Background: an optimization exercise with open tools, aiming at small area. Do not read the settings as production practice.
The RTL was checked by simulation tests, not by an equivalence proof against the original design.
Some runs may be left out. An edit can pass the tests and still lose a function that they never use.

==> design.v <==
`timescale 1ns / 1ps
module bin2dec(clk,bin,dec0,dec1,dec2);
input clk;
input [7:0] bin;
output reg [3:0] dec0;
output reg [3:0] dec1;
output reg [3:0] dec2;
reg [3:0] i;
always @(posedge clk)
begin
	for(i=0;i<=9;i=i+1)
	begin
		if(100*i<=bin) dec2=i;
	end
	for(i=0;i<=9;i=i+1)
	begin
		if(10*i<=bin-dec2*100) dec1=i;
	end
	dec0=bin-dec1*10-dec2*100;
end
endmodule
`timescale 1ns / 1ps
module doRaMi(note,clk,rst,wave);
input [4:0] note;
input clk;
input rst;
output reg wave;
reg [15:0]count;
always @(posedge clk)
if(rst)
begin
	count<=0;
	wave<=0;
end
else
begin
	case (note)
		0:wave<=0;
		1: 
		begin
			if(count>=47800)
			begin
				count<=0;
				wave<=~wave;
			end
			else count<=count+1;
		end
		2: 
		begin
			if(count>=45125)
			begin
				count<=0;
				wave<=~wave;
			end
			else count<=count+1;
		end
		3: 
		begin
			if(count>=42588)
			begin
				count<=0;
				wave<=~wave;
			end
			else count<=count+1;
		end
		4: 
		begin
			if(count>=40191)
			begin
				count<=0;
				wave<=~wave;
			end
			else count<=count+1;
		end
		5: 
		begin
			if(count>=37935)
			begin
				count<=0;
				wave<=~wave;
			end
			else count<=count+1;
		end
		6: 
		begin
			if(count>=35815)
			begin
				count<=0;
				wave<=~wave;
			end
			else count<=count+1;
		end
		7: 
		begin
			if(count>=33828)
			begin
				count<=0;
				wave<=~wave;
			end
			else count<=count+1;
		end
		8: 
		begin
			if(count>=31886)
			begin
				count<=0;
				wave<=~wave;
			end
			else count<=count+1;
		end
		9: 
		begin
			if(count>=30119)
			begin
				count<=0;
				wave<=~wave;
			end
			else count<=count+1;
		end
		10: 
		begin
			if(count>=28408)
			begin
				count<=0;
				wave<=~wave;
			end
			else count<=count+1;
		end
		11: 
		begin
			if(count>=26823)
			begin
				count<=0;
				wave<=~wave;
			end
			else count<=count+1;
		end
		12: 
		begin
			if(count>=25328)
			begin
				count<=0;
				wave<=~wave;
			end
			else count<=count+1;
		end
		13: 
		begin
			if(count>=23899)
			begin
				count<=0;
				wave<=~wave;
			end
			else count<=count+1;
		end
		14: 
		begin
			if(count>=22562)
			begin
				count<=0;
				wave<=~wave;
			end
			else count<=count+1;
		end
		15: 
		begin
			if(count>=21294)
			begin
				count<=0;
				wave<=~wave;
			end
			else count<=count+1;
		end
		16: 
		begin
			if(count>=18967)
			begin
				count<=0;
				wave<=~wave;
			end
			else count<=count+1;
		end
		17: 
		begin
			if(count>=17908)
			begin
				count<=0;
				wave<=~wave;
			end
			else count<=count+1;
		end
		18: 
		begin
			if(count>=12664)
			begin
				count<=0;
				wave<=~wave;
			end
			else count<=count+1;
		end
		19: 
		begin
			if(count>=9484)
			begin
				count<=0;
				wave<=~wave;
			end
			else count<=count+1;
		end
		default:wave<=0;
	endcase
end
endmodule
`timescale 1ns / 1ps
module sound(tick,clk,rst,hit,fault,lose,squareWave);
input tick,clk,rst,hit,fault,lose;
output squareWave;
reg [1:0] play;
reg [6:0]notelength;
reg [4:0]note;
doRaMi U(note,clk,rst,squareWave);
always @(posedge clk)
if(rst)
	begin
	play<=0;
	notelength<=0;
	note<=0;
	end 
else if(tick)
begin
	if(hit)
	begin
		notelength<=0;
		play<=1;
	end
	if(fault)
	begin
		notelength<=0;
		play<=2;
	end
	if(lose)
	begin
		notelength<=0;
		play<=3;
	end
	if(play==1)
	begin
		if(notelength<9) note<=18;
		else if(notelength<49) note<=19;
		else
		begin
			note<=0;
			play<=0;
		end
		notelength<=notelength+1;
	end
	if(play==2)
	begin
		if(notelength<19) note<=1;
		else
		begin
			note<=0;
			play<=0;
		end
		notelength<=notelength+1;
	end
	if(play==3)
	begin
		if(notelength<15) note<=12;
		else if(notelength==15) note<=0;
		else if(notelength<31) note<=17;
		else if(notelength<47) note<=0;
		else if(notelength<63) note<=17;
		else if(notelength==63) note<=0;
		else if(notelength<79) note<=17;
		else if(notelength==79) note<=0;
		else if(notelength<95) note<=16;
		else if(notelength==95) note<=0;
		else if(notelength<111) note<=15;
		else if(notelength==111) note<=0;
		else if(notelength<127) note<=13;
		else
		begin
			note<=0;
			play<=0;
		end
		notelength<=notelength+1;
	end
end
endmodule
`timescale 1ns / 1ps
module bgm(situation,mission,clk,rst,tick,wave);
input [1:0] situation;
input [2:0] mission;
input clk,rst,tick;
output wave;
reg [2:0] count;
reg [3:0] note;
reg [6:0] i;
reg [3:0] j;
doRaMi U({1'b0,note},clk,rst,wave);
always @(posedge clk)
if(rst)
	begin
	note<=0;
	i=0;
	j=0;
	count<=0;
	end
else if(tick)
begin
	if((count>=3&&mission==0)||(count>=2&&mission==1)||(count>=1&&mission==2))
	begin
		count<=0;
		if(situation==0)
		begin 
			if(i<85)
			begin
				j=j+1;
				if(j>getLength(i))
				begin
					j=0;
					i=i+1;
					note<=0;
				end
				else note<=getNote(i);
			end
			else i=0;
		end
		else if(situation==3) note<=0;
		else
		begin
			i=0;
			j=0;
			note<=0;
		end
	end
	else count<=count+1;
end
function [3:0] getNote;
	input [6:0]i;
	case(i)
		0:getNote=7;
		1:getNote=2;
		2:getNote=7;
		3:getNote=7;
		4:getNote=9;
		5:getNote=10;
		6:getNote=10;
		7:getNote=7;
		8:getNote=7;
		9:getNote=7;
		10:getNote=10;
		11:getNote=9;
		12:getNote=5;
		13:getNote=5;
		14:getNote=5;
		15:getNote=9;
		16:getNote=9;
		17:getNote=7;
		18:getNote=7;
		19:getNote=7;
		20:getNote=2;
		21:getNote=7;
		22:getNote=7;
		23:getNote=9;
		24:getNote=10;
		25:getNote=10;
		26:getNote=7;
		27:getNote=7;
		28:getNote=7;
		29:getNote=10;
		30:getNote=14;
		31:getNote=14;
		32:getNote=14;
		33:getNote=12;
		34:getNote=10;
		35:getNote=10;
		36:getNote=9;
		37:getNote=9;
		38:getNote=10;
		39:getNote=7;
		40:getNote=7;
		41:getNote=7;
		42:getNote=7;
		43:getNote=10;
		44:getNote=14;
		45:getNote=14;
		46:getNote=12;
		47:getNote=10;
		48:getNote=9;
		49:getNote=5;
		50:getNote=5;
		51:getNote=5;
		52:getNote=9;
		53:getNote=12;
		54:getNote=12;
		55:getNote=12;
		56:getNote=12;
		57:getNote=10;
		58:getNote=9;
		59:getNote=10;
		60:getNote=7;
		61:getNote=7;
		62:getNote=7;
		63:getNote=0;
		64:getNote=7;
		65:getNote=14;
		66:getNote=14;
		67:getNote=12;
		68:getNote=10;
		69:getNote=9;
		70:getNote=5;
		71:getNote=5;
		72:getNote=5;
		73:getNote=9;
		74:getNote=12;
		75:getNote=12;
		76:getNote=12;
		77:getNote=12;
		78:getNote=10;
		79:getNote=9;
		80:getNote=10;
		81:getNote=7;
		82:getNote=7;
		83:getNote=7;
		84:getNote=0;
		default:getNote=0;
	endcase
endfunction
function [3:0] getLength;
	input [6:0]i;
	case(i)
		0:getLength=4;
		1:getLength=9;
		2:getLength=9;
		3:getLength=14;
		4:getLength=4;
		5:getLength=4;
		6:getLength=4;
		7:getLength=9;
		8:getLength=9;
		9:getLength=4;
		10:getLength=4;
		11:getLength=9;
		12:getLength=9;
		13:getLength=9;
		14:getLength=9;
		15:getLength=4;
		16:getLength=4;
		17:getLength=9;
		18:getLength=14;
		19:getLength=4;
		20:getLength=9;
		21:getLength=9;
		22:getLength=14;
		23:getLength=4;
		24:getLength=4;
		25:getLength=4;
		26:getLength=9;
		27:getLength=9;
		28:getLength=4;
		29:getLength=4;
		30:getLength=4;
		31:getLength=4;
		32:getLength=4;
		33:getLength=4;
		34:getLength=4;
		35:getLength=4;
		36:getLength=4;
		37:getLength=4;
		38:getLength=9;
		39:getLength=4;
		40:getLength=4;
		41:getLength=9;
		42:getLength=4;
		43:getLength=4;
		44:getLength=9;
		45:getLength=9;
		46:getLength=9;
		47:getLength=9;
		48:getLength=9;
		49:getLength=9;
		50:getLength=9;
		51:getLength=4;
		52:getLength=4;
		53:getLength=4;
		54:getLength=4;
		55:getLength=4;
		56:getLength=4;
		57:getLength=9;
		58:getLength=9;
		59:getLength=9;
		60:getLength=4;
		61:getLength=4;
		62:getLength=9;
		63:getLength=4;
		64:getLength=4;
		65:getLength=9;
		66:getLength=9;
		67:getLength=9;
		68:getLength=9;
		69:getLength=9;
		70:getLength=9;
		71:getLength=9;
		72:getLength=4;
		73:getLength=4;
		74:getLength=4;
		75:getLength=4;
		76:getLength=4;
		77:getLength=4;
		78:getLength=9;
		79:getLength=9;
		80:getLength=9;
		81:getLength=4;
		82:getLength=4;
		83:getLength=9;
		84:getLength=9;
		default:getLength=0;
	endcase
endfunction
endmodule
`timescale 1ns / 1ps
module game(clk,rst,reset,start,pause,btn,soundWave,BGM,mouseout,score2,score1,score0,countdownout,lifeout,mission,score_max0,score_max1,score_max2);
output soundWave,BGM;
input clk,rst,reset,start,pause;
input [7:0] btn;
output [7:0]mouseout;
output [4:0]lifeout;
output [5:0]countdownout;
parameter MAX_LIFE=5,MAX_TIME=40;
parameter TICK_HALF=500;  
reg clk100;
reg [17:0]clk100_count;
wire tick;
reg [7:0] old_btn;
reg old_pause;
reg hit;
reg [9:0] i,j;
reg [30:0]randNum;
reg [4:0]seed;
reg [8:0] appearCount;
reg [6:0] TimeCount;
reg [5:0] disappearCount;
reg [7:0]score; 
reg [4:0]lifebuff;
reg [5:0]countdown; 
reg [2:0]life; 
reg [7:0]score_max; 
reg [4:0]onebitlife;
reg [2:0]mouse[7:0];
reg [7:0]onebitmouse;
output reg [1:0]mission; 
reg [1:0]situation; 
reg hitSound,faultSound,loseSound;
output [3:0]score0,score1,score2;
output [3:0]score_max0,score_max1,score_max2;
bin2dec U3(clk,score_max,score_max0,score_max1,score_max2);
sound U4(tick,clk,rst,hitSound,faultSound,loseSound,soundWave);
bgm U5(situation,{1'b0,mission},clk,rst,tick,BGM);
bin2dec U6(clk,score,score0,score1,score2);
assign tick = (clk100_count==TICK_HALF-1) && !clk100;
always @(posedge clk)
begin
	if(rst)
	begin
		seed<=0;
		clk100_count<=0;
		clk100<=0;
	end
	else
	begin
		if(seed>=25)
			seed<=0;
		else seed<=seed+1;
		if(clk100_count==TICK_HALF-1)
		begin
			clk100_count<=0;
			clk100<=~clk100;
		end
		else clk100_count<=clk100_count+1;
	end
end
always @(posedge clk)
if(rst)
begin
	score_max<=0;
	score<=0;
	countdown<=MAX_TIME;
	life<=MAX_LIFE;
	mission<=0;
	lifebuff<=0;
	appearCount<=0;
	TimeCount<=0;
	disappearCount<=0;
	randNum=0;
	situation<=2;
	hit<=0;
	hitSound<=0;
	faultSound<=0;
	loseSound<=0;
	for(i=0;i<8;i=i+1) mouse[i]<=0;
	old_btn<=0;
	old_pause<=0;
end
else if(tick)
begin
	if(score>score_max) score_max<=score;
	hitSound<=0;
	faultSound<=0;
	loseSound<=0;
	if(situation==0)
	begin
		if((appearCount>=299&&mission==0)||(appearCount>=249&&mission==1)||(appearCount>=149&&mission==2)||(hit&&appearCount==49))
			begin
				hit<=0;
				appearCount<=0;
				if(mission==0)
					begin
						randNum=65539*randNum;
						mouse[randNum>>28]<=5;
					end
				else
					begin
						randNum=65539*randNum;
						mouse[randNum>>28]<=4;
					end
			end
		else appearCount<=appearCount+1'b1;
		if(disappearCount>=49)
			begin
				disappearCount<=0;
				for(i=0;i<8;i=i+1)
				begin
					if(mouse[i]>0) mouse[i]<=mouse[i]-1;
				end
			end
		else disappearCount<=disappearCount+1'b1;
		if(TimeCount==99)
			begin
				TimeCount<=0;
				if(countdown>0) countdown<=countdown-1;
				else situation<=1; 
			end
		else TimeCount<=TimeCount+1'b1;
		for(i=0;i<8;i=i+1)
		begin
			if(!old_btn[i]&&btn[i])
			begin
				if(mouse[i])
				begin
					mouse[i]<=0;
					score<=score+1;
					lifebuff<=lifebuff+1;
					hit<=1;
					appearCount<=0;
					disappearCount<=0;
					hitSound<=1;
				end
				else
				begin
					life<=life-1;
					lifebuff<=0;
					faultSound<=1;
				end
			end
		end
		if(life<MAX_LIFE&&lifebuff==10)
		begin
			life<=life+1;
			lifebuff<=0;
		end
		if((score>=20&&mission==0)||(score>=50&&mission==1))
			begin
				mission<=mission+1;
				countdown<=MAX_TIME;
			end
		if(life==0)
		begin
			situation<=1; 
			loseSound<=1;
		end
	end
	if(reset)
	begin
		score<=0;
		lifebuff<=0;
		countdown<=MAX_TIME;
		life<=MAX_LIFE;
		mission<=0;
		appearCount<=0;
		TimeCount<=0;
		situation<=2;
		disappearCount<=0;
		for(i=0;i<8;i=i+1) mouse[i]<=0;
		hit<=0;
	end
	if(!old_pause&&pause&&situation==0)situation<=3;
	else if(!old_pause&&pause&&situation==3) situation<=0;
	if(start&&situation==3) situation<=0;
	else if(start&&situation!=0)
	begin
		score<=0;
		countdown<=MAX_TIME;
		life<=MAX_LIFE;
		mission<=0;
		appearCount<=0;
		TimeCount<=0;
		disappearCount<=0;
		for(i=0;i<8;i=i+1) mouse[i]<=0;
		situation<=0;
		randNum=65539*seed;
		for(i=0;i<20;i=i+1) randNum=65539*randNum;
		hit<=1;
	end
	old_btn<=btn;
	old_pause<=pause;
end
always@(posedge clk)
if(rst)
begin
	onebitmouse=0;
	onebitlife=5'b11111;
end
else
begin
for(j=0;j<=7;j=j+1)
if (mouse[j]==0) onebitmouse[j]=0;
	else onebitmouse[j]=1;
case (life)
	0: onebitlife=5'b00000;
	1: onebitlife=5'b10000;
	2: onebitlife=5'b11000;
	3: onebitlife=5'b11100;
	4: onebitlife=5'b11110;
	5: onebitlife=5'b11111;
endcase
end
assign mouseout[7:0] = onebitmouse[7:0];
assign lifeout[4:0] = onebitlife[4:0];
assign countdownout[5:0] =countdown[5:0];
endmodule
`timescale 1ns / 1ps
module VGA_Display(ck,rst,HS,VS,outRed,outGreen,outBlue,mouse,score2,score1,score0,
                   countdown,life,score_max2,score_max1,score_max0,mission);
input ck,rst;
output reg HS,VS;
output reg outRed,outGreen,outBlue;
input [7:0] mouse;
input [3:0] score2,score1,score0;
input [5:0] countdown;
input [4:0] life;
input [3:0] score_max2,score_max1,score_max0;
input [1:0] mission;
localparam PAL=640;   
localparam LAF=480;   
localparam PLD=800;   
localparam LFD=521;   
localparam HPW=96;    
localparam HFP=16;    
localparam VPW=2;     
localparam VFP=10;    
reg ck25MHz;
reg [9:0] intHcnt;  
reg [9:0] intVcnt;  
function integer fmod;
	input integer a;
	input integer b;
	integer k;
	begin
		fmod=0;
		for(k=0;k<=16;k=k+1)
			if((a-b*k)>=b) fmod=k+1;
	end
endfunction
function pic_mouse;
	input integer r;
	input integer c;
	reg [15:0] row;
	begin
		case(r)
			0: row=16'b0000000000000000;
			1: row=16'b0000011111100000;
			2: row=16'b0000111111110000;
			3: row=16'b0001111111111000;
			4: row=16'b0001101111011000;
			5: row=16'b0001101111011000;
			6: row=16'b0001101111011000;
			7: row=16'b0001111111111000;
			8: row=16'b0001111001111000;
			9: row=16'b0001111111111000;
			10: row=16'b0001100110011000;
			11: row=16'b0001100110011000;
			12: row=16'b0001110000111000;
			13: row=16'b0111111111111110;
			14: row=16'b0111111111111110;
			15: row=16'b0000000000000000;
			default: row=16'b0;
		endcase
		if(c>=0 && c<=15) pic_mouse=row[15-c];
		else pic_mouse=1'b0;
	end
endfunction
function pic_heart;
	input integer r;
	input integer c;
	input broken;
	reg [12:0] row;
	begin
		if(!broken)
			case(r)
				0: row=13'b0001000001000;
				1: row=13'b0111100011110;
				2: row=13'b1111110111111;
				3: row=13'b1111111111111;
				4: row=13'b1111111111111;
				5: row=13'b1111111111111;
				6: row=13'b1111111111111;
				7: row=13'b0111111111110;
				8: row=13'b0011111111100;
				9: row=13'b0001111111000;
				10: row=13'b0000111110000;
				11: row=13'b0000011100000;
				12: row=13'b0000001000000;
				default: row=13'b0;
			endcase
		else
			case(r)
				0: row=13'b0001000001000;
				1: row=13'b0111100011110;
				2: row=13'b1111100111111;
				3: row=13'b1111001111111;
				4: row=13'b1110000011111;
				5: row=13'b1111000000111;
				6: row=13'b1111110000111;
				7: row=13'b0111110001110;
				8: row=13'b0011110011100;
				9: row=13'b0001100111000;
				10: row=13'b0000100110000;
				11: row=13'b0000001100000;
				12: row=13'b0000001000000;
				default: row=13'b0;
			endcase
		if(c>=0 && c<=12) pic_heart=row[12-c];
		else pic_heart=1'b0;
	end
endfunction
function pic_num;
	input [3:0] num;
	input integer r;
	input integer c;
	reg [29:0] p;
	reg [4:0] row;
	begin
		case(num)
			0: p={5'b01110,5'b10001,5'b10001,5'b10001,5'b10001,5'b01110};
			1: p={5'b00100,5'b01100,5'b00100,5'b00100,5'b00100,5'b01110};
			2: p={5'b01110,5'b10001,5'b00010,5'b00100,5'b01000,5'b11111};
			3: p={5'b11111,5'b00001,5'b00110,5'b00001,5'b00001,5'b01110};
			4: p={5'b00010,5'b00110,5'b01010,5'b10010,5'b11111,5'b00010};
			5: p={5'b11111,5'b10000,5'b11110,5'b00001,5'b00001,5'b01110};
			6: p={5'b01110,5'b10000,5'b11110,5'b10001,5'b10001,5'b01110};
			7: p={5'b11111,5'b00001,5'b00010,5'b00100,5'b00100,5'b00100};
			8: p={5'b01110,5'b10001,5'b01110,5'b10001,5'b10001,5'b01110};
			9: p={5'b01110,5'b10001,5'b10001,5'b01111,5'b00001,5'b01110};
			default: p=30'b0;
		endcase
		case(r)
			0: row=p[29:25];
			1: row=p[24:20];
			2: row=p[19:15];
			3: row=p[14:10];
			4: row=p[9:5];
			5: row=p[4:0];
			default: row=5'b0;
		endcase
		if(c>=0 && c<=4) pic_num=row[4-c];
		else pic_num=1'b0;
	end
endfunction
function [2:0] draw_mouse;
	input integer x;
	input integer y;
	input integer h;
	input integer v;
	input up;
	begin
		if(!up)
		begin
			if(h>=x+10 && h<x+150 && v>=y+130 && v<y+150) draw_mouse=3'b111;
			else draw_mouse=3'b000;
		end
		else
		begin
			if(h>=x+10 && h<x+150 && v>=y+130 && v<y+150) draw_mouse=3'b111;
			else if(h>=x+70 && h<x+90 && v>=y+80 && v<y+90) draw_mouse=3'b101;
			else if(h>=x+70 && h<x+90 && v>=y+100 && v<y+120) draw_mouse=3'b111;
			else if(pic_mouse(fmod(v-y,10),fmod(h-x,10))) draw_mouse=3'b011;
			else draw_mouse=3'b000;
		end
	end
endfunction
function [2:0] draw_heart;
	input integer x;
	input integer y;
	input integer h;
	input integer v;
	input alive;
	begin
		if(!alive)
			draw_heart = pic_heart(fmod(v-y,4),fmod(h-x,4),1'b1) ? 3'b111 : 3'b000;
		else
			draw_heart = pic_heart(fmod(v-y,4),fmod(h-x,4),1'b0) ? 3'b100 : 3'b000;
	end
endfunction
function [2:0] draw_num;
	input integer x;
	input integer y;
	input integer h;
	input integer v;
	input [3:0] num;
	begin
		draw_num = pic_num(num,fmod(v-y,10),fmod(h-x,10)) ? 3'b111 : 3'b000;
	end
endfunction
always @(posedge ck)
	if(rst) ck25MHz<=1'b0;
	else ck25MHz<=~ck25MHz;
always @(posedge ck)
	if(rst)
	begin
		intHcnt<=0;
		intVcnt<=0;
		HS<=1'b1;
		VS<=1'b1;
	end
	else if(!ck25MHz)
	begin
		if(intHcnt==PLD-1)
		begin
			intHcnt<=0;
			if(intVcnt==LFD-1) intVcnt<=0;
			else intVcnt<=intVcnt+1'b1;
		end
		else intHcnt<=intHcnt+1'b1;
		if(intHcnt==PAL-1+HFP) HS<=1'b0;
		else if(intHcnt==PAL-1+HFP+HPW) HS<=1'b1;
		if(intVcnt==LAF-1+VFP) VS<=1'b0;
		else if(intVcnt==LAF-1+VFP+VPW) VS<=1'b1;
	end
integer h,v,inttime,x,y,ti,tj;
reg [2:0] rgb,t;
always @*
begin
	h=intHcnt;
	v=intVcnt;
	inttime=countdown;
	x=0;
	y=0;
	t=3'b000;
	rgb=3'b000;
	if(h<PAL && v<LAF)
	begin
		if(v<320)
		begin
			for(ti=0;ti<4;ti=ti+1)
				for(tj=0;tj<2;tj=tj+1)
				begin
					x=ti*160;
					y=tj*160;
					if(h>=x && h<x+160 && v>=y && v<y+160)
						rgb=draw_mouse(x,y,h,v,mouse[7-ti-4*tj]);
				end
		end
		else if(h>=10 && h<=10+inttime*7 && v>=420 && v<=460) rgb=3'b010;
		else if(h>=340 && h<=390 && v>=330 && v<=390) rgb=draw_num(340,330,h,v,score2);
		else if(h>=410 && h<=460 && v>=330 && v<=390) rgb=draw_num(410,330,h,v,score1);
		else if(h>=480 && h<=530 && v>=330 && v<=390) rgb=draw_num(480,330,h,v,score0);
		else if(h>=340 && h<=390 && v>=410 && v<=470)
		begin
			t=draw_num(340,410,h,v,score_max2);
			rgb={t[2],2'b00};
		end
		else if(h>=410 && h<=460 && v>=410 && v<=470)
		begin
			t=draw_num(410,410,h,v,score_max1);
			rgb={t[2],2'b00};
		end
		else if(h>=480 && h<=530 && v>=410 && v<=470)
		begin
			t=draw_num(480,410,h,v,score_max0);
			rgb={t[2],2'b00};
		end
		else if(h>=560 && h<=620 && v>=430 && v<=460) rgb=3'b011;
		else if(h>=560 && h<=620 && v>=390 && v<=420)
			rgb = (mission==2'b01 || mission==2'b10) ? 3'b010 : 3'b000;
		else if(h>=560 && h<=620 && v>=350 && v<=380)
			rgb = (mission==2'b10) ? 3'b110 : 3'b000;
		else if(h>=14 && h<=14+52 && v>=336 && v<=336+52) rgb=draw_heart(14,336,h,v,life[4]);
		else if(h>=74 && h<=74+52 && v>=336 && v<=336+52) rgb=draw_heart(74,336,h,v,life[3]);
		else if(h>=134 && h<=134+52 && v>=336 && v<=336+52) rgb=draw_heart(134,336,h,v,life[2]);
		else if(h>=194 && h<=194+52 && v>=336 && v<=336+52) rgb=draw_heart(194,336,h,v,life[1]);
		else if(h>=254 && h<=254+52 && v>=336 && v<=336+52) rgb=draw_heart(254,336,h,v,life[0]);
		else rgb=3'b000;
	end
	outRed=rgb[2];
	outGreen=rgb[1];
	outBlue=rgb[0];
end
endmodule
`timescale 1ns / 1ps
module HitTheMouse(
	input        mclk,       
	input        rst,        
	input  [7:0] btn,        
	output [7:0] led,        
	input  [3:0] fpgabtn,    
	output       OutBlue,
	output       OutGreen,
	output       OutRed,
	output       HS,
	output       VS,
	output       soundwave,  
	output       bgm         
);
wire [7:0] mainmouse;
wire [3:0] score2,score1,score0;
wire [4:0] life;
wire [5:0] countdown;
wire [3:0] score_max2,score_max1,score_max0;
wire [1:0] mission;
VGA_Display VGAshow(
	.ck(mclk),
	.rst(rst),
	.HS(HS),
	.VS(VS),
	.outRed(OutRed),
	.outGreen(OutGreen),
	.outBlue(OutBlue),
	.mouse(mainmouse),
	.score2(score2),
	.score1(score1),
	.score0(score0),
	.countdown(countdown),
	.life(life),
	.score_max2(score_max2),
	.score_max1(score_max1),
	.score_max0(score_max0),
	.mission(mission)
);
assign led = mainmouse;
game verilogmodelGE(
	.clk(mclk),
	.rst(rst),
	.reset(fpgabtn[0]),
	.start(fpgabtn[2]),
	.pause(fpgabtn[1]),
	.btn(btn),
	.soundWave(soundwave),
	.BGM(bgm),
	.mouseout(mainmouse),
	.score2(score2),
	.score1(score1),
	.score0(score0),
	.countdownout(countdown),
	.lifeout(life),
	.mission(mission),
	.score_max0(score_max0),
	.score_max1(score_max1),
	.score_max2(score_max2)
);
endmodule
==> run.sh <==
#!/bin/bash
# synth_recipe.tcl (not shown) runs the flow's synth.tcl, then flattens the netlist and writes it again
# the make line also repeats each setting of config.mk as NAME=value (left out here)
make -C /OpenROAD-flow-scripts/flow DESIGN_CONFIG=/design/flow/config.mk WORK_HOME=/design/flow/orfs CLKGATE_MAP_FILE= SYNTH_SCRIPT=/design/flow/synth_recipe.tcl finish
==> config.mk <==
export PLATFORM = sky130hd
export DESIGN_NAME = HitTheMouse
export DESIGN_NICKNAME = HitTheMouse
export VERILOG_FILES = /design/flow/design.v
export SDC_FILE = /design/flow/constraint.sdc
export NUM_CORES = 8
export LEC_CHECK = 0
export CAP_MARGIN = 20
export CORE_MARGIN = 2
export CORE_UTILIZATION = 40
export SLEW_MARGIN = 20
==> constraint.sdc <==
create_clock -name core_clock -period 60.0 [get_ports {mclk}]
set_input_delay 12.0000 -clock core_clock [delete_from_list [all_inputs] [get_ports {mclk}]]
set_output_delay 12.0000 -clock core_clock [all_outputs]
set_load 0.01 [all_outputs]
==> run_1/floorplan.png <==
Pins as bars on the die edge.
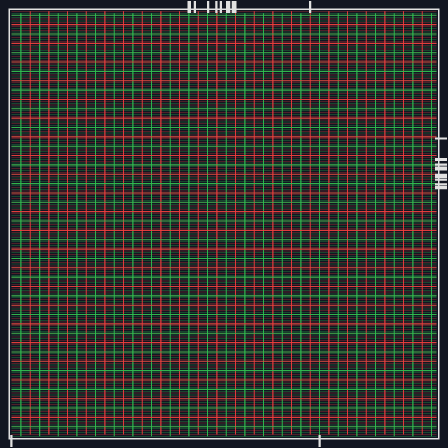
[VDD] red
[VSS] green
met5 straps: 45
rows: 227
met1 rails: 228
met4 straps: 45
signal pins: 29

==> run_1/class_map.png <==
Bar = 200 um.
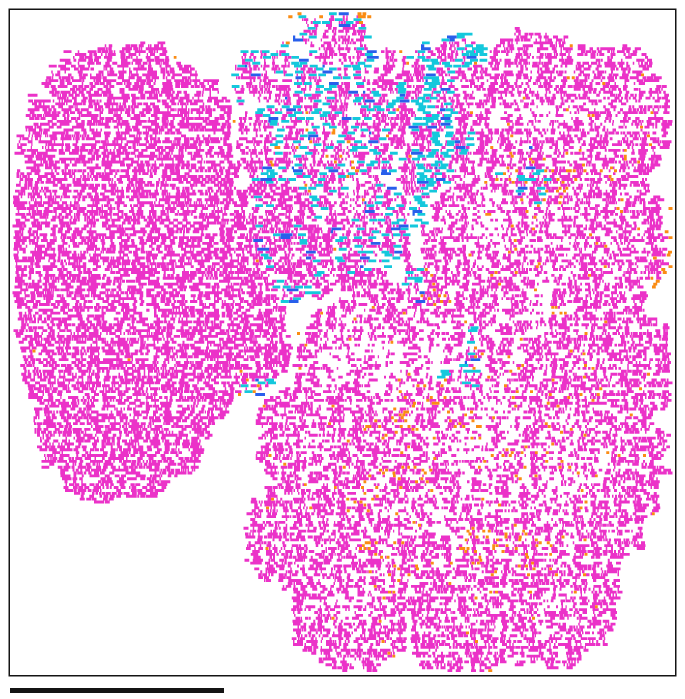
[remaining logic cells] magenta | cells: 18,806
[clock drivers and dummy loads] blue | cells: 85
[registers] cyan | cells: 377
[remaining buffers and delay cells] orange | cells: 437

==> results.json, run 1 <==
{
  "synthTopCellsByCount": "ha_1, nand2_1, inv_1, nor2_1, a21oi_1",
  "synthAdderAreaFrac_pct": 36.8,
  "vias": 153490,
  "fin_crit_sh_pct": 93.9,
  "core_sq_mm": 0.381,
  "crit_arrival_ps": 56780,
  "slowest_delay_ps": 610,
  "finalNonFillerCells": 24761,
  "critPathSlowestCell": "a2111oi_1",
  "synthArstFlopShare_pct": 0,
  "die_h_um": 622,
  "worst_path_most_repeated_cell": "ha_1",
  "synth-simple-area-share_pct": 23.4,
  "synth_top_cell_by_area": "ha_1",
  "rsz0062_at_grt": "no",
  "critPathRequiredTime_ps": 60470,
  "period_needed_ps": 56310,
  "synth_compound_area_share_pct": 20.2,
  "synth_area_leaders": "ha_1, dfxtp_1, nand2_1",
  "place_inst": 24658,
  "top_usage_layer": "met2",
  "synth_top_family_by_area": "adder cells",
  "dieArea_sq_mm": 0.387,
  "worstSetupStartpointType": "register",
  "synth_edf_count": 0,
  "hp-class": "reg2reg",
  "cts.clk_slew.worst_paths_ps": 60,
  "hold_viol": 0,
  "status": "no timing/DRC/antenna violations",
  "worstHoldStart": "verilogmodelGE.old_btn[2]",
  "die_w_um": 622,
  "start_util_pct": 40.1,
  "io_buffers": 27,
  "tns_ps": 0,
  "drive_gt1_share_pct": 5.14,
  "drt_iter0_drc": 16025,
  "synth.most_common_cell": "ha_1",
  "route.antenna.remaining_nets": 0,
  "io-pin-count": 29,
  "cp_max_fo": 21,
  "track_usage_pct": 28.3,
  "fmax_ghz": 0.0178,
  "grt_pass1_vias": 142938,
  "yosys.cell_types.count": 142,
  "path_buf_inv": 28,
  "synth_xor_area_share_pct": 6.49,
  "crit_end": "verilogmodelGE.randNum[30]",
  "clock-sinks": 377,
  "reg2reg_depth": 227,
  "ys.flop_type": "dfxtp_1",
  "slew_viol_final": 0,
  "cp_num_cells": 227,
  "clockBufferDepth": 3,
  "vias_per_cell": 6.20,
  "overflow": 0,
  "setup.worst_path.start": "verilogmodelGE.seed[0]",
  "synth.top_cell.area_share_pct": 33.1
}
==> run_1/clock_wires.png <==
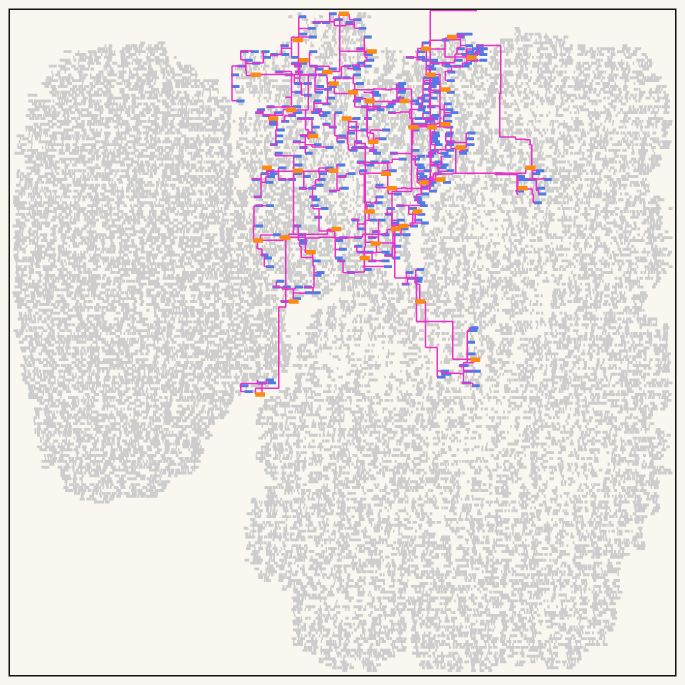
[flip-flops] blue | count: 377
[clock-net drivers] orange | count: 47
[clock wires] magenta | length: 6,270 um
flops lie: top centre
Clock Latency Late Sink: 620 ps
Clock Skew: 19.9 ps

[run 1: per-stage QoR]
step / area, sq um / worst slack (ps) / utilization [%]
after floorplan: 153000 / 9320 / -
after global placement: 159000 / 3460 / 41.7
after detailed placement: 159000 / 3210 / 41.7
after CTS: 161000 / 3010 / 42.2
after global routing: 161000 / 29.9 / 42.2
final: 161000 / 3690 / 42.2
[run 1: layout make-up]
cell class / instances / area [sq um] / area share (%)
multi-input combinational: 16962 / 135000 / 83.9
sequential: 377 / 7580 / 4.71
inverter: 1844 / 6950 / 4.32
tap: 5038 / 6300 / 3.92
timing repair buffer: 437 / 3360 / 2.09
clock buffer: 66 / 1350 / 0.838
clock inverter: 19 / 304 / 0.189
antenna: 18 / 45.0 / 0.0280
[run 1: cells by family (layout without fill, tap and decap cells)]
logic type / after synthesis / after routing
muxes: 160 / 160
and+or+nand+nor: 6882 / 6882
other: 1 / 20
buffers and inverters: 2718 / 2366
DFF: 377 / 377
xor gates and xnor gates: 1033 / 1033
adders and majority gates: 4334 / 4334
AOI/OAI and AO/OA: 4551 / 4551
[run 1: worst min-delay path, cell delays in order (launching register included)]
cell	delay (ps)
dfxtp_1	300
nand2_1	50
a21oi_1	50
[run 1: per-layer routing]
layer	wire length, um	up-vias	part of all wire, %
met4	35400	12	6.2
met5	93	-	0.016
met3	51300	1529	9.0
li1	-	72883	-
met1	243000	72240	43
met2	242000	6826	42
[run 1: cells in the final DEF, fill, tap and decap left out, drive strengths merged, types with 352 or more instances in the layout]
master	n
a21oi	1006
buf	411
dfxtp	377
ha	4044
inv	1824
nand2	1995
nand3	749
nand4	352
nor2	1178
nor3	513
o21ai	1004
xnor2	808
[run 1: what timing repair did]
action	CTS	global route
setup buffers	0	0
hold buffers	0	0
setup endpoints to repair	0	1
resized for setup	0	3
==> run_1/layers.png <==
Bar = 200 um.
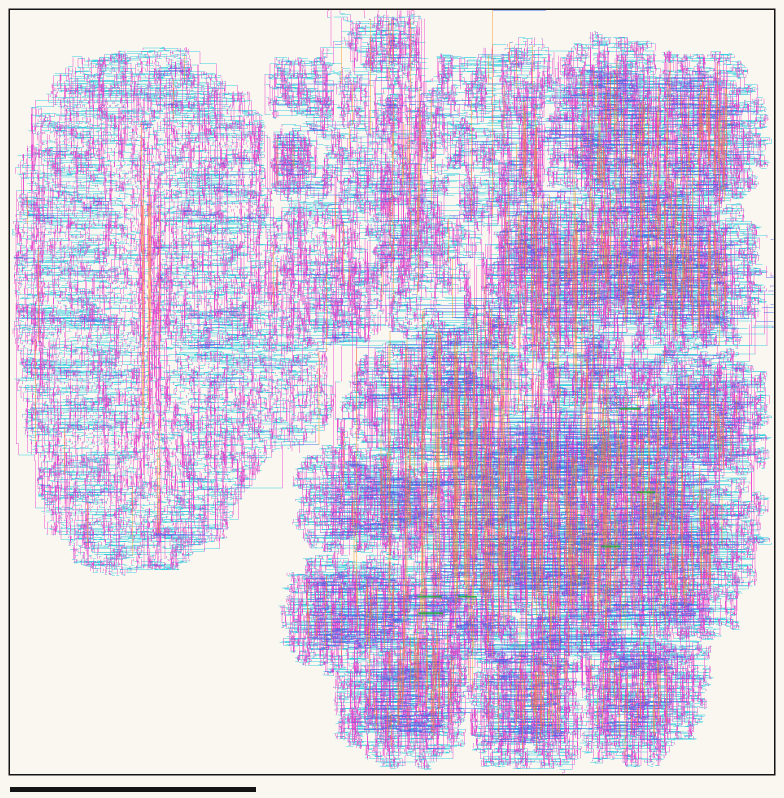

## Run 2: files that changed since run 1, shown whole
==> design.v <==
`timescale 1ns / 1ps
module HitTheMouse(
	input        mclk,       
	input        rst,        
	input  [7:0] btn,        
	output [7:0] led,        
	input  [3:0] fpgabtn,    
	output       OutBlue,
	output       OutGreen,
	output       OutRed,
	output       HS,
	output       VS,
	output       soundwave,  
	output       bgm         
);
reg       p;
reg [3:0] hr;
reg [6:0] hq;
reg [3:0] vr;
reg [5:0] vq;
reg [2:0] lm5;
wire hend = (hq==7'd79) && (hr==4'd9);
wire vend = (vq==6'd52) && (vr==4'd0);
always @(posedge mclk)
	if(rst) begin
		p<=1'b0; hr<=4'd0; hq<=7'd0; vr<=4'd0; vq<=6'd0; lm5<=3'd0;
	end else begin
		p<=~p;
		if(!p) begin
			if(hr==4'd9) begin
				hr<=4'd0;
				hq<=hend ? 7'd0 : hq+1'b1;
			end else hr<=hr+1'b1;
			if(hend) begin
				lm5<=(lm5==3'd4) ? 3'd0 : lm5+1'b1;
				if(vend) begin
					vr<=4'd0; vq<=6'd0;
				end else if(vr==4'd9) begin
					vr<=4'd0; vq<=vq+1'b1;
				end else vr<=vr+1'b1;
			end
		end
	end
wire th = (hr==4'd0) &&
          ((lm5==3'd0 && (hq==7'd25 || hq==7'd75)) ||
           (lm5==3'd1 &&  hq==7'd45) ||
           (lm5==3'd2 && (hq==7'd15 || hq==7'd65)) ||
           (lm5==3'd3 &&  hq==7'd35) ||
           (lm5==3'd4 && (hq==7'd5  || hq==7'd55)));
wire tick  = th & p;
wire tick1 = th & ~p;
assign HS = !(((hq>7'd65) || (hq==7'd65 && hr>=4'd6)) && ((hq<7'd75) || (hq==7'd75 && hr<=4'd1)));
wire h0 = (hq==7'd0) && (hr==4'd0);
assign VS = !((vq==6'd48 && vr==4'd9 && !h0) || (vq==6'd49 && vr==4'd0) || (vq==6'd49 && vr==4'd1 && h0));
wire [7:0] up;
wire [1:0] sc2, mx2;
wire [3:0] sc1, sc0, mx1, mx0;
wire [2:0] life;
wire [5:0] cd;
wire [1:0] mission, sit;
wire hs, fs, ls;
game u_game(.clk(mclk), .rst(rst), .tick(tick), .tick1(tick1), .btn(btn),
	.reset(fpgabtn[0]), .pause(fpgabtn[1]), .start(fpgabtn[2]),
	.up(up), .sc2(sc2), .sc1(sc1), .sc0(sc0), .mx2(mx2), .mx1(mx1), .mx0(mx0),
	.life(life), .cd(cd), .mission(mission), .sit(sit), .hs(hs), .fs(fs), .ls(ls));
assign led = up;
sfx u_sfx(.clk(mclk), .rst(rst), .tick(tick), .hs(hs), .fs(fs), .ls(ls), .wave(soundwave));
music u_music(.clk(mclk), .rst(rst), .tick(tick), .sit(sit), .mission(mission), .wave(bgm));
vga u_vga(.hq(hq), .hr(hr), .vq(vq), .vr(vr), .up(up), .sc2(sc2), .sc1(sc1), .sc0(sc0),
	.mx2(mx2), .mx1(mx1), .mx0(mx0), .cd(cd), .life(life), .mission(mission),
	.rgb({OutRed, OutGreen, OutBlue}));
endmodule
module game(
	input            clk, rst, tick, tick1,
	input      [7:0] btn,
	input            reset, pause, start,
	output reg [7:0] up,
	output reg [1:0] sc2, mx2,
	output reg [3:0] sc1, sc0, mx1, mx0,
	output reg [2:0] life,
	output reg [5:0] cd,
	output reg [1:0] mission, sit,
	output reg       hs, fs, ls
);
reg [3:0] sd;
always @(posedge clk)
	if(rst) sd<=4'd2;
	else if(tick) sd<=(sd>=4'd7) ? sd-4'd7 : sd+4'd6;
reg [7:0]  old_btn;
reg        old_pause;
reg        hit;
reg [29:0] ry;           
reg [8:0]  ac;           
reg [6:0]  tc;           
reg [5:0]  dc;           
reg [4:0]  lb;           
reg [23:0] mouse;        
reg        clr_p, linc_p;
wire play = (sit==2'd0);
wire [7:0] rise = btn & ~old_btn;
wire [7:0] mup;
genvar gi;
generate for(gi=0;gi<8;gi=gi+1) begin: g_mup
	assign mup[gi] = |mouse[3*gi+2:3*gi];
end endgenerate
wire [7:0] hitv  = rise & mup;
wire anyhit  = |hitv;
wire anymiss = |(rise & ~mup);
reg lasthit;
integer k;
always @* begin
	lasthit=1'b0;
	for(k=0;k<8;k=k+1)
		if(rise[k]) lasthit=mup[k];
end
wire ge20 = (sc2!=2'd0) || (sc1>=4'd2);
wire ge50 = (sc2!=2'd0) || (sc1>=4'd5);
wire spawn = (ac==9'd299 && mission==2'd0) || (ac>=9'd249 && mission==2'd1) ||
             (ac>=9'd149 && mission==2'd2) || (hit && ac==9'd49);
wire [29:0] ry_n = ry + {ry[28:0],1'b0} + {ry[13:0],16'd0} + 30'd32769;
wire [2:0] idx = ry_n[29:27];
wire dis = (dc==6'd49);
wire tcw = (tc==7'd99);
wire mup_g = (ge20 && mission==2'd0) || (ge50 && mission==2'd1);
wire newgame = start && sit!=2'd3 && sit!=2'd0;
wire clr = reset || newgame;
wire linc = play && life<3'd5 && lb==5'd10;
wire pedge = !old_pause && pause;
wire [3:0] sd_prev = sd;
wire [3:0] ryinit_i = sd_prev;
wire [29:0] ryinit =
	({30{ryinit_i==4'd0}} & 30'h1930a959) |
	({30{ryinit_i==4'd1}} & 30'hb91fc0c) |
	({30{ryinit_i==4'd2}} & 30'h3df34ebf) |
	({30{ryinit_i==4'd3}} & 30'h3054a172) |
	({30{ryinit_i==4'd4}} & 30'h22b5f425) |
	({30{ryinit_i==4'd5}} & 30'h151746d8) |
	({30{ryinit_i==4'd6}} & 30'h778998b) |
	({30{ryinit_i==4'd7}} & 30'h39d9ec3e) |
	({30{ryinit_i==4'd8}} & 30'h2c3b3ef1) |
	({30{ryinit_i==4'd9}} & 30'h1e9c91a4) |
	({30{ryinit_i==4'd10}} & 30'h10fde457) |
	({30{ryinit_i==4'd11}} & 30'h35f370a) |
	({30{ryinit_i==4'd12}} & 30'h35c089bd);
reg [2:0] nm;
integer i;
always @(posedge clk)
if(rst) begin
	old_btn<=8'd0; old_pause<=1'b0; hit<=1'b0; ry<=30'd0;
	ac<=9'd0; tc<=7'd0; dc<=6'd0; lb<=5'd0; cd<=6'd40;
	mission<=2'd0; sit<=2'd2; hs<=1'b0; fs<=1'b0; ls<=1'b0;
	mouse<=24'd0;
end else if(tick) begin
	hs<=play && anyhit;
	fs<=play && anymiss;
	ls<=play && life==3'd0;
	if(play) begin
		if(spawn) begin
			hit<=1'b0;
			ac<=9'd0;
			ry<=ry_n;
		end else ac<=ac+1'b1;
		if(dis) dc<=6'd0; else dc<=dc+1'b1;
		if(tcw) begin
			tc<=7'd0;
			if(cd!=6'd0) cd<=cd-1'b1;
		end else tc<=tc+1'b1;
		if(|rise) lb<=lasthit ? lb+1'b1 : 5'd0;
		if(anyhit) begin
			hit<=1'b1; ac<=9'd0; dc<=6'd0;
		end
		if(linc) lb<=5'd0;
		if(mup_g) begin
			mission<=mission+1'b1;
			cd<=6'd40;
		end
	end
	for(i=0;i<8;i=i+1) begin
		nm=mouse[3*i+:3];
		if(play && spawn && idx==i) nm=(mission==2'd0) ? 3'd5 : 3'd4;
		if(play && dis && mouse[3*i+:3]!=3'd0) nm=mouse[3*i+:3]-1'b1;
		if(play && hitv[i]) nm=3'd0;
		if(clr) nm=3'd0;
		mouse[3*i+:3]<=nm;
	end
	if(reset) begin
		lb<=5'd0; cd<=6'd40; mission<=2'd0; ac<=9'd0; tc<=7'd0; dc<=6'd0; hit<=1'b0;
	end
	if(newgame) begin
		cd<=6'd40; mission<=2'd0; ac<=9'd0; tc<=7'd0; dc<=6'd0;
		ry<=ryinit;
		hit<=1'b1;
	end
	if(start && sit!=2'd0) sit<=2'd0;
	else if(pedge && sit==2'd0) sit<=2'd3;
	else if(pedge && sit==2'd3) sit<=2'd0;
	else if(reset) sit<=2'd2;
	else if(play && ((tcw && cd==6'd0) || life==3'd0)) sit<=2'd1;
	old_btn<=btn;
	old_pause<=pause;
end
always @(posedge clk)
	if(rst) begin
		clr_p<=1'b0; linc_p<=1'b0;
	end else begin
		clr_p<=tick && clr;
		linc_p<=tick && linc;
	end
always @(posedge clk)
if(rst) begin
	sc2<=2'd0; sc1<=4'd0; sc0<=4'd0;
	mx2<=2'd0; mx1<=4'd0; mx0<=4'd0;
	life<=3'd5;
	up<=8'd0;
end else begin
	up<=mup;
	if(tick1 && {sc2,sc1,sc0}>{mx2,mx1,mx0}) begin
		mx2<=sc2; mx1<=sc1; mx0<=sc0;
	end
	if(clr_p) begin
		sc2<=2'd0; sc1<=4'd0; sc0<=4'd0;
	end else if(tick1 && hs) begin
		if(sc0==4'd9) begin
			sc0<=4'd0;
			if(sc1==4'd9) begin
				sc1<=4'd0;
				sc2<=sc2+1'b1;
			end else sc1<=sc1+1'b1;
		end else sc0<=sc0+1'b1;
	end
	if(clr_p) life<=3'd5;
	else if(linc_p) life<=life+1'b1;
	else if(tick1 && fs) life<=life-1'b1;
end
endmodule
module tone(
	input         clk, rst,
	input         silent,
	input  [15:0] thr,
	output reg    wave
);
reg [15:0] cnt;
always @(posedge clk)
if(rst) begin
	cnt<=16'd0; wave<=1'b0;
end else if(silent) wave<=1'b0;
else if(cnt>=thr) begin
	cnt<=16'd0; wave<=~wave;
end else cnt<=cnt+1'b1;
endmodule
module sfx(
	input  clk, rst, tick, hs, fs, ls,
	output wave
);
reg [1:0] play, lastplay;
reg [6:0] nl;
always @(posedge clk)
if(rst) begin
	play<=2'd0; lastplay<=2'd0; nl<=7'd0;
end else if(tick) begin
	lastplay<=play;
	if(play!=2'd0) nl<=nl+1'b1;
	else if(hs|fs|ls) nl<=7'd0;
	if((play==2'd1 && nl>=7'd49) || (play==2'd2 && nl>=7'd19) || (play==2'd3 && nl==7'd127))
		play<=2'd0;
	else if(ls) play<=2'd3;
	else if(fs) play<=2'd2;
	else if(hs) play<=2'd1;
end
wire [6:0] onl = nl-1'b1;
reg [3:0] scode;
always @* begin
	scode=4'd0;
	case(lastplay)
		2'd1: if(onl<7'd9) scode=4'd7; else if(onl<7'd49) scode=4'd8;
		2'd2: if(onl<7'd19) scode=4'd1;
		2'd3: begin
			if(onl<7'd15) scode=4'd2;
			else if(onl==7'd15) scode=4'd0;
			else if(onl<7'd31) scode=4'd6;
			else if(onl<7'd47) scode=4'd0;
			else if(onl<7'd63) scode=4'd6;
			else if(onl==7'd63) scode=4'd0;
			else if(onl<7'd79) scode=4'd6;
			else if(onl==7'd79) scode=4'd0;
			else if(onl<7'd95) scode=4'd5;
			else if(onl==7'd95) scode=4'd0;
			else if(onl<7'd111) scode=4'd4;
			else if(onl==7'd111) scode=4'd0;
			else if(onl<7'd127) scode=4'd3;
		end
		default: scode=4'd0;
	endcase
end
wire [3:0] sthr_i = scode;
wire [15:0] sthr =
	({16{sthr_i==4'd1}} & 16'hbab8) |
	({16{sthr_i==4'd2}} & 16'h62f0) |
	({16{sthr_i==4'd3}} & 16'h5d5b) |
	({16{sthr_i==4'd4}} & 16'h532e) |
	({16{sthr_i==4'd5}} & 16'h4a17) |
	({16{sthr_i==4'd6}} & 16'h45f4) |
	({16{sthr_i==4'd7}} & 16'h3178) |
	({16{sthr_i==4'd8}} & 16'h250c);
tone u_tone(.clk(clk), .rst(rst), .silent(scode==4'd0), .thr(sthr), .wave(wave));
endmodule
module music(
	input       clk, rst, tick,
	input [1:0] sit, mission,
	output      wave
);
reg [1:0] bc;
reg [6:0] bi;
reg [3:0] bj;
reg       muted;
wire [6:0] song_i = bi;
wire [4:0] song =
	({5{song_i==7'd0}} & 5'h3) |
	({5{song_i==7'd1}} & 5'h9) |
	({5{song_i==7'd2}} & 5'hb) |
	({5{song_i==7'd3}} & 5'h13) |
	({5{song_i==7'd4}} & 5'h4) |
	({5{song_i==7'd5}} & 5'h5) |
	({5{song_i==7'd6}} & 5'h5) |
	({5{song_i==7'd7}} & 5'hb) |
	({5{song_i==7'd8}} & 5'hb) |
	({5{song_i==7'd9}} & 5'h3) |
	({5{song_i==7'd10}} & 5'h5) |
	({5{song_i==7'd11}} & 5'hc) |
	({5{song_i==7'd12}} & 5'ha) |
	({5{song_i==7'd13}} & 5'ha) |
	({5{song_i==7'd14}} & 5'ha) |
	({5{song_i==7'd15}} & 5'h4) |
	({5{song_i==7'd16}} & 5'h4) |
	({5{song_i==7'd17}} & 5'hb) |
	({5{song_i==7'd18}} & 5'h13) |
	({5{song_i==7'd19}} & 5'h3) |
	({5{song_i==7'd20}} & 5'h9) |
	({5{song_i==7'd21}} & 5'hb) |
	({5{song_i==7'd22}} & 5'h13) |
	({5{song_i==7'd23}} & 5'h4) |
	({5{song_i==7'd24}} & 5'h5) |
	({5{song_i==7'd25}} & 5'h5) |
	({5{song_i==7'd26}} & 5'hb) |
	({5{song_i==7'd27}} & 5'hb) |
	({5{song_i==7'd28}} & 5'h3) |
	({5{song_i==7'd29}} & 5'h5) |
	({5{song_i==7'd30}} & 5'h7) |
	({5{song_i==7'd31}} & 5'h7) |
	({5{song_i==7'd32}} & 5'h7) |
	({5{song_i==7'd33}} & 5'h6) |
	({5{song_i==7'd34}} & 5'h5) |
	({5{song_i==7'd35}} & 5'h5) |
	({5{song_i==7'd36}} & 5'h4) |
	({5{song_i==7'd37}} & 5'h4) |
	({5{song_i==7'd38}} & 5'hd) |
	({5{song_i==7'd39}} & 5'h3) |
	({5{song_i==7'd40}} & 5'h3) |
	({5{song_i==7'd41}} & 5'hb) |
	({5{song_i==7'd42}} & 5'h3) |
	({5{song_i==7'd43}} & 5'h5) |
	({5{song_i==7'd44}} & 5'hf) |
	({5{song_i==7'd45}} & 5'hf) |
	({5{song_i==7'd46}} & 5'he) |
	({5{song_i==7'd47}} & 5'hd) |
	({5{song_i==7'd48}} & 5'hc) |
	({5{song_i==7'd49}} & 5'ha) |
	({5{song_i==7'd50}} & 5'ha) |
	({5{song_i==7'd51}} & 5'h2) |
	({5{song_i==7'd52}} & 5'h4) |
	({5{song_i==7'd53}} & 5'h6) |
	({5{song_i==7'd54}} & 5'h6) |
	({5{song_i==7'd55}} & 5'h6) |
	({5{song_i==7'd56}} & 5'h6) |
	({5{song_i==7'd57}} & 5'hd) |
	({5{song_i==7'd58}} & 5'hc) |
	({5{song_i==7'd59}} & 5'hd) |
	({5{song_i==7'd60}} & 5'h3) |
	({5{song_i==7'd61}} & 5'h3) |
	({5{song_i==7'd62}} & 5'hb) |
	({5{song_i==7'd64}} & 5'h3) |
	({5{song_i==7'd65}} & 5'hf) |
	({5{song_i==7'd66}} & 5'hf) |
	({5{song_i==7'd67}} & 5'he) |
	({5{song_i==7'd68}} & 5'hd) |
	({5{song_i==7'd69}} & 5'hc) |
	({5{song_i==7'd70}} & 5'ha) |
	({5{song_i==7'd71}} & 5'ha) |
	({5{song_i==7'd72}} & 5'h2) |
	({5{song_i==7'd73}} & 5'h4) |
	({5{song_i==7'd74}} & 5'h6) |
	({5{song_i==7'd75}} & 5'h6) |
	({5{song_i==7'd76}} & 5'h6) |
	({5{song_i==7'd77}} & 5'h6) |
	({5{song_i==7'd78}} & 5'hd) |
	({5{song_i==7'd79}} & 5'hc) |
	({5{song_i==7'd80}} & 5'hd) |
	({5{song_i==7'd81}} & 5'h3) |
	({5{song_i==7'd82}} & 5'h3) |
	({5{song_i==7'd83}} & 5'hb) |
	({5{song_i==7'd84}} & 5'h8);
wire [1:0] blen = song[4:3];
wire adv = (blen==2'd0) ? (bj>=4'd4) : (blen==2'd1) ? (bj>=4'd9) : (bj>=4'd14);
wire beat = (bc>=2'd3 && mission==2'd0) || (bc>=2'd2 && mission==2'd1) || (bc>=2'd1 && mission==2'd2);
always @(posedge clk)
if(rst) begin
	bc<=2'd0; bi<=7'd0; bj<=4'd0; muted<=1'b0;
end else if(tick) begin
	if(beat) begin
		bc<=2'd0;
		if(sit==2'd0) begin
			if(bi<7'd85) begin
				muted<=1'b0;
				if(adv) begin
					bj<=4'd0; bi<=bi+1'b1;
				end else bj<=bj+1'b1;
			end else bi<=7'd0;
		end else if(sit==2'd3) muted<=1'b1;
		else begin
			bi<=7'd0; bj<=4'd0;
		end
	end else bc<=bc+1'b1;
end
wire [2:0] bcode = song[2:0];
wire [2:0] bthr_i = bcode;
wire [15:0] bthr =
	({16{bthr_i==3'd1}} & 16'hb045) |
	({16{bthr_i==3'd2}} & 16'h942f) |
	({16{bthr_i==3'd3}} & 16'h8424) |
	({16{bthr_i==3'd4}} & 16'h75a7) |
	({16{bthr_i==3'd5}} & 16'h6ef8) |
	({16{bthr_i==3'd6}} & 16'h62f0) |
	({16{bthr_i==3'd7}} & 16'h5822);
tone u_tone(.clk(clk), .rst(rst), .silent(bj==4'd0 || muted || bcode==3'd0), .thr(bthr), .wave(wave));
endmodule
module vga(
	input  [6:0] hq,
	input  [3:0] hr,
	input  [5:0] vq,
	input  [3:0] vr,
	input  [7:0] up,
	input  [1:0] sc2, mx2,
	input  [3:0] sc1, sc0, mx1, mx0,
	input  [5:0] cd,
	input  [2:0] life,
	input  [1:0] mission,
	output [2:0] rgb
);
wire act = !hq[6] && (vq<6'd48);
wire [3:0] C = hq[3:0];
wire [3:0] R = vq[3:0];
wire mu = up[~{vq[4],hq[5:4]}];
wire [3:0] mrow_i = R;
wire [15:0] mrow =
	({16{mrow_i==4'd1}} & 16'h7e0) |
	({16{mrow_i==4'd2}} & 16'hff0) |
	({16{mrow_i==4'd3}} & 16'h1ff8) |
	({16{mrow_i==4'd4}} & 16'h1bd8) |
	({16{mrow_i==4'd5}} & 16'h1bd8) |
	({16{mrow_i==4'd6}} & 16'h1bd8) |
	({16{mrow_i==4'd7}} & 16'h1ff8) |
	({16{mrow_i==4'd8}} & 16'h1e78) |
	({16{mrow_i==4'd9}} & 16'h1ff8) |
	({16{mrow_i==4'd10}} & 16'h1998) |
	({16{mrow_i==4'd11}} & 16'h1998) |
	({16{mrow_i==4'd12}} & 16'h1c38) |
	({16{mrow_i==4'd13}} & 16'h7ffe) |
	({16{mrow_i==4'd14}} & 16'h7ffe);
wire hole  = (C!=4'd0) && (C!=4'd15) && (R==4'd13 || R==4'd14);
wire mid   = (C==4'd7 || C==4'd8);
wire [2:0] mrgb = hole ? 3'b111 :
                  !mu ? 3'b000 :
                  (mid && R==4'd8) ? 3'b101 :
                  (mid && (R==4'd10 || R==4'd11)) ? 3'b111 :
                  mrow[C] ? 3'b011 : 3'b000;
wire [5:0] bar_i = cd;
wire [8:0] bar =
	({9{bar_i==6'd0}} & 9'h10) |
	({9{bar_i==6'd1}} & 9'h17) |
	({9{bar_i==6'd2}} & 9'h24) |
	({9{bar_i==6'd3}} & 9'h31) |
	({9{bar_i==6'd4}} & 9'h38) |
	({9{bar_i==6'd5}} & 9'h45) |
	({9{bar_i==6'd6}} & 9'h52) |
	({9{bar_i==6'd7}} & 9'h59) |
	({9{bar_i==6'd8}} & 9'h66) |
	({9{bar_i==6'd9}} & 9'h73) |
	({9{bar_i==6'd10}} & 9'h80) |
	({9{bar_i==6'd11}} & 9'h87) |
	({9{bar_i==6'd12}} & 9'h94) |
	({9{bar_i==6'd13}} & 9'ha1) |
	({9{bar_i==6'd14}} & 9'ha8) |
	({9{bar_i==6'd15}} & 9'hb5) |
	({9{bar_i==6'd16}} & 9'hc2) |
	({9{bar_i==6'd17}} & 9'hc9) |
	({9{bar_i==6'd18}} & 9'hd6) |
	({9{bar_i==6'd19}} & 9'he3) |
	({9{bar_i==6'd20}} & 9'hf0) |
	({9{bar_i==6'd21}} & 9'hf7) |
	({9{bar_i==6'd22}} & 9'h104) |
	({9{bar_i==6'd23}} & 9'h111) |
	({9{bar_i==6'd24}} & 9'h118) |
	({9{bar_i==6'd25}} & 9'h125) |
	({9{bar_i==6'd26}} & 9'h132) |
	({9{bar_i==6'd27}} & 9'h139) |
	({9{bar_i==6'd28}} & 9'h146) |
	({9{bar_i==6'd29}} & 9'h153) |
	({9{bar_i==6'd30}} & 9'h160) |
	({9{bar_i==6'd31}} & 9'h167) |
	({9{bar_i==6'd32}} & 9'h174) |
	({9{bar_i==6'd33}} & 9'h181) |
	({9{bar_i==6'd34}} & 9'h188) |
	({9{bar_i==6'd35}} & 9'h195) |
	({9{bar_i==6'd36}} & 9'h1a2) |
	({9{bar_i==6'd37}} & 9'h1a9) |
	({9{bar_i==6'd38}} & 9'h1b6) |
	({9{bar_i==6'd39}} & 9'h1c3) |
	({9{bar_i==6'd40}} & 9'h1d0) |
	({9{bar_i==6'd41}} & 9'h1d0) |
	({9{bar_i==6'd42}} & 9'h1d0) |
	({9{bar_i==6'd43}} & 9'h1d0) |
	({9{bar_i==6'd44}} & 9'h1d0) |
	({9{bar_i==6'd45}} & 9'h1d0) |
	({9{bar_i==6'd46}} & 9'h1d0) |
	({9{bar_i==6'd47}} & 9'h1d0) |
	({9{bar_i==6'd48}} & 9'h1d0) |
	({9{bar_i==6'd49}} & 9'h1d0) |
	({9{bar_i==6'd50}} & 9'h1d0) |
	({9{bar_i==6'd51}} & 9'h1d0) |
	({9{bar_i==6'd52}} & 9'h1d0) |
	({9{bar_i==6'd53}} & 9'h1d0) |
	({9{bar_i==6'd54}} & 9'h1d0) |
	({9{bar_i==6'd55}} & 9'h1d0) |
	({9{bar_i==6'd56}} & 9'h1d0) |
	({9{bar_i==6'd57}} & 9'h1d0) |
	({9{bar_i==6'd58}} & 9'h1d0) |
	({9{bar_i==6'd59}} & 9'h1d0) |
	({9{bar_i==6'd60}} & 9'h1d0) |
	({9{bar_i==6'd61}} & 9'h1d0) |
	({9{bar_i==6'd62}} & 9'h1d0) |
	({9{bar_i==6'd63}} & 9'h1d0);
wire [4:0] bq = bar[8:4];
wire [3:0] brm = bar[3:0];
wire vbar = (vq>=6'd42 && vq<=6'd45) || (vq==6'd46 && vr==4'd0);
wire hbar = (hq!=7'd0) && ((hq<{2'b00,bq}) || (hq=={2'b00,bq} && hr<=brm));
wire srow = (vq>=6'd33 && vq<=6'd38);
wire brow = (vq>=6'd41 && vq<=6'd46);
wire g2 = (hq>=7'd34 && hq<=7'd38);
wire g1 = (hq>=7'd41 && hq<=7'd45);
wire g0 = (hq>=7'd48 && hq<=7'd52);
wire [2:0] dr = vq[2:0]-3'd1;
wire [2:0] dc = g2 ? hq[2:0]-3'd2 : g1 ? hq[2:0]-3'd1 : hq[2:0];
wire [3:0] digit = srow ? (g2 ? {2'b00,sc2} : g1 ? sc1 : sc0) : (g2 ? {2'b00,mx2} : g1 ? mx1 : mx0);
wire [3:0] font_i = digit;
wire [29:0] font =
	({30{font_i==4'd0}} & 30'h1d18c62e) |
	({30{font_i==4'd1}} & 30'h1c4210c4) |
	({30{font_i==4'd2}} & 30'h3e22222e) |
	({30{font_i==4'd3}} & 30'h1d08321f) |
	({30{font_i==4'd4}} & 30'h11f4a988) |
	({30{font_i==4'd5}} & 30'h1d083c3f) |
	({30{font_i==4'd6}} & 30'h1d18bc2e) |
	({30{font_i==4'd7}} & 30'h842221f) |
	({30{font_i==4'd8}} & 30'h1d18ba2e) |
	({30{font_i==4'd9}} & 30'h1d0f462e);
wire [4:0] frow = (dr==3'd0) ? font[4:0] : (dr==3'd1) ? font[9:5] : (dr==3'd2) ? font[14:10] :
                  (dr==3'd3) ? font[19:15] : (dr==3'd4) ? font[24:20] : font[29:25];
wire dpix = (srow | brow) && (g2 | g1 | g0) && frow[dc];
wire hlev = (hq>=7'd56 && hq<=7'd61) || (hq==7'd62 && hr==4'd0);
wire lv1 = (vq>=6'd43 && vq<=6'd45) || (vq==6'd46 && vr==4'd0);
wire lv2 = (vq>=6'd39 && vq<=6'd41) || (vq==6'd42 && vr==4'd0);
wire lv3 = (vq>=6'd35 && vq<=6'd37) || (vq==6'd38 && vr==4'd0);
wire [6:0] hh_i = hq;
wire [5:0] hh =
	({6{hh_i==7'd0}} & 6'h3f) |
	({6{hh_i==7'd2}} & 6'h1) |
	({6{hh_i==7'd3}} & 6'h2) |
	({6{hh_i==7'd4}} & 6'h3) |
	({6{hh_i==7'd5}} & 6'h4) |
	({6{hh_i==7'd6}} & 6'h5) |
	({6{hh_i==7'd7}} & 6'h8) |
	({6{hh_i==7'd8}} & 6'h9) |
	({6{hh_i==7'd9}} & 6'ha) |
	({6{hh_i==7'd10}} & 6'hb) |
	({6{hh_i==7'd11}} & 6'hc) |
	({6{hh_i==7'd12}} & 6'hd) |
	({6{hh_i==7'd13}} & 6'h10) |
	({6{hh_i==7'd14}} & 6'h11) |
	({6{hh_i==7'd15}} & 6'h12) |
	({6{hh_i==7'd16}} & 6'h13) |
	({6{hh_i==7'd17}} & 6'h14) |
	({6{hh_i==7'd18}} & 6'h15) |
	({6{hh_i==7'd19}} & 6'h18) |
	({6{hh_i==7'd20}} & 6'h19) |
	({6{hh_i==7'd21}} & 6'h1a) |
	({6{hh_i==7'd22}} & 6'h1b) |
	({6{hh_i==7'd23}} & 6'h1c) |
	({6{hh_i==7'd24}} & 6'h1d) |
	({6{hh_i==7'd25}} & 6'h20) |
	({6{hh_i==7'd26}} & 6'h21) |
	({6{hh_i==7'd27}} & 6'h22) |
	({6{hh_i==7'd28}} & 6'h23) |
	({6{hh_i==7'd29}} & 6'h24) |
	({6{hh_i==7'd30}} & 6'h25) |
	({6{hh_i==7'd31}} & 6'h3f) |
	({6{hh_i==7'd32}} & 6'h3f) |
	({6{hh_i==7'd33}} & 6'h3f) |
	({6{hh_i==7'd34}} & 6'h3f) |
	({6{hh_i==7'd35}} & 6'h3f) |
	({6{hh_i==7'd36}} & 6'h3f) |
	({6{hh_i==7'd37}} & 6'h3f) |
	({6{hh_i==7'd38}} & 6'h3f) |
	({6{hh_i==7'd39}} & 6'h3f) |
	({6{hh_i==7'd40}} & 6'h3f) |
	({6{hh_i==7'd41}} & 6'h3f) |
	({6{hh_i==7'd42}} & 6'h3f) |
	({6{hh_i==7'd43}} & 6'h3f) |
	({6{hh_i==7'd44}} & 6'h3f) |
	({6{hh_i==7'd45}} & 6'h3f) |
	({6{hh_i==7'd46}} & 6'h3f) |
	({6{hh_i==7'd47}} & 6'h3f) |
	({6{hh_i==7'd48}} & 6'h3f) |
	({6{hh_i==7'd49}} & 6'h3f) |
	({6{hh_i==7'd50}} & 6'h3f) |
	({6{hh_i==7'd51}} & 6'h3f) |
	({6{hh_i==7'd52}} & 6'h3f) |
	({6{hh_i==7'd53}} & 6'h3f) |
	({6{hh_i==7'd54}} & 6'h3f) |
	({6{hh_i==7'd55}} & 6'h3f) |
	({6{hh_i==7'd56}} & 6'h3f) |
	({6{hh_i==7'd57}} & 6'h3f) |
	({6{hh_i==7'd58}} & 6'h3f) |
	({6{hh_i==7'd59}} & 6'h3f) |
	({6{hh_i==7'd60}} & 6'h3f) |
	({6{hh_i==7'd61}} & 6'h3f) |
	({6{hh_i==7'd62}} & 6'h3f) |
	({6{hh_i==7'd63}} & 6'h3f) |
	({6{hh_i==7'd64}} & 6'h3f) |
	({6{hh_i==7'd65}} & 6'h3f) |
	({6{hh_i==7'd66}} & 6'h3f) |
	({6{hh_i==7'd67}} & 6'h3f) |
	({6{hh_i==7'd68}} & 6'h3f) |
	({6{hh_i==7'd69}} & 6'h3f) |
	({6{hh_i==7'd70}} & 6'h3f) |
	({6{hh_i==7'd71}} & 6'h3f) |
	({6{hh_i==7'd72}} & 6'h3f) |
	({6{hh_i==7'd73}} & 6'h3f) |
	({6{hh_i==7'd74}} & 6'h3f) |
	({6{hh_i==7'd75}} & 6'h3f) |
	({6{hh_i==7'd76}} & 6'h3f) |
	({6{hh_i==7'd77}} & 6'h3f) |
	({6{hh_i==7'd78}} & 6'h3f) |
	({6{hh_i==7'd79}} & 6'h3f) |
	({6{hh_i==7'd80}} & 6'h3f) |
	({6{hh_i==7'd81}} & 6'h3f) |
	({6{hh_i==7'd82}} & 6'h3f) |
	({6{hh_i==7'd83}} & 6'h3f) |
	({6{hh_i==7'd84}} & 6'h3f) |
	({6{hh_i==7'd85}} & 6'h3f) |
	({6{hh_i==7'd86}} & 6'h3f) |
	({6{hh_i==7'd87}} & 6'h3f) |
	({6{hh_i==7'd88}} & 6'h3f) |
	({6{hh_i==7'd89}} & 6'h3f) |
	({6{hh_i==7'd90}} & 6'h3f) |
	({6{hh_i==7'd91}} & 6'h3f) |
	({6{hh_i==7'd92}} & 6'h3f) |
	({6{hh_i==7'd93}} & 6'h3f) |
	({6{hh_i==7'd94}} & 6'h3f) |
	({6{hh_i==7'd95}} & 6'h3f) |
	({6{hh_i==7'd96}} & 6'h3f) |
	({6{hh_i==7'd97}} & 6'h3f) |
	({6{hh_i==7'd98}} & 6'h3f) |
	({6{hh_i==7'd99}} & 6'h3f) |
	({6{hh_i==7'd100}} & 6'h3f) |
	({6{hh_i==7'd101}} & 6'h3f) |
	({6{hh_i==7'd102}} & 6'h3f) |
	({6{hh_i==7'd103}} & 6'h3f) |
	({6{hh_i==7'd104}} & 6'h3f) |
	({6{hh_i==7'd105}} & 6'h3f) |
	({6{hh_i==7'd106}} & 6'h3f) |
	({6{hh_i==7'd107}} & 6'h3f) |
	({6{hh_i==7'd108}} & 6'h3f) |
	({6{hh_i==7'd109}} & 6'h3f) |
	({6{hh_i==7'd110}} & 6'h3f) |
	({6{hh_i==7'd111}} & 6'h3f) |
	({6{hh_i==7'd112}} & 6'h3f) |
	({6{hh_i==7'd113}} & 6'h3f) |
	({6{hh_i==7'd114}} & 6'h3f) |
	({6{hh_i==7'd115}} & 6'h3f) |
	({6{hh_i==7'd116}} & 6'h3f) |
	({6{hh_i==7'd117}} & 6'h3f) |
	({6{hh_i==7'd118}} & 6'h3f) |
	({6{hh_i==7'd119}} & 6'h3f) |
	({6{hh_i==7'd120}} & 6'h3f) |
	({6{hh_i==7'd121}} & 6'h3f) |
	({6{hh_i==7'd122}} & 6'h3f) |
	({6{hh_i==7'd123}} & 6'h3f) |
	({6{hh_i==7'd124}} & 6'h3f) |
	({6{hh_i==7'd125}} & 6'h3f) |
	({6{hh_i==7'd126}} & 6'h3f) |
	({6{hh_i==7'd127}} & 6'h3f);
wire [2:0] hi = hh[5:3];
wire [2:0] hj = hh[2:0];
wire [6:0] hc_i = {hj,hr};
wire [4:0] hc =
	({5{hc_i==7'd4}} & 5'h10) |
	({5{hc_i==7'd5}} & 5'h10) |
	({5{hc_i==7'd6}} & 5'h10) |
	({5{hc_i==7'd7}} & 5'h10) |
	({5{hc_i==7'd8}} & 5'h11) |
	({5{hc_i==7'd9}} & 5'h11) |
	({5{hc_i==7'd16}} & 5'h11) |
	({5{hc_i==7'd17}} & 5'h11) |
	({5{hc_i==7'd18}} & 5'h12) |
	({5{hc_i==7'd19}} & 5'h12) |
	({5{hc_i==7'd20}} & 5'h12) |
	({5{hc_i==7'd21}} & 5'h12) |
	({5{hc_i==7'd22}} & 5'h13) |
	({5{hc_i==7'd23}} & 5'h13) |
	({5{hc_i==7'd24}} & 5'h13) |
	({5{hc_i==7'd25}} & 5'h13) |
	({5{hc_i==7'd32}} & 5'h14) |
	({5{hc_i==7'd33}} & 5'h14) |
	({5{hc_i==7'd34}} & 5'h14) |
	({5{hc_i==7'd35}} & 5'h14) |
	({5{hc_i==7'd36}} & 5'h15) |
	({5{hc_i==7'd37}} & 5'h15) |
	({5{hc_i==7'd38}} & 5'h15) |
	({5{hc_i==7'd39}} & 5'h15) |
	({5{hc_i==7'd40}} & 5'h16) |
	({5{hc_i==7'd41}} & 5'h16) |
	({5{hc_i==7'd48}} & 5'h16) |
	({5{hc_i==7'd49}} & 5'h16) |
	({5{hc_i==7'd50}} & 5'h17) |
	({5{hc_i==7'd51}} & 5'h17) |
	({5{hc_i==7'd52}} & 5'h17) |
	({5{hc_i==7'd53}} & 5'h17) |
	({5{hc_i==7'd54}} & 5'h18) |
	({5{hc_i==7'd55}} & 5'h18) |
	({5{hc_i==7'd56}} & 5'h18) |
	({5{hc_i==7'd57}} & 5'h18) |
	({5{hc_i==7'd64}} & 5'h19) |
	({5{hc_i==7'd65}} & 5'h19) |
	({5{hc_i==7'd66}} & 5'h19) |
	({5{hc_i==7'd67}} & 5'h19) |
	({5{hc_i==7'd68}} & 5'h1a) |
	({5{hc_i==7'd69}} & 5'h1a) |
	({5{hc_i==7'd70}} & 5'h1a) |
	({5{hc_i==7'd71}} & 5'h1a) |
	({5{hc_i==7'd72}} & 5'h1b) |
	({5{hc_i==7'd73}} & 5'h1b) |
	({5{hc_i==7'd80}} & 5'h1b) |
	({5{hc_i==7'd81}} & 5'h1b) |
	({5{hc_i==7'd82}} & 5'h1c) |
	({5{hc_i==7'd83}} & 5'h1c) |
	({5{hc_i==7'd84}} & 5'h1c) |
	({5{hc_i==7'd85}} & 5'h1c);
wire [9:0] hv_i = {vq,vr};
wire [4:0] hv =
	({5{hv_i==10'd534}} & 5'h10) |
	({5{hv_i==10'd535}} & 5'h10) |
	({5{hv_i==10'd536}} & 5'h10) |
	({5{hv_i==10'd537}} & 5'h10) |
	({5{hv_i==10'd544}} & 5'h11) |
	({5{hv_i==10'd545}} & 5'h11) |
	({5{hv_i==10'd546}} & 5'h11) |
	({5{hv_i==10'd547}} & 5'h11) |
	({5{hv_i==10'd548}} & 5'h12) |
	({5{hv_i==10'd549}} & 5'h12) |
	({5{hv_i==10'd550}} & 5'h12) |
	({5{hv_i==10'd551}} & 5'h12) |
	({5{hv_i==10'd552}} & 5'h13) |
	({5{hv_i==10'd553}} & 5'h13) |
	({5{hv_i==10'd560}} & 5'h13) |
	({5{hv_i==10'd561}} & 5'h13) |
	({5{hv_i==10'd562}} & 5'h14) |
	({5{hv_i==10'd563}} & 5'h14) |
	({5{hv_i==10'd564}} & 5'h14) |
	({5{hv_i==10'd565}} & 5'h14) |
	({5{hv_i==10'd566}} & 5'h15) |
	({5{hv_i==10'd567}} & 5'h15) |
	({5{hv_i==10'd568}} & 5'h15) |
	({5{hv_i==10'd569}} & 5'h15) |
	({5{hv_i==10'd576}} & 5'h16) |
	({5{hv_i==10'd577}} & 5'h16) |
	({5{hv_i==10'd578}} & 5'h16) |
	({5{hv_i==10'd579}} & 5'h16) |
	({5{hv_i==10'd580}} & 5'h17) |
	({5{hv_i==10'd581}} & 5'h17) |
	({5{hv_i==10'd582}} & 5'h17) |
	({5{hv_i==10'd583}} & 5'h17) |
	({5{hv_i==10'd584}} & 5'h18) |
	({5{hv_i==10'd585}} & 5'h18) |
	({5{hv_i==10'd592}} & 5'h18) |
	({5{hv_i==10'd593}} & 5'h18) |
	({5{hv_i==10'd594}} & 5'h19) |
	({5{hv_i==10'd595}} & 5'h19) |
	({5{hv_i==10'd596}} & 5'h19) |
	({5{hv_i==10'd597}} & 5'h19) |
	({5{hv_i==10'd598}} & 5'h1a) |
	({5{hv_i==10'd599}} & 5'h1a) |
	({5{hv_i==10'd600}} & 5'h1a) |
	({5{hv_i==10'd601}} & 5'h1a) |
	({5{hv_i==10'd608}} & 5'h1b) |
	({5{hv_i==10'd609}} & 5'h1b) |
	({5{hv_i==10'd610}} & 5'h1b) |
	({5{hv_i==10'd611}} & 5'h1b) |
	({5{hv_i==10'd612}} & 5'h1c) |
	({5{hv_i==10'd613}} & 5'h1c) |
	({5{hv_i==10'd614}} & 5'h1c) |
	({5{hv_i==10'd615}} & 5'h1c);
wire [3:0] hrow = hv[3:0];
wire [3:0] hcol = hc[3:0];
wire [3:0] hrowa_i = hrow;
wire [12:0] hrowa =
	({13{hrowa_i==4'd0}} & 13'h208) |
	({13{hrowa_i==4'd1}} & 13'hf1e) |
	({13{hrowa_i==4'd2}} & 13'h1fbf) |
	({13{hrowa_i==4'd3}} & 13'h1fff) |
	({13{hrowa_i==4'd4}} & 13'h1fff) |
	({13{hrowa_i==4'd5}} & 13'h1fff) |
	({13{hrowa_i==4'd6}} & 13'h1fff) |
	({13{hrowa_i==4'd7}} & 13'hffe) |
	({13{hrowa_i==4'd8}} & 13'h7fc) |
	({13{hrowa_i==4'd9}} & 13'h3f8) |
	({13{hrowa_i==4'd10}} & 13'h1f0) |
	({13{hrowa_i==4'd11}} & 13'he0) |
	({13{hrowa_i==4'd12}} & 13'h40);
wire [3:0] hrowb_i = hrow;
wire [12:0] hrowb =
	({13{hrowb_i==4'd0}} & 13'h208) |
	({13{hrowb_i==4'd1}} & 13'hf1e) |
	({13{hrowb_i==4'd2}} & 13'h1f9f) |
	({13{hrowb_i==4'd3}} & 13'h1fcf) |
	({13{hrowb_i==4'd4}} & 13'h1f07) |
	({13{hrowb_i==4'd5}} & 13'h1c0f) |
	({13{hrowb_i==4'd6}} & 13'h1c3f) |
	({13{hrowb_i==4'd7}} & 13'he3e) |
	({13{hrowb_i==4'd8}} & 13'h73c) |
	({13{hrowb_i==4'd9}} & 13'h398) |
	({13{hrowb_i==4'd10}} & 13'h190) |
	({13{hrowb_i==4'd11}} & 13'hc0) |
	({13{hrowb_i==4'd12}} & 13'h40);
wire alive = (life<=3'd5) && (life>hi);
wire hpix = hv[4] && hc[4] && (alive ? hrowa[hcol] : hrowb[hcol]);
wire [2:0] lower = (vbar && hbar) ? 3'b010 :
                   dpix ? (srow ? 3'b111 : 3'b100) :
                   (hlev && lv1) ? 3'b011 :
                   (hlev && lv2 && (mission==2'd1 || mission==2'd2)) ? 3'b010 :
                   (hlev && lv3 && mission==2'd2) ? 3'b110 :
                   hpix ? (alive ? 3'b100 : 3'b111) : 3'b000;
assign rgb = !act ? 3'b000 : !vq[5] ? mrgb : lower;
endmodule
==> run_2/layers.png <==
Bar = 50 um.
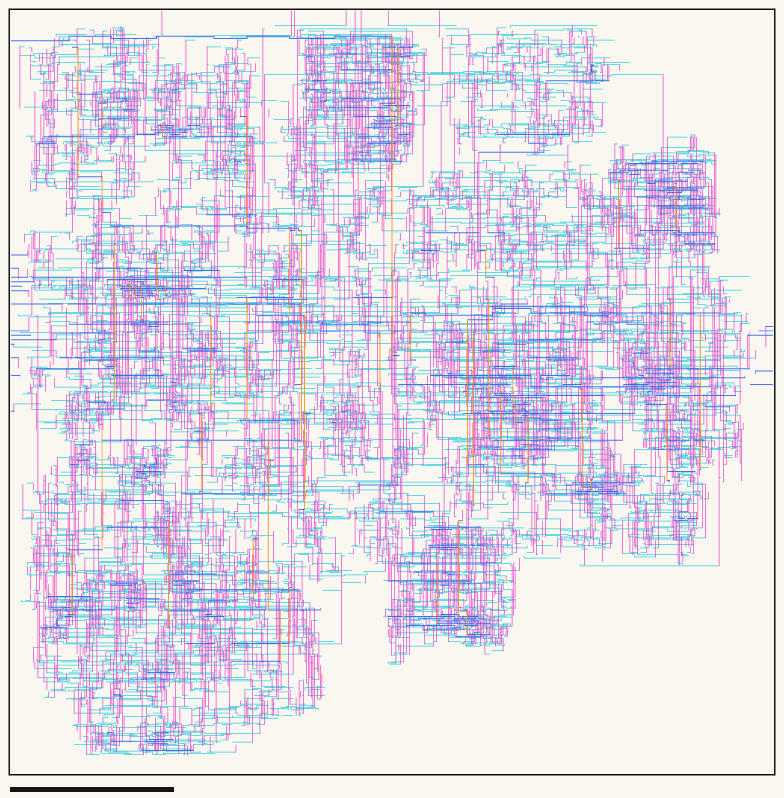
[M3] blue | wire length: 3,480 um
[M1] cyan | wire length: 28.1 mm
[M2] magenta | wire length: 27.6 mm
[M4] orange | wire length: 1,190 um

==> run_2/floorplan.png <==
Pins as bars on the die edge.
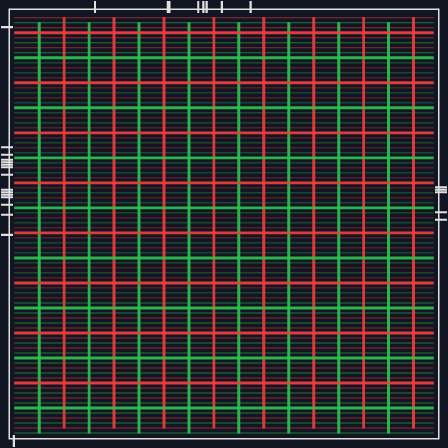
[VDD] red
[VSS] green
met4 straps: 16
met1 rails: 84
met5 straps: 16
signal pins: 29

==> run_2/clock_wires.png <==
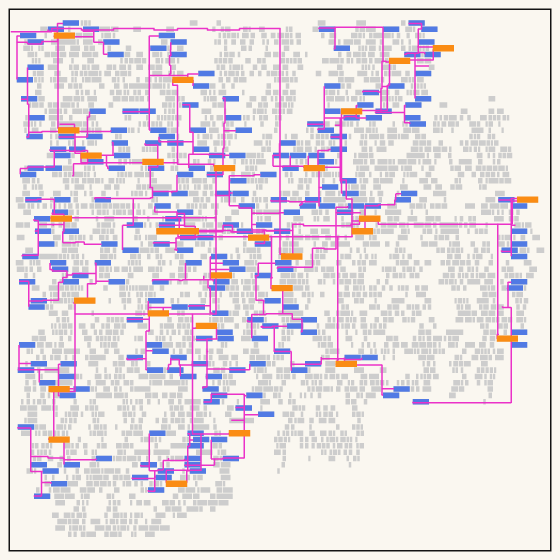
[clock-net drivers] orange | count: 29
[clock wires] magenta | length: 3,700 um
[flip-flops] blue | count: 225
routed clock nets: 30

==> run_2/class_map.png <==
Bar = 50 um.
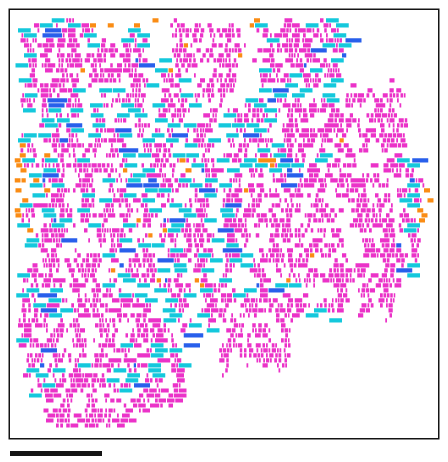
Core Region: 0.0515 sq mm
Finished Cell Area: 0.0226 sq mm
num rows: 83
Seq area share: 19.9%

==> run 2 against run 1 <==
Effect of this change:
- register-to-register slack improved by 50000 ps
- critical path depth decreased by 209
- final cell count decreased by 86%
- setup slack improved by 37000 ps
- non-clock buffer count decreased by 391
- area after synthesis decreased by 86%
- routed wire length decreased by 89%
- maximum frequency increased to 3.0 times the previous value
- via count decreased by 86%
- largest cell class unchanged
==> results.json, run 2 <==
{
  "status": "no timing/DRC/antenna violations",
  "synth.top_cell.area_share_pct": 21.5,
  "overflow": 0,
  "clock-sinks": 225,
  "drive_gt1_share_pct": 5.41,
  "postCtsHoldBufs": 0,
  "synthArstFlopShare_pct": 0,
  "cts.repair.resized": 0,
  "worst_path_most_repeated_cell": "ha_1",
  "top_usage_layer": "met2",
  "cts.clk_slew.worst_paths_ps": 60,
  "reg2reg_depth": 22,
  "io_buffers": 27,
  "die_w_um": 233,
  "place_area_sq_mm": 0.0215,
  "cp_num_cells": 18,
  "synth_top_cell_by_area": "dfxtp_1",
  "fin_crit_sh_pct": 31.6,
  "synth_area_leaders": "dfxtp_1, ha_1, nor2_1",
  "track_usage_pct": 21.8,
  "rsz0062_at_grt": "no",
  "wl_um": 60300,
  "slowest_delay_ps": 790,
  "cp_top_family": "compound AO/OA/AOI/OAI gates",
  "yosys.cell_types.count": 109,
  "dieArea_sq_mm": 0.0542,
  "wl_met1_um": 28100,
  "synth_edf_count": 0,
  "crit_arrival_ps": 6970,
  "synth.most_common_cell": "nor2_1",
  "wl_met3_um": 3480,
  "setup_ws_ps": 41030,
  "cp_max_fo": 19,
  "setup.worst_path.start": "hq[0]",
  "drt_iter0_drc": 1994,
  "tns_ps": 0,
  "hold_viol": 0,
  "period_needed_ps": 18970,
  "cts_setup_buffers": 0,
  "hp-class": "reg2reg",
  "setup_viol": 0,
  "die_h_um": 233,
  "antenna_cells": 0,
  "worstSetupStartpointType": "register",
  "vias": 20910,
  "dr_wl_met2_um": 27600,
  "start_util_pct": 40.6,
  "fin_nets": 2988,
  "route.antenna.remaining_nets": 0,
  "path_buf_inv": 2,
  "finalClockSkew_ps": 24.3,
  "crit_end": "OutGreen",
  "insertion_delay_ps": 590,
  "use_met1_pct": 29.6,
  "yosysSeqAreaShare_pct": 21.5,
  "worst_pin_slew_ps": 1100,
  "routed.top_layer": "met4",
  "post-place-ws_ps": 41720,
  "fmax_ghz": 0.0527,
  "vias_per_cell": 5.99,
  "layout_common_cells": "nor2_1, nand2_1, a21oi_1",
  "critPathSlowestCell": "dfxtp_1",
  "final_common_cell": "nor2_1",
  "clockBufferDepth": 3,
  "grt_pass1_vias": 19550,
  "critPathRequiredTime_ps": 48000,
  "drc": 0,
  "slew_viol_final": 0,
  "io-pin-count": 29,
  "grt_max_degree": 67,
  "synthTopCellsByCount": "nor2_1, nand2_1, a21oi_1, dfxtp_1, o21ai_0",
  "ys.flop_type": "dfxtp_1"
}
[run 2: cell count changes in the layout (fill, tap and decap cells not counted), sizes merged, moves of 744 or more]
cell / change
ha: -3873
nand2: -1723
inv: -1701
nor2: -817
o21ai: -806
a21oi: -765
xnor2: -744
[run 2: final cells by class]
| type | instances | area (sq um) |
|---|---|---|
| Clock inverter | 20 | 284 |
| Inverter | 124 | 465 |
| Timing Repair Buffer | 46 | 430 |
| Multi-Input combinational cell | 2362 | 15300 |
| Fill cell | 5318 | 28900 |
| Tap cell | 680 | 851 |
| Clock buffer | 34 | 774 |
| Sequential cell | 225 | 4500 |
[run 2: per-stage QoR]
step / util, % / hold slack [ps] / instances
2_1_floorplan: - / 415 / 2885
3_3_place_gp: 41.7 / 438 / 3436
3_5_place_dp: 41.7 / 438 / 3436
4_1_cts: 43.8 / 453 / 3490
5_1_grt: 43.9 / 463 / 3491
6_report: 43.9 / 452 / 3491
[run 2: worst min path at each step]
stage | startpoint | end | depth (start not counted)
5_1_grt | u_game.clr_p | u_game.life[2] | 2
3_3_place_gp | u_game.clr_p | u_game.life[2] | 2
4_1_cts | u_game.clr_p | u_game.life[2] | 2
3_5_place_dp | u_game.clr_p | u_game.life[2] | 2
6_report | u_game.old_pause | u_game.old_pause | 2
2_1_floorplan | u_game.clr_p | u_game.life[0] | 2
[run 2: worst register-to-register path: stages, from the launching register on]
cell      delay, ps
dfxtp_1         450
inv_1           170
ha_1            190
or3b_1          430
o31a_1          290
nor2_1          260
nand2_1         170
nor4b_1         920
nor3_2          190
nand2b_1        230
o21a_1          180
ha_1            270
a21o_1          160
a21o_1          180
a21o_1          170
a21o_1          170
a21oi_1         130
o21ai_0         120
a31oi_1         180
o21ai_0         110
a221oi_1        490
o21ai_2         320
a21oi_1         190
[run 2: logic make-up (layout without fill, tap and decap cells)]
logic type,after synthesis,count (layout),synth area share [%]
muxes,40,40,2.23
buffers and inverters,298,224,5.61
and+or+nand+nor,1156,1156,26.9
adders and majority gates,187,187,11.7
DFF,225,225,21.5
xor gates and xnor gates,122,122,5.11
AOI/OAI and AO/OA,857,857,26.9
==> run_2/cts.png <==
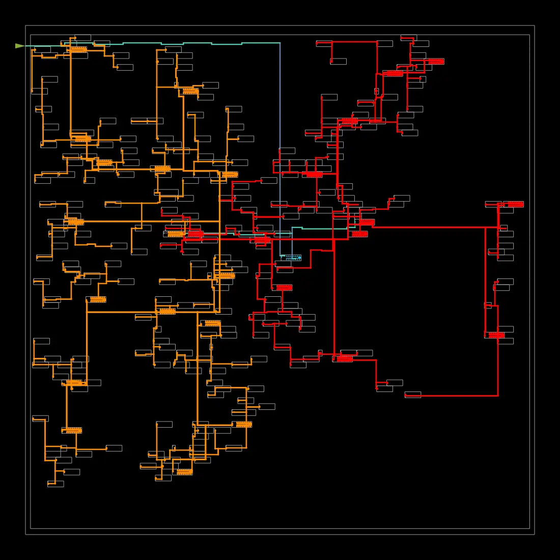

==> run 3: too many edits to list; what changed since run 2 <==
design.v: 853 -> 823 lines; modules unchanged: 1
  HitTheMouse: edited, 71 -> 72 lines
  game: edited, 163 -> 195 lines
  sfx: edited, 56 -> 59 lines
  music: edited, 129 -> 130 lines
  vga: edited, 418 -> 351 lines
==> module HitTheMouse as of run 3 <==
module HitTheMouse(
	input        mclk,       
	input        rst,        
	input  [7:0] btn,        
	output [7:0] led,        
	input  [3:0] fpgabtn,    
	output       OutBlue,
	output       OutGreen,
	output       OutRed,
	output       HS,
	output       VS,
	output       soundwave,  
	output       bgm         
);
reg       p;
reg [3:0] hr;
reg [6:0] hq;
reg [3:0] vr;
reg [5:0] vq;
reg [2:0] lm5;
wire hend = (hq==7'd79) && (hr==4'd9);
wire vend = (vq==6'd52) && (vr==4'd0);
always @(posedge mclk)
	if(rst) begin
		p<=1'b0; hr<=4'd0; hq<=7'd0; vr<=4'd0; vq<=6'd0; lm5<=3'd0;
	end else begin
		p<=~p;
		if(!p) begin
			if(hr==4'd9) begin
				hr<=4'd0;
				hq<=hend ? 7'd0 : hq+1'b1;
			end else hr<=hr+1'b1;
			if(hend) begin
				lm5<=(lm5==3'd4) ? 3'd0 : lm5+1'b1;
				if(vend) begin
					vr<=4'd0; vq<=6'd0;
				end else if(vr==4'd9) begin
					vr<=4'd0; vq<=vq+1'b1;
				end else vr<=vr+1'b1;
			end
		end
	end
wire th = (hr==4'd0) &&
          ((lm5==3'd0 && (hq==7'd25 || hq==7'd75)) ||
           (lm5==3'd1 &&  hq==7'd45) ||
           (lm5==3'd2 && (hq==7'd15 || hq==7'd65)) ||
           (lm5==3'd3 &&  hq==7'd35) ||
           (lm5==3'd4 && (hq==7'd5  || hq==7'd55)));
wire tick  = th & p;
wire tick1 = th & ~p;
assign HS = !(((hq>7'd65) || (hq==7'd65 && hr>=4'd6)) && ((hq<7'd75) || (hq==7'd75 && hr<=4'd1)));
wire h0 = (hq==7'd0) && (hr==4'd0);
assign VS = !((vq==6'd48 && vr==4'd9 && !h0) || (vq==6'd49 && vr==4'd0) || (vq==6'd49 && vr==4'd1 && h0));
wire [7:0] up;
wire [1:0] sc2, mx2;
wire [3:0] sc1, sc0, mx1, mx0;
wire [2:0] life;
wire [4:0] bq;
wire [3:0] brm;
wire [1:0] mission, sit;
wire hs, fs, ls;
game u_game(.clk(mclk), .rst(rst), .tick(tick), .tick1(tick1), .p(p), .btn(btn),
	.reset(fpgabtn[0]), .pause(fpgabtn[1]), .start(fpgabtn[2]),
	.up(up), .sc2(sc2), .sc1(sc1), .sc0(sc0), .mx2(mx2), .mx1(mx1), .mx0(mx0),
	.life(life), .bq(bq), .brm(brm), .mission(mission), .sit(sit), .hs(hs), .fs(fs), .ls(ls));
assign led = up;
sfx u_sfx(.clk(mclk), .rst(rst), .tick(tick), .hs(hs), .fs(fs), .ls(ls), .wave(soundwave));
music u_music(.clk(mclk), .rst(rst), .tick(tick), .sit(sit), .mission(mission), .wave(bgm));
vga u_vga(.hq(hq), .hr(hr), .vq(vq), .vr(vr), .up(up), .sc2(sc2), .sc1(sc1), .sc0(sc0),
	.mx2(mx2), .mx1(mx1), .mx0(mx0), .bq(bq), .brm(brm), .life(life), .mission(mission),
	.rgb({OutRed, OutGreen, OutBlue}));
endmodule
==> module music as of run 3 <==
module music(
	input       clk, rst, tick,
	input [1:0] sit, mission,
	output      wave
);
reg [1:0] bc;
reg [6:0] bi;
reg [3:0] bj;
reg       muted;
wire [6:0] song_i = bi;
wire [4:0] song =
	({5{song_i==7'd0}} & 5'h3) |
	({5{song_i==7'd1}} & 5'h9) |
	({5{song_i==7'd2}} & 5'hb) |
	({5{song_i==7'd3}} & 5'h13) |
	({5{song_i==7'd4}} & 5'h4) |
	({5{song_i==7'd5}} & 5'h5) |
	({5{song_i==7'd6}} & 5'h5) |
	({5{song_i==7'd7}} & 5'hb) |
	({5{song_i==7'd8}} & 5'hb) |
	({5{song_i==7'd9}} & 5'h3) |
	({5{song_i==7'd10}} & 5'h5) |
	({5{song_i==7'd11}} & 5'hc) |
	({5{song_i==7'd12}} & 5'ha) |
	({5{song_i==7'd13}} & 5'ha) |
	({5{song_i==7'd14}} & 5'ha) |
	({5{song_i==7'd15}} & 5'h4) |
	({5{song_i==7'd16}} & 5'h4) |
	({5{song_i==7'd17}} & 5'hb) |
	({5{song_i==7'd18}} & 5'h13) |
	({5{song_i==7'd19}} & 5'h3) |
	({5{song_i==7'd20}} & 5'h9) |
	({5{song_i==7'd21}} & 5'hb) |
	({5{song_i==7'd22}} & 5'h13) |
	({5{song_i==7'd23}} & 5'h4) |
	({5{song_i==7'd24}} & 5'h5) |
	({5{song_i==7'd25}} & 5'h5) |
	({5{song_i==7'd26}} & 5'hb) |
	({5{song_i==7'd27}} & 5'hb) |
	({5{song_i==7'd28}} & 5'h3) |
	({5{song_i==7'd29}} & 5'h5) |
	({5{song_i==7'd30}} & 5'h7) |
	({5{song_i==7'd31}} & 5'h7) |
	({5{song_i==7'd32}} & 5'h7) |
	({5{song_i==7'd33}} & 5'h6) |
	({5{song_i==7'd34}} & 5'h5) |
	({5{song_i==7'd35}} & 5'h5) |
	({5{song_i==7'd36}} & 5'h4) |
	({5{song_i==7'd37}} & 5'h4) |
	({5{song_i==7'd38}} & 5'hd) |
	({5{song_i==7'd39}} & 5'h3) |
	({5{song_i==7'd40}} & 5'h3) |
	({5{song_i==7'd41}} & 5'hb) |
	({5{song_i==7'd42}} & 5'h3) |
	({5{song_i==7'd43}} & 5'h5) |
	({5{song_i==7'd44}} & 5'hf) |
	({5{song_i==7'd45}} & 5'hf) |
	({5{song_i==7'd46}} & 5'he) |
	({5{song_i==7'd47}} & 5'hd) |
	({5{song_i==7'd48}} & 5'hc) |
	({5{song_i==7'd49}} & 5'ha) |
	({5{song_i==7'd50}} & 5'ha) |
	({5{song_i==7'd51}} & 5'h2) |
	({5{song_i==7'd52}} & 5'h4) |
	({5{song_i==7'd53}} & 5'h6) |
	({5{song_i==7'd54}} & 5'h6) |
	({5{song_i==7'd55}} & 5'h6) |
	({5{song_i==7'd56}} & 5'h6) |
	({5{song_i==7'd57}} & 5'hd) |
	({5{song_i==7'd58}} & 5'hc) |
	({5{song_i==7'd59}} & 5'hd) |
	({5{song_i==7'd60}} & 5'h3) |
	({5{song_i==7'd61}} & 5'h3) |
	({5{song_i==7'd62}} & 5'hb) |
	({5{song_i==7'd64}} & 5'h3) |
	({5{song_i==7'd65}} & 5'hf) |
	({5{song_i==7'd66}} & 5'hf) |
	({5{song_i==7'd67}} & 5'he) |
	({5{song_i==7'd68}} & 5'hd) |
	({5{song_i==7'd69}} & 5'hc) |
	({5{song_i==7'd70}} & 5'ha) |
	({5{song_i==7'd71}} & 5'ha) |
	({5{song_i==7'd72}} & 5'h2) |
	({5{song_i==7'd73}} & 5'h4) |
	({5{song_i==7'd74}} & 5'h6) |
	({5{song_i==7'd75}} & 5'h6) |
	({5{song_i==7'd76}} & 5'h6) |
	({5{song_i==7'd77}} & 5'h6) |
	({5{song_i==7'd78}} & 5'hd) |
	({5{song_i==7'd79}} & 5'hc) |
	({5{song_i==7'd80}} & 5'hd) |
	({5{song_i==7'd81}} & 5'h3) |
	({5{song_i==7'd82}} & 5'h3) |
	({5{song_i==7'd83}} & 5'hb) |
	({5{song_i==7'd84}} & 5'h8);
wire [1:0] blen = song[4:3];
wire adv = (blen==2'd0) ? (bj>=4'd4) : (blen==2'd1) ? (bj>=4'd9) : (bj>=4'd14);
wire beat = (bc>=2'd3 && mission==2'd0) || (bc>=2'd2 && mission==2'd1) || (bc>=2'd1 && mission==2'd2);
always @(posedge clk)
	if(tick && beat && sit==2'd0 && bi<7'd85) muted<=1'b0;
	else if(tick && beat && sit==2'd3) muted<=1'b1;
always @(posedge clk)
if(rst) begin
	bc<=2'd0; bi<=7'd0; bj<=4'd0;
end else if(tick) begin
	if(beat) begin
		bc<=2'd0;
		if(sit==2'd0) begin
			if(bi<7'd85) begin
				if(adv) begin
					bj<=4'd0; bi<=bi+1'b1;
				end else bj<=bj+1'b1;
			end else bi<=7'd0;
		end else if(sit!=2'd3) begin
			bi<=7'd0; bj<=4'd0;
		end
	end else bc<=bc+1'b1;
end
wire [2:0] bcode = song[2:0];
wire [2:0] bthr_i = bcode;
wire [15:0] bthr =
	({16{bthr_i==3'd1}} & 16'hb045) |
	({16{bthr_i==3'd2}} & 16'h942f) |
	({16{bthr_i==3'd3}} & 16'h8424) |
	({16{bthr_i==3'd4}} & 16'h75a7) |
	({16{bthr_i==3'd5}} & 16'h6ef8) |
	({16{bthr_i==3'd6}} & 16'h62f0) |
	({16{bthr_i==3'd7}} & 16'h5822);
tone u_tone(.clk(clk), .rst(rst), .silent(bj==4'd0 || muted || bcode==3'd0), .thr(bthr), .wave(wave));
endmodule
==> module sfx as of run 3 <==
module sfx(
	input  clk, rst, tick, hs, fs, ls,
	output wave
);
reg [1:0] play, lastplay;
reg [6:0] nl;
always @(posedge clk)
	if(tick) begin
		if(play!=2'd0) nl<=nl+1'b1;
		else if(hs|fs|ls) nl<=7'd0;
	end
always @(posedge clk)
if(rst) begin
	play<=2'd0; lastplay<=2'd0;
end else if(tick) begin
	lastplay<=play;
	if((play==2'd1 && nl>=7'd49) || (play==2'd2 && nl>=7'd19) || (play==2'd3 && nl==7'd127))
		play<=2'd0;
	else if(ls) play<=2'd3;
	else if(fs) play<=2'd2;
	else if(hs) play<=2'd1;
end
wire [6:0] onl = nl-1'b1;
reg [3:0] scode;
always @* begin
	scode=4'd0;
	case(lastplay)
		2'd1: if(onl<7'd9) scode=4'd7; else if(onl<7'd49) scode=4'd8;
		2'd2: if(onl<7'd19) scode=4'd1;
		2'd3: begin
			if(onl<7'd15) scode=4'd2;
			else if(onl==7'd15) scode=4'd0;
			else if(onl<7'd31) scode=4'd6;
			else if(onl<7'd47) scode=4'd0;
			else if(onl<7'd63) scode=4'd6;
			else if(onl==7'd63) scode=4'd0;
			else if(onl<7'd79) scode=4'd6;
			else if(onl==7'd79) scode=4'd0;
			else if(onl<7'd95) scode=4'd5;
			else if(onl==7'd95) scode=4'd0;
			else if(onl<7'd111) scode=4'd4;
			else if(onl==7'd111) scode=4'd0;
			else if(onl<7'd127) scode=4'd3;
		end
		default: scode=4'd0;
	endcase
end
wire [3:0] sthr_i = scode;
wire [15:0] sthr =
	({16{sthr_i==4'd1}} & 16'hbab8) |
	({16{sthr_i==4'd2}} & 16'h62f0) |
	({16{sthr_i==4'd3}} & 16'h5d5b) |
	({16{sthr_i==4'd4}} & 16'h532e) |
	({16{sthr_i==4'd5}} & 16'h4a17) |
	({16{sthr_i==4'd6}} & 16'h45f4) |
	({16{sthr_i==4'd7}} & 16'h3178) |
	({16{sthr_i==4'd8}} & 16'h250c);
tone u_tone(.clk(clk), .rst(rst), .silent(scode==4'd0), .thr(sthr), .wave(wave));
endmodule
==> flow/run.sh (new file) <==
#!/bin/bash
# Own layout flow: the standard synthesis; then the logic between its registers is
# mapped again for area (ABC: deepsyn, the area-oriented mapper amap, then stochastic remapping
# of overlapping parts with amap), keeping every
# register as the standard synthesis made it; then the standard layout steps.
set -euo pipefail
R=orfs/results/${FLOW_PLATFORM}/HitTheMouse/base
bash standard.sh synth > synth.log 2>&1
cp $R/1_2_yosys.v $R/1_2_yosys_standard.v
export REMAP_LIB=${FLOW_HOME}/platforms/${FLOW_PLATFORM}/lib/sky130_fd_sc_hd__tt_025C_1v80.lib
export REMAP_MAPLIB=$PWD/remap.lib
export REMAP_SCRIPT=$PWD/flow/remap.abc
export REMAP_IN=$PWD/$R/1_2_yosys_standard.v
export REMAP_OUT=$PWD/$R/1_2_yosys.v
python3 flow/filterlib.py $REMAP_LIB $REMAP_MAPLIB > filterlib.log 2>&1
${FLOW_HOME}/../tools/install/yosys/bin/yosys -c flow/remap.tcl > remap.log 2>&1
# ports buffered with the smallest buffer; a clock tree of clkbuf_16 leaves for at most 25 registers
# each (clkbuf_8 above them), without dummy loads
bash standard.sh BUFFER_PORTS_ARGS="-buffer_cell sky130_fd_sc_hd__buf_1" \
  CTS_ARGS="-sink_clustering_enable -repair_clock_nets -sink_clustering_size 25 -sink_clustering_max_diameter 80 -buf_list sky130_fd_sc_hd__clkbuf_8 -sink_clustering_buffer sky130_fd_sc_hd__clkbuf_16 -dont_use_dummy_load" \
  finish > layout.log 2>&1
==> flow/filterlib.py (new file) <==
# Writes a copy of a Liberty file that keeps only plain logic cells, for the remapping step:
# usage: python3 filterlib.py IN.lib OUT.lib
import re, sys
KEEP = re.compile(r'sky130_fd_sc_hd__(a\d|o\d|and\d|or\d|nand\d|nor\d|xor\d|xnor\d|inv_|mux2|mux4|maj3|buf_1$)')
DROP = re.compile(r'lpflow|probe|clk|dly')
src = open(sys.argv[1]).read()
out = []
pos = 0
kept = dropped = 0
for m in re.finditer(r'\n\s*cell\s*\(\s*"?([\w]+)"?\s*\)\s*\{', src):
    if m.start() < pos:
        continue
    # find the end of this cell group
    depth = 0
    i = m.end() - 1
    while True:
        c = src[i]
        if c == '{':
            depth += 1
        elif c == '}':
            depth -= 1
            if depth == 0:
                break
        i += 1
    name = m.group(1)
    out.append(src[pos:m.start()])
    if KEEP.match(name) and not DROP.search(name):
        out.append(src[m.start():i + 1])
        kept += 1
    else:
        dropped += 1
    pos = i + 1
out.append(src[pos:])
open(sys.argv[2], 'w').write(''.join(out))
print('kept %d cells, dropped %d' % (kept, dropped))
==> flow/remap.abc (new file) <==
strash
&get -n
&deepsyn -T 400 -S 1
&put
dch
amap
stochmap -N 14 -T 300 -I 1000000 -S 1 -o "strash; dch; amap"
==> flow/remap.tcl (new file) <==
# Maps the logic between the registers of the standard synthesis again, for area.
# The registers (their cells, instance names and output nets) are kept as they are.
# Environment: REMAP_IN, REMAP_OUT (netlists), REMAP_LIB (the platform's Liberty file),
# REMAP_MAPLIB (the cells to map to), REMAP_SCRIPT (ABC script), FLOW_TOP.
set f [open $::env(REMAP_IN)]
set text [read $f]
close $f
# sequential cell types used in the netlist
set seq {}
foreach {m t} [regexp -all -inline {(sky130_fd_sc_hd__(?:e?s?df|dl|sedf)[a-z0-9_]*)\s} $text] {
  if {[lsearch $seq $t] < 0} { lappend seq $t }
}
puts "sequential cells: $seq"
yosys read_liberty -ignore_miss_func -ignore_miss_dir $::env(REMAP_LIB)
yosys read_verilog $::env(REMAP_IN)
yosys hierarchy -top $::env(FLOW_TOP)
set sel {}
foreach t $seq {
  yosys setattr -mod -set blackbox 1 $t
  lappend sel t:$t %d
}
# hidden names for the cells that are flattened, so that nets keep their original names
yosys rename -hide t:sky130_fd_sc_hd__* {*}$sel
yosys flatten
yosys hierarchy -top $::env(FLOW_TOP)
# the platform's cells as black boxes, so that the mapped cells have known ports
yosys read_liberty -lib -ignore_redef -ignore_miss_func -ignore_miss_dir $::env(REMAP_LIB)
yosys opt_clean
yosys stat
yosys abc -liberty $::env(REMAP_MAPLIB) -script $::env(REMAP_SCRIPT)
yosys setundef -zero
yosys splitnets
yosys opt_clean -purge
yosys hilomap -singleton -hicell sky130_fd_sc_hd__conb_1 HI -locell sky130_fd_sc_hd__conb_1 LO
yosys insbuf -buf sky130_fd_sc_hd__buf_4 A X
yosys opt_clean -purge
yosys check -assert
yosys stat -liberty $::env(REMAP_LIB)
yosys write_verilog -noattr -noexpr -nohex -nodec $::env(REMAP_OUT)
==> standard.sh (new file) <==
#!/bin/bash
# synth_recipe.tcl (not shown) runs the flow's synth.tcl, then flattens the netlist and writes it again
# the make line also repeats each setting of config.mk as NAME=value (left out here)
make -C /OpenROAD-flow-scripts/flow DESIGN_CONFIG=/design/flow/config.mk WORK_HOME=/design/flow/orfs CLKGATE_MAP_FILE= SYNTH_SCRIPT=/design/flow/synth_recipe.tcl "${@:-finish}"
--- a/config.mk
+++ b/config.mk
@@ -6,6 +6,7 @@
 export NUM_CORES = 8
 export LEC_CHECK = 0
+export ABC_AREA = 1
 export CAP_MARGIN = 20
 export CORE_MARGIN = 2
-export CORE_UTILIZATION = 40
+export CORE_UTILIZATION = 70
 export SLEW_MARGIN = 20
removed: run.sh
==> run_3/cts.png <==
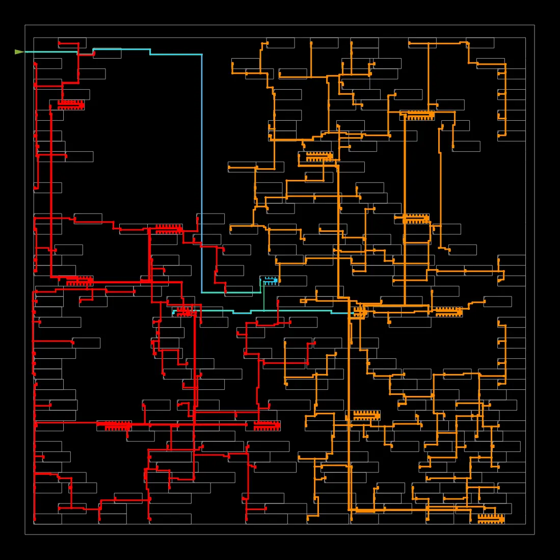
CTS Buf Count: 14
H-tree lvl count: 1
Root Buffer: clkbuf_8

==> run_3/layers.png <==
Bar = 50 um.
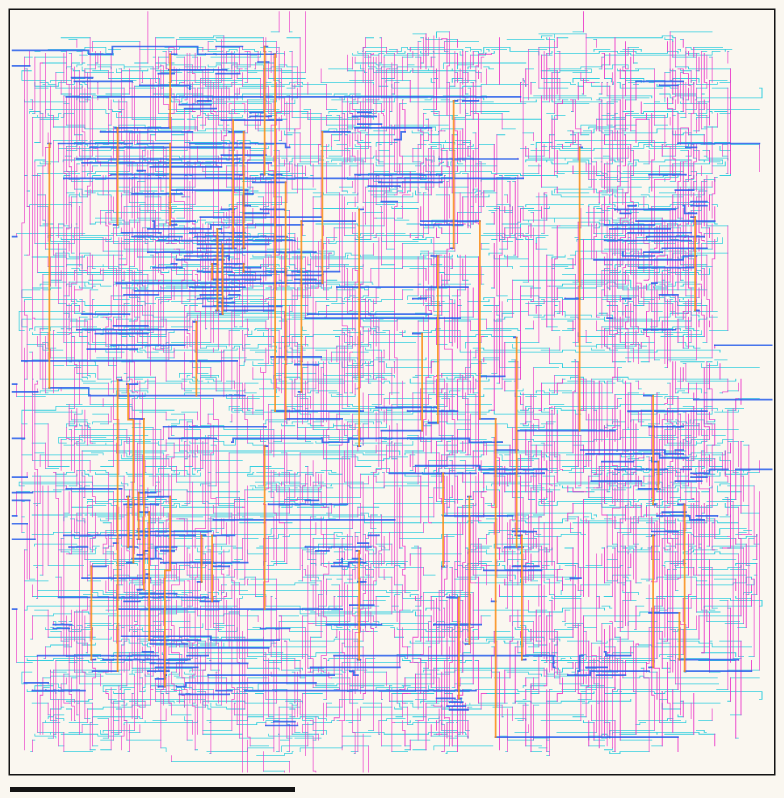
wire length per cell: 17.5 um
DR vias: 11,717

==> run_3/clock_wires.png <==
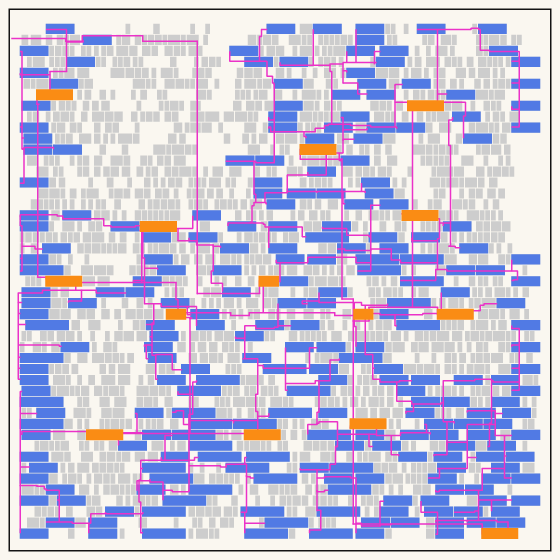
Clock Latency Late Sink: 550 ps
Clock Skew: 70.7 ps

==> run_3/class_map.png <==
Bar = 50 um.
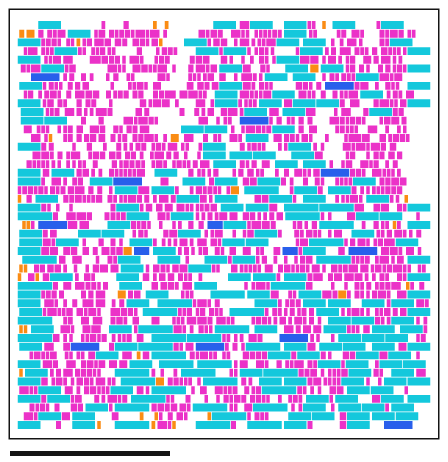
[clock-net drivers] blue | cells: 14
[remaining buffers and delay cells] orange | cells: 35
[remaining logic cells] magenta | cells: 1,295
[registers] cyan | cells: 243
Seq area share: 42.0%
Finished Cell Area: 0.0126 sq mm
num rows: 47
Finished Core Util: 76.0%

==> run 3 against run 2 <==
Effect of this change:
- non-clock buffer count shrank 11
- global-route usage up 13 points
- still clean on timing, DRC and antenna
- critical endpoint unchanged
- area after synthesis shrank 44%
- routed wire length is 48% lower
- critical path type unchanged
==> results.json, run 3 <==
{
  "crit_path_end_kind": "primary output",
  "route.antenna.remaining_nets": 0,
  "place.gp.congestion": 0.973,
  "synthToLayoutAreaGrowth_pct": 6.39,
  "cts.repair.resized": 0,
  "final_common_cell": "nor2_1",
  "cts_setup_buffers": 0,
  "worstHoldStart": "u_game.rg[24]",
  "slew_headroom_pct": 36.5,
  "drc": 0,
  "wl_um": 31600,
  "clockBufferDepth": 3,
  "setup_viol": 0,
  "overflow": 0,
  "reg.largest.list": "u_game.rg: 32 flops, u_game.mouse: 24 flops",
  "io-pin-count": 29,
  "vias_per_cell": 6.48,
  "critPathRequiredTime_ps": 48000,
  "drive_gt1_share_pct": 1.45,
  "die_h_um": 134,
  "dp_hpwl_um": 22700,
  "worstSetupStartpointType": "register",
  "setup.worst_path.start": "hq[3]",
  "drt_iter0_drc": 1051,
  "antenna_cells": 0,
  "maxCapViolations": 0,
  "worst_pin_slew_ps": 944,
  "antenna_found_initial": 0,
  "critPathKind": "reg2out",
  "slew_viol_final": 0,
  "layout_common_cells": "nor2_1, dfxtp_1, inv_1",
  "hold_viol": 0,
  "layout.area.seq_sq_mm": 0.00528,
  "fin_nets": 1603,
  "io_buffers": 27,
  "hp-class": "reg2reg",
  "grt_pass1_vias": 11026,
  "tns_ps": 0,
  "clock-sinks": 243,
  "cts_tree": "built",
  "r2r_start": "u_music.bi[1]",
  "fin_crit_sh_pct": 28.0,
  "crit_arrival_ps": 4800,
  "multi_input_area_sq_mm": 0.00586,
  "cp_max_fo": 14,
  "syn_avg_cell_area_sq_um": 7.68,
  "syn_area_sq_mm": 0.0118,
  "core_sq_mm": 0.0165,
  "setup_ws_ps": 43200,
  "drt_first_pass_iters": 7,
  "die_w_um": 134,
  "top_register": "u_game.rg",
  "dieArea_sq_mm": 0.0179,
  "postCtsHoldBufs": 0,
  "fmax_ghz": 0.0595,
  "start_util_pct": 71.5,
  "grt_pass1_wl_um": 51900,
  "netlist_instances": 1538,
  "nFillCells": 1263,
  "status": "no timing/DRC/antenna violations",
  "period_needed_ps": 16800,
  "post-place-ws_ps": 43840,
  "rsz0062_at_grt": "no",
  "track_usage_pct": 34.8,
  "grt_max_degree": 33,
  "largest_register_ffs": 32,
  "cts.clk_slew.worst_paths_ps": 100,
  "yosys_warnings": 5
}
==> run 3: per-layer routing <==
metal	global-route usage, %	vias up	wire [um]
li1	-	5682	-
met1	45.3	5350	13100
met2	58.3	585	14800
met3	5.48	100	2590
met4	14.0	0	1100
met5	0	-	0
==> run 3: path summary, 6_finish.rpt <==
check	slack, ps	cells past startpoint	endpoint
worst max register to register	53180	33	u_music.u_tone.cnt[14]
worst max-delay path	43200	18	OutGreen
worst min register to register	330	0	u_game.rg[23]
worst min-delay path	330	0	u_game.rg[23]
==> run 3: cell type report <==
type / instances / area share (%)
clock buffer: 14 / 2.52
inverter: 179 / 5.35
multi-input combinational: 1116 / 46.7
sequential: 243 / 42.0
tap: 220 / 2.19
timing repair buffer: 35 / 1.29
==> run 3: through the flow <==
step | util [%] | cell area (sq um) | hold slack [ps] | std cells
3_3_place_gp | 74.1 | 12200 | 310 | 1793
3_5_place_dp | 74.1 | 12200 | 312 | 1793
2_1_floorplan | - | 11800 | 310 | 1538
6_report | 76.0 | 12600 | 334 | 1807
5_1_grt | 76.0 | 12600 | 342 | 1807
4_1_cts | 76.0 | 12600 | 333 | 1807
==> run 3: worst max-delay path, stage by stage (launching register included) <==
cell and delay [ps]:
dfxtp_1 600, inv_1 320, nand2_1 210, a221oi_1 80, nor3_1 570, inv_1 250
nor2_1 180, o21ai_0 110, a31oi_1 230, o21ai_0 170, a31oi_1 280, o21ai_0 140
a21oi_1 170, nor2_1 50, a211oi_1 260, a221o_1 230, nor2_1 40, a21boi_0 230
buf_1 180
==> run_3/floorplan.png <==
Pins as bars on the die edge.
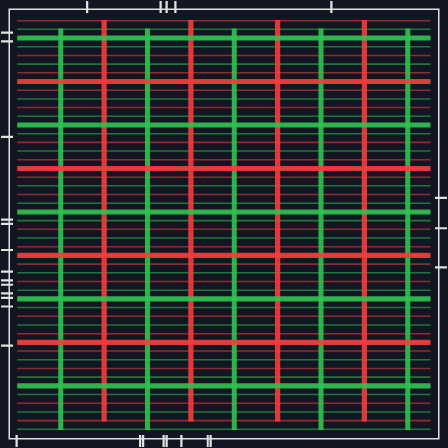

==> run 3 -> run 4 <==
--- a/design.v
+++ b/design.v
@@ -53,7 +53,7 @@
 wire h0 = (hq==7'd0) && (hr==4'd0);
 assign VS = !((vq==6'd48 && vr==4'd9 && !h0) || (vq==6'd49 && vr==4'd0) || (vq==6'd49 && vr==4'd1 && h0));
 wire [7:0] up;
-wire [1:0] sc2, mx2;
+wire sc2, mx2;
 wire [3:0] sc1, sc0, mx1, mx0;
 wire [2:0] life;
 wire [4:0] bq;
@@ -77,7 +77,7 @@
 	input      [7:0] btn,
 	input            reset, pause, start,
 	output reg [7:0] up,
-	output reg [1:0] sc2, mx2,
+	output reg       sc2, mx2,    
 	output reg [3:0] sc1, sc0, mx1, mx0,
 	output reg [2:0] life,
 	output reg [4:0] bq,      
@@ -92,25 +92,25 @@
 reg [3:0] ph;
 always @(posedge clk)
 	if(rst) ph<=4'd0;
-	else if(p) ph<=ph+1'b1;
-wire [4:0] phase = {ph,p};
-wire last = (phase==5'd31);
-reg [31:0] rg;
+	else if(p) ph<=(ph==4'd14) ? 4'd0 : ph+1'b1;
+wire last = (ph==4'd14) & p;                   
+wire ph15 = (ph==4'd7) & p;                    
+reg [29:0] rg;
 reg        rq, act, ld, init;
 reg        d1, c1, e1, r1, c2;
 wire [3:0] sdp = (sd>=4'd6) ? sd-4'd6 : sd+4'd7;
-wire a = rg[0];
+wire a = rg[0];                                
 wire w = a ^ d1 ^ c1;                          
-wire xr = rg[16] ^ e1 ^ r1;                    
-wire u = ph[3] & xr;                           
+wire xr = rg[14] ^ e1 ^ r1;                    
+wire u = ph15 | (ph[3] & xr);                  
 wire y = w ^ u ^ c2;                           
-wire sbit = (phase==5'd0) | ((phase>=5'd1 && phase<=5'd4) & sdp[phase[1:0]-2'd1]);
+wire sbit = (ph==4'd0) ? (p ? sdp[1] : sdp[0]) : (ph==4'd1) ? (p ? sdp[3] : sdp[2]) : 1'b0;
 always @(posedge clk) begin
-	rg<={ (act ? (ld ? sbit : y) : a), rg[31:1] };
-	d1<=!last & a;
+	rg<={ (act ? (ld ? sbit : y) : a), rg[29:1] };
+	d1<=last | a;
 	c1<=!last & ((a&d1)|(a&c1)|(d1&c1));
-	e1<=(phase!=5'd15) & xr;
-	r1<=(phase!=5'd15) & ((xr&e1)|(xr&r1)|(e1&r1));
+	e1<=ph15 | xr;
+	r1<=!ph15 & ((xr&e1)|(xr&r1)|(e1&r1));
 	c2<=!last & ((w&u)|(w&c2)|(u&c2));
 end
 reg [7:0]  old_btn;
@@ -139,12 +139,11 @@
 	for(k=0;k<8;k=k+1)
 		if(rise[k]) lasthit=up[k];
 end
-wire ge20 = (sc2!=2'd0) || (sc1>=4'd2);
-wire ge50 = (sc2!=2'd0) || (sc1>=4'd5);
+wire ge20 = sc2 || (sc1>=4'd2);
+wire ge50 = sc2 || (sc1>=4'd5);
 wire spawn = (ac==9'd299 && mission==2'd0) || (ac>=9'd249 && mission==2'd1) ||
              (ac>=9'd149 && mission==2'd2) || (hit && ac==9'd49);
-wire [2:0] idx = (ph[3:2]==2'd0) ? rg[27:25] : (ph[3:2]==2'd1) ? rg[19:17] :
-                 (ph[3:2]==2'd2) ? rg[11:9] : rg[3:1];
+wire [2:0] idx = (ph==4'd9) ? rg[10:8] : (ph==4'd14) ? {rg[0],rg[29:28]} : rg[20:18];
 wire dis = (dc==6'd49);
 wire tcw = (tc==7'd99);
 wire cd0 = (bq==5'd1) && (brm==4'd0);    
@@ -243,21 +242,21 @@
 end
 always @(posedge clk)
 if(rst) begin
-	sc2<=2'd0; sc1<=4'd0; sc0<=4'd0;
-	mx2<=2'd0; mx1<=4'd0; mx0<=4'd0;
+	sc2<=1'b0; sc1<=4'd0; sc0<=4'd0;
+	mx2<=1'b0; mx1<=4'd0; mx0<=4'd0;
 	life<=3'd5;
 end else begin
 	if(tick1 && {sc2,sc1,sc0}>{mx2,mx1,mx0}) begin
 		mx2<=sc2; mx1<=sc1; mx0<=sc0;
 	end
 	if(clr_p) begin
-		sc2<=2'd0; sc1<=4'd0; sc0<=4'd0;
+		sc2<=1'b0; sc1<=4'd0; sc0<=4'd0;
 	end else if(tick1 && hs) begin
 		if(sc0==4'd9) begin
 			sc0<=4'd0;
 			if(sc1==4'd9) begin
 				sc1<=4'd0;
-				sc2<=sc2+1'b1;
+				sc2<=1'b1;
 			end else sc1<=sc1+1'b1;
 		end else sc0<=sc0+1'b1;
 	end
@@ -303,31 +302,14 @@
 	else if(fs) play<=2'd2;
 	else if(hs) play<=2'd1;
 end
-wire [6:0] onl = nl-1'b1;
-reg [3:0] scode;
-always @* begin
-	scode=4'd0;
-	case(lastplay)
-		2'd1: if(onl<7'd9) scode=4'd7; else if(onl<7'd49) scode=4'd8;
-		2'd2: if(onl<7'd19) scode=4'd1;
-		2'd3: begin
-			if(onl<7'd15) scode=4'd2;
-			else if(onl==7'd15) scode=4'd0;
-			else if(onl<7'd31) scode=4'd6;
-			else if(onl<7'd47) scode=4'd0;
-			else if(onl<7'd63) scode=4'd6;
-			else if(onl==7'd63) scode=4'd0;
-			else if(onl<7'd79) scode=4'd6;
-			else if(onl==7'd79) scode=4'd0;
-			else if(onl<7'd95) scode=4'd5;
-			else if(onl==7'd95) scode=4'd0;
-			else if(onl<7'd111) scode=4'd4;
-			else if(onl==7'd111) scode=4'd0;
-			else if(onl<7'd127) scode=4'd3;
-		end
-		default: scode=4'd0;
-	endcase
-end
+wire [2:0] blk = nl[6:4];
+wire nl0 = (nl==7'd0);
+wire [3:0] tune3 = (blk==3'd0) ? 4'd2 : (blk==3'd2) ? 4'd0 : (blk==3'd5) ? 4'd5 :
+                   (blk==3'd6) ? 4'd4 : (blk==3'd7) ? 4'd3 : 4'd6;
+wire [3:0] scode = nl0 ? 4'd0 :
+                   (lastplay==2'd1) ? ((nl<=7'd9) ? 4'd7 : (nl<=7'd49) ? 4'd8 : 4'd0) :
+                   (lastplay==2'd2) ? ((nl<=7'd19) ? 4'd1 : 4'd0) :
+                   (lastplay==2'd3 && (nl[3:0]!=4'd0 || blk==3'd3)) ? tune3 : 4'd0;
 wire [3:0] sthr_i = scode;
 wire [15:0] sthr =
 	({16{sthr_i==4'd1}} & 16'hbab8) |
@@ -476,7 +458,7 @@
 	input  [5:0] vq,
 	input  [3:0] vr,
 	input  [7:0] up,
-	input  [1:0] sc2, mx2,
+	input        sc2, mx2,
 	input  [3:0] sc1, sc0, mx1, mx0,
 	input  [4:0] bq,
 	input  [3:0] brm,
@@ -520,7 +502,7 @@
 wire g0 = (hq>=7'd48 && hq<=7'd52);
 wire [2:0] dr = vq[2:0]-3'd1;
 wire [2:0] dc = g2 ? hq[2:0]-3'd2 : g1 ? hq[2:0]-3'd1 : hq[2:0];
-wire [3:0] digit = srow ? (g2 ? {2'b00,sc2} : g1 ? sc1 : sc0) : (g2 ? {2'b00,mx2} : g1 ? mx1 : mx0);
+wire [3:0] digit = srow ? (g2 ? {3'b000,sc2} : g1 ? sc1 : sc0) : (g2 ? {3'b000,mx2} : g1 ? mx1 : mx0);
 wire [3:0] font_i = digit;
 wire [29:0] font =
 	({30{font_i==4'd0}} & 30'h1d18c62e) |
==> run_4/floorplan.png <==
Pins as bars on the die edge.
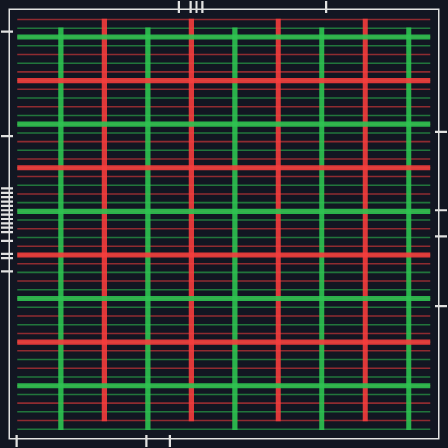
[VDD] red
[VSS] green
met4 straps: 9
met1 rails: 48
signal pins: 29
met5 straps: 9

==> run_4/cts.png <==
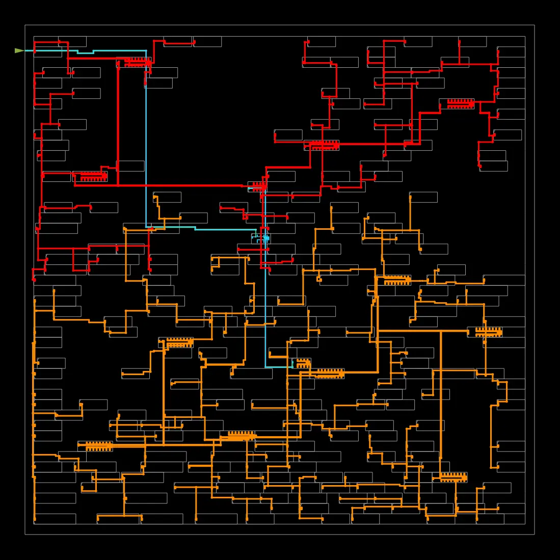
Clock Sinks: 239
FFs & Latches: 239

==> run_4/layers.png <==
Bar = 50 um.
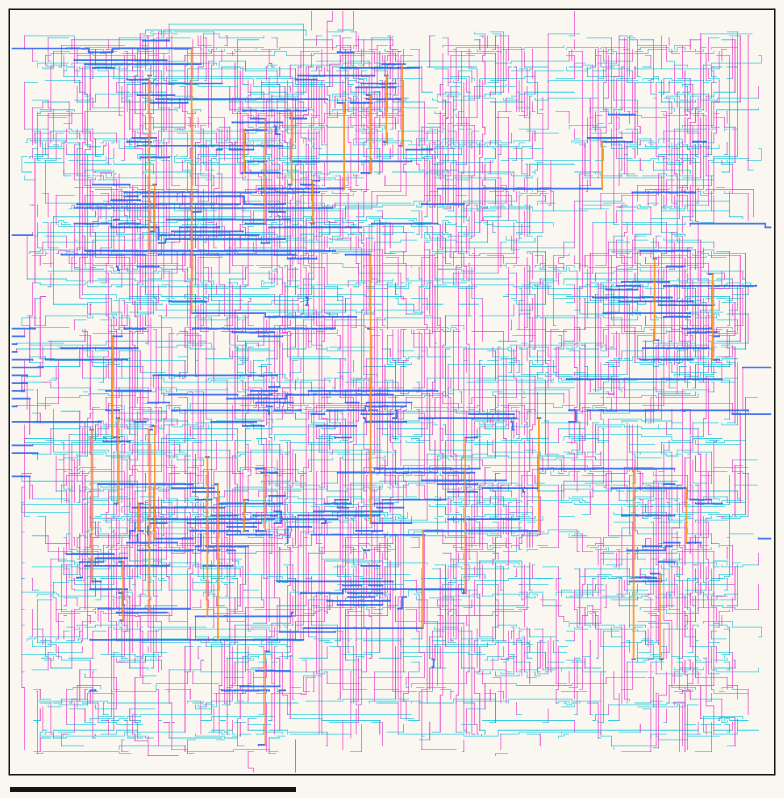
[M3] blue | wire length: 2,180 um
[M4] orange | wire length: 605 um
[M1] cyan | wire length: 12,800 um
[M2] magenta | wire length: 14,000 um
DR vias: 11,660
GRT Total Usage: 32.6%
WL final: 29,500 um
wire length per cell: 16.3 um

==> run_4/class_map.png <==
Bar = 50 um.
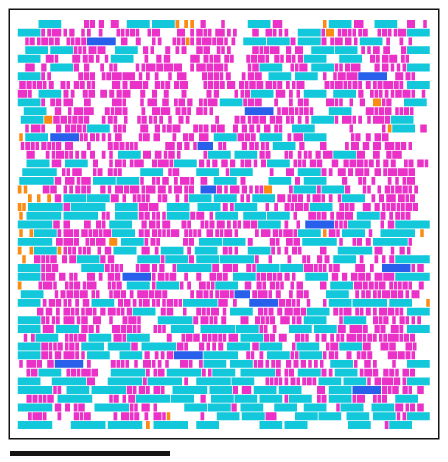
[remaining buffers and delay cells] orange | cells: 32
[clock-net drivers] blue | cells: 14
[remaining logic cells] magenta | cells: 1,312
[registers] cyan | cells: 239
Finished Cell Area: 0.0125 sq mm
Core Region: 0.0165 sq mm

==> run 4 against run 3 <==
Effect of this change:
- sequential cell count is 4 lower
- via count shrank 0.49%
- area after synthesis fell by 0.53%
- final cell count is 0.55% higher
- non-clock buffer count fell by 3
- first-iteration DRC count up 13%
- setup slack lost 130 ps
- maximum frequency is 0.75% lower
- hold slack is essentially flat
- synthesized cell count increased by 0.85%
==> results.json, run 4 <==
{
  "status": "no timing/DRC/antenna violations",
  "met2_usage_pct": 55.4,
  "dieArea_sq_mm": 0.0178,
  "grt_pass1_vias": 10577,
  "worstHoldStart": "u_game.rg[6]",
  "rsz0062_at_grt": "no",
  "synthToLayoutAreaGrowth_pct": 6.22,
  "clockBufferDepth": 3,
  "netlist_instances": 1551,
  "critPathKind": "reg2out",
  "rows": 47,
  "top_usage_layer": "met2",
  "dp_hpwl_um": 21900,
  "hold_viol": 0,
  "nFillCells": 1305,
  "vias_per_cell": 6.42,
  "use_met1_pct": 44.3,
  "reg2reg_to": "u_music.u_tone.cnt[3]",
  "period_needed_ps": 16930,
  "top_register": "u_game.rg",
  "setup_viol": 0,
  "slowest_delay_ps": 490,
  "cts_tree": "built",
  "r2r_slack_ps": 53210,
  "grt_max_degree": 30,
  "syn_avg_cell_area_sq_um": 7.57,
  "met3_usage_pct": 3.73,
  "io-pin-count": 29,
  "start_util_pct": 71.4,
  "final_common_cell": "nor2_1",
  "drive_gt1_share_pct": 1.19,
  "drt_iter0_drc": 1186,
  "cp_max_fo": 15,
  "layout_common_cells": "nor2_1, dfxtp_1, inv_1",
  "fin_nets": 1613,
  "critPathSlowestCell": "dfxtp_1",
  "overflow": 0,
  "r2r_start": "u_music.bi[2]",
  "hold_depth": 0,
  "fmax_ghz": 0.0591,
  "worst_path_most_repeated_cell": "a21oi_1",
  "cts.clk_slew.worst_paths_ps": 90,
  "h-tree-depth": 1,
  "hp-class": "reg2reg",
  "worstHoldEndpoint": "u_game.rg[5]",
  "worstSetupStartpointType": "register",
  "route.antenna.remaining_nets": 0,
  "crit_arrival_ps": 4930,
  "slew_headroom_pct": 36.3,
  "grt_pass1_wl_um": 49200,
  "antenna_cells": 0,
  "fin_crit_sh_pct": 28.2,
  "critPathRequiredTime_ps": 48000,
  "largest_register_ffs": 30,
  "cts-buffers-inserted": 14,
  "drc": 0,
  "worst_pin_slew_ps": 948,
  "path_cells": "inv_1 > o21ai_0 > a21oi_1 > nor3_1 > inv_1 > a21oi_1 > nor2_1 > a21oi_1 > nand2_1 > o311ai_0 > o21ai_0 > o21ai_0 > a21oi_1 > a221oi_1 > nor4_1 > nor2_1 > nor4_1 > a221oi_1 > a21boi_0 > buf_1",
  "place.gp.congestion": 0.962,
  "reg.largest.list": "u_game.rg: 30 flops, u_game.mouse: 24 flops",
  "insertion_delay_ps": 560,
  "reg2reg_depth": 29,
  "yosys_warnings": 5,
  "drt_first_pass_iters": 5,
  "finalClockSkew_ps": 103,
  "die_w_um": 134,
  "slew_viol_final": 0,
  "postCtsHoldBufs": 0,
  "tns_ps": 0,
  "maxCapViolations": 0,
  "place_area_sq_mm": 0.0122,
  "crit_path_end_kind": "primary output",
  "cts.repair.resized": 0,
  "cp_top_family": "compound AO/OA/AOI/OAI gates",
  "syn_area_sq_mm": 0.0117,
  "die_h_um": 134,
  "cts-root-buf": "clkbuf_8",
  "path_buf_inv": 3,
  "cts_setup_buffers": 0,
  "io_buffers": 27,
  "antenna_found_initial": 0
}
## run 4: routing by layer
metal | vias to the layer above | share of wire (%)
met1 | 5347 | 43
met4 | 0 | 2.0
met2 | 531 | 47
met3 | 70 | 7.4
li1 | 5712 | -
met5 | - | 0
## run 4: worst max-delay path by stage
stage          start  endpoint  depth (start not counted)
6_report       vq[3]  OutGreen                         20
5_1_grt        vq[3]  OutGreen                         21
4_1_cts        vq[3]  OutGreen                         20
3_5_place_dp   vq[3]  OutGreen                         20
3_3_place_gp   vq[3]  OutGreen                         20
2_1_floorplan  vq[3]  OutGreen                         20
## run 4: cell type report
class	instances	area, sq um	area share, %
multi-input combinational	1132	5880	47.1
sequential	239	5190	41.6
inverter	180	676	5.41
clock buffer	14	317	2.54
tap	220	275	2.21
timing repair buffer	32	139	1.11
## run 4: through the flow
stage	utilization (%)	worst slack [ps]	cells	hold slack [ps]
floorplan	-	44510	1551	310
detailed placement	73.9	43660	1803	312
finish	75.8	43070	1817	334
CTS	75.8	43170	1817	334
global route	75.8	42570	1817	340
global placement	73.9	43690	1803	310

-- re-timing with driven ports --
No port has a modelled driver above. Below, the same layouts with a new extraction and two added sets of constraints. Step 1, drivers: a clkbuf_16 drives mclk and a buf_2 each remaining input, both assumed. Step 2 times the ports against the registers' clock, not the clock port: input delays grow and output delays shrink by t, the midpoint of the rising clock arrivals with the driver on. Three values: ideal, step 1, step 2; two values: the first two.
run | t (ns) | setup slack, ns | pins driven straight from the clock port
run 1 | 0.671 | 3.688 / 3.688 / 3.688 | 1
run 2 | 0.639 | 41.032 / 40.971 / 41.610 | 1
run 3 | 0.558 | 43.199 / 43.155 / 43.713 | 1
run 4 | 0.551 | 43.072 / 43.031 / 43.582 | 1
After both steps every run listed still meets setup and hold.
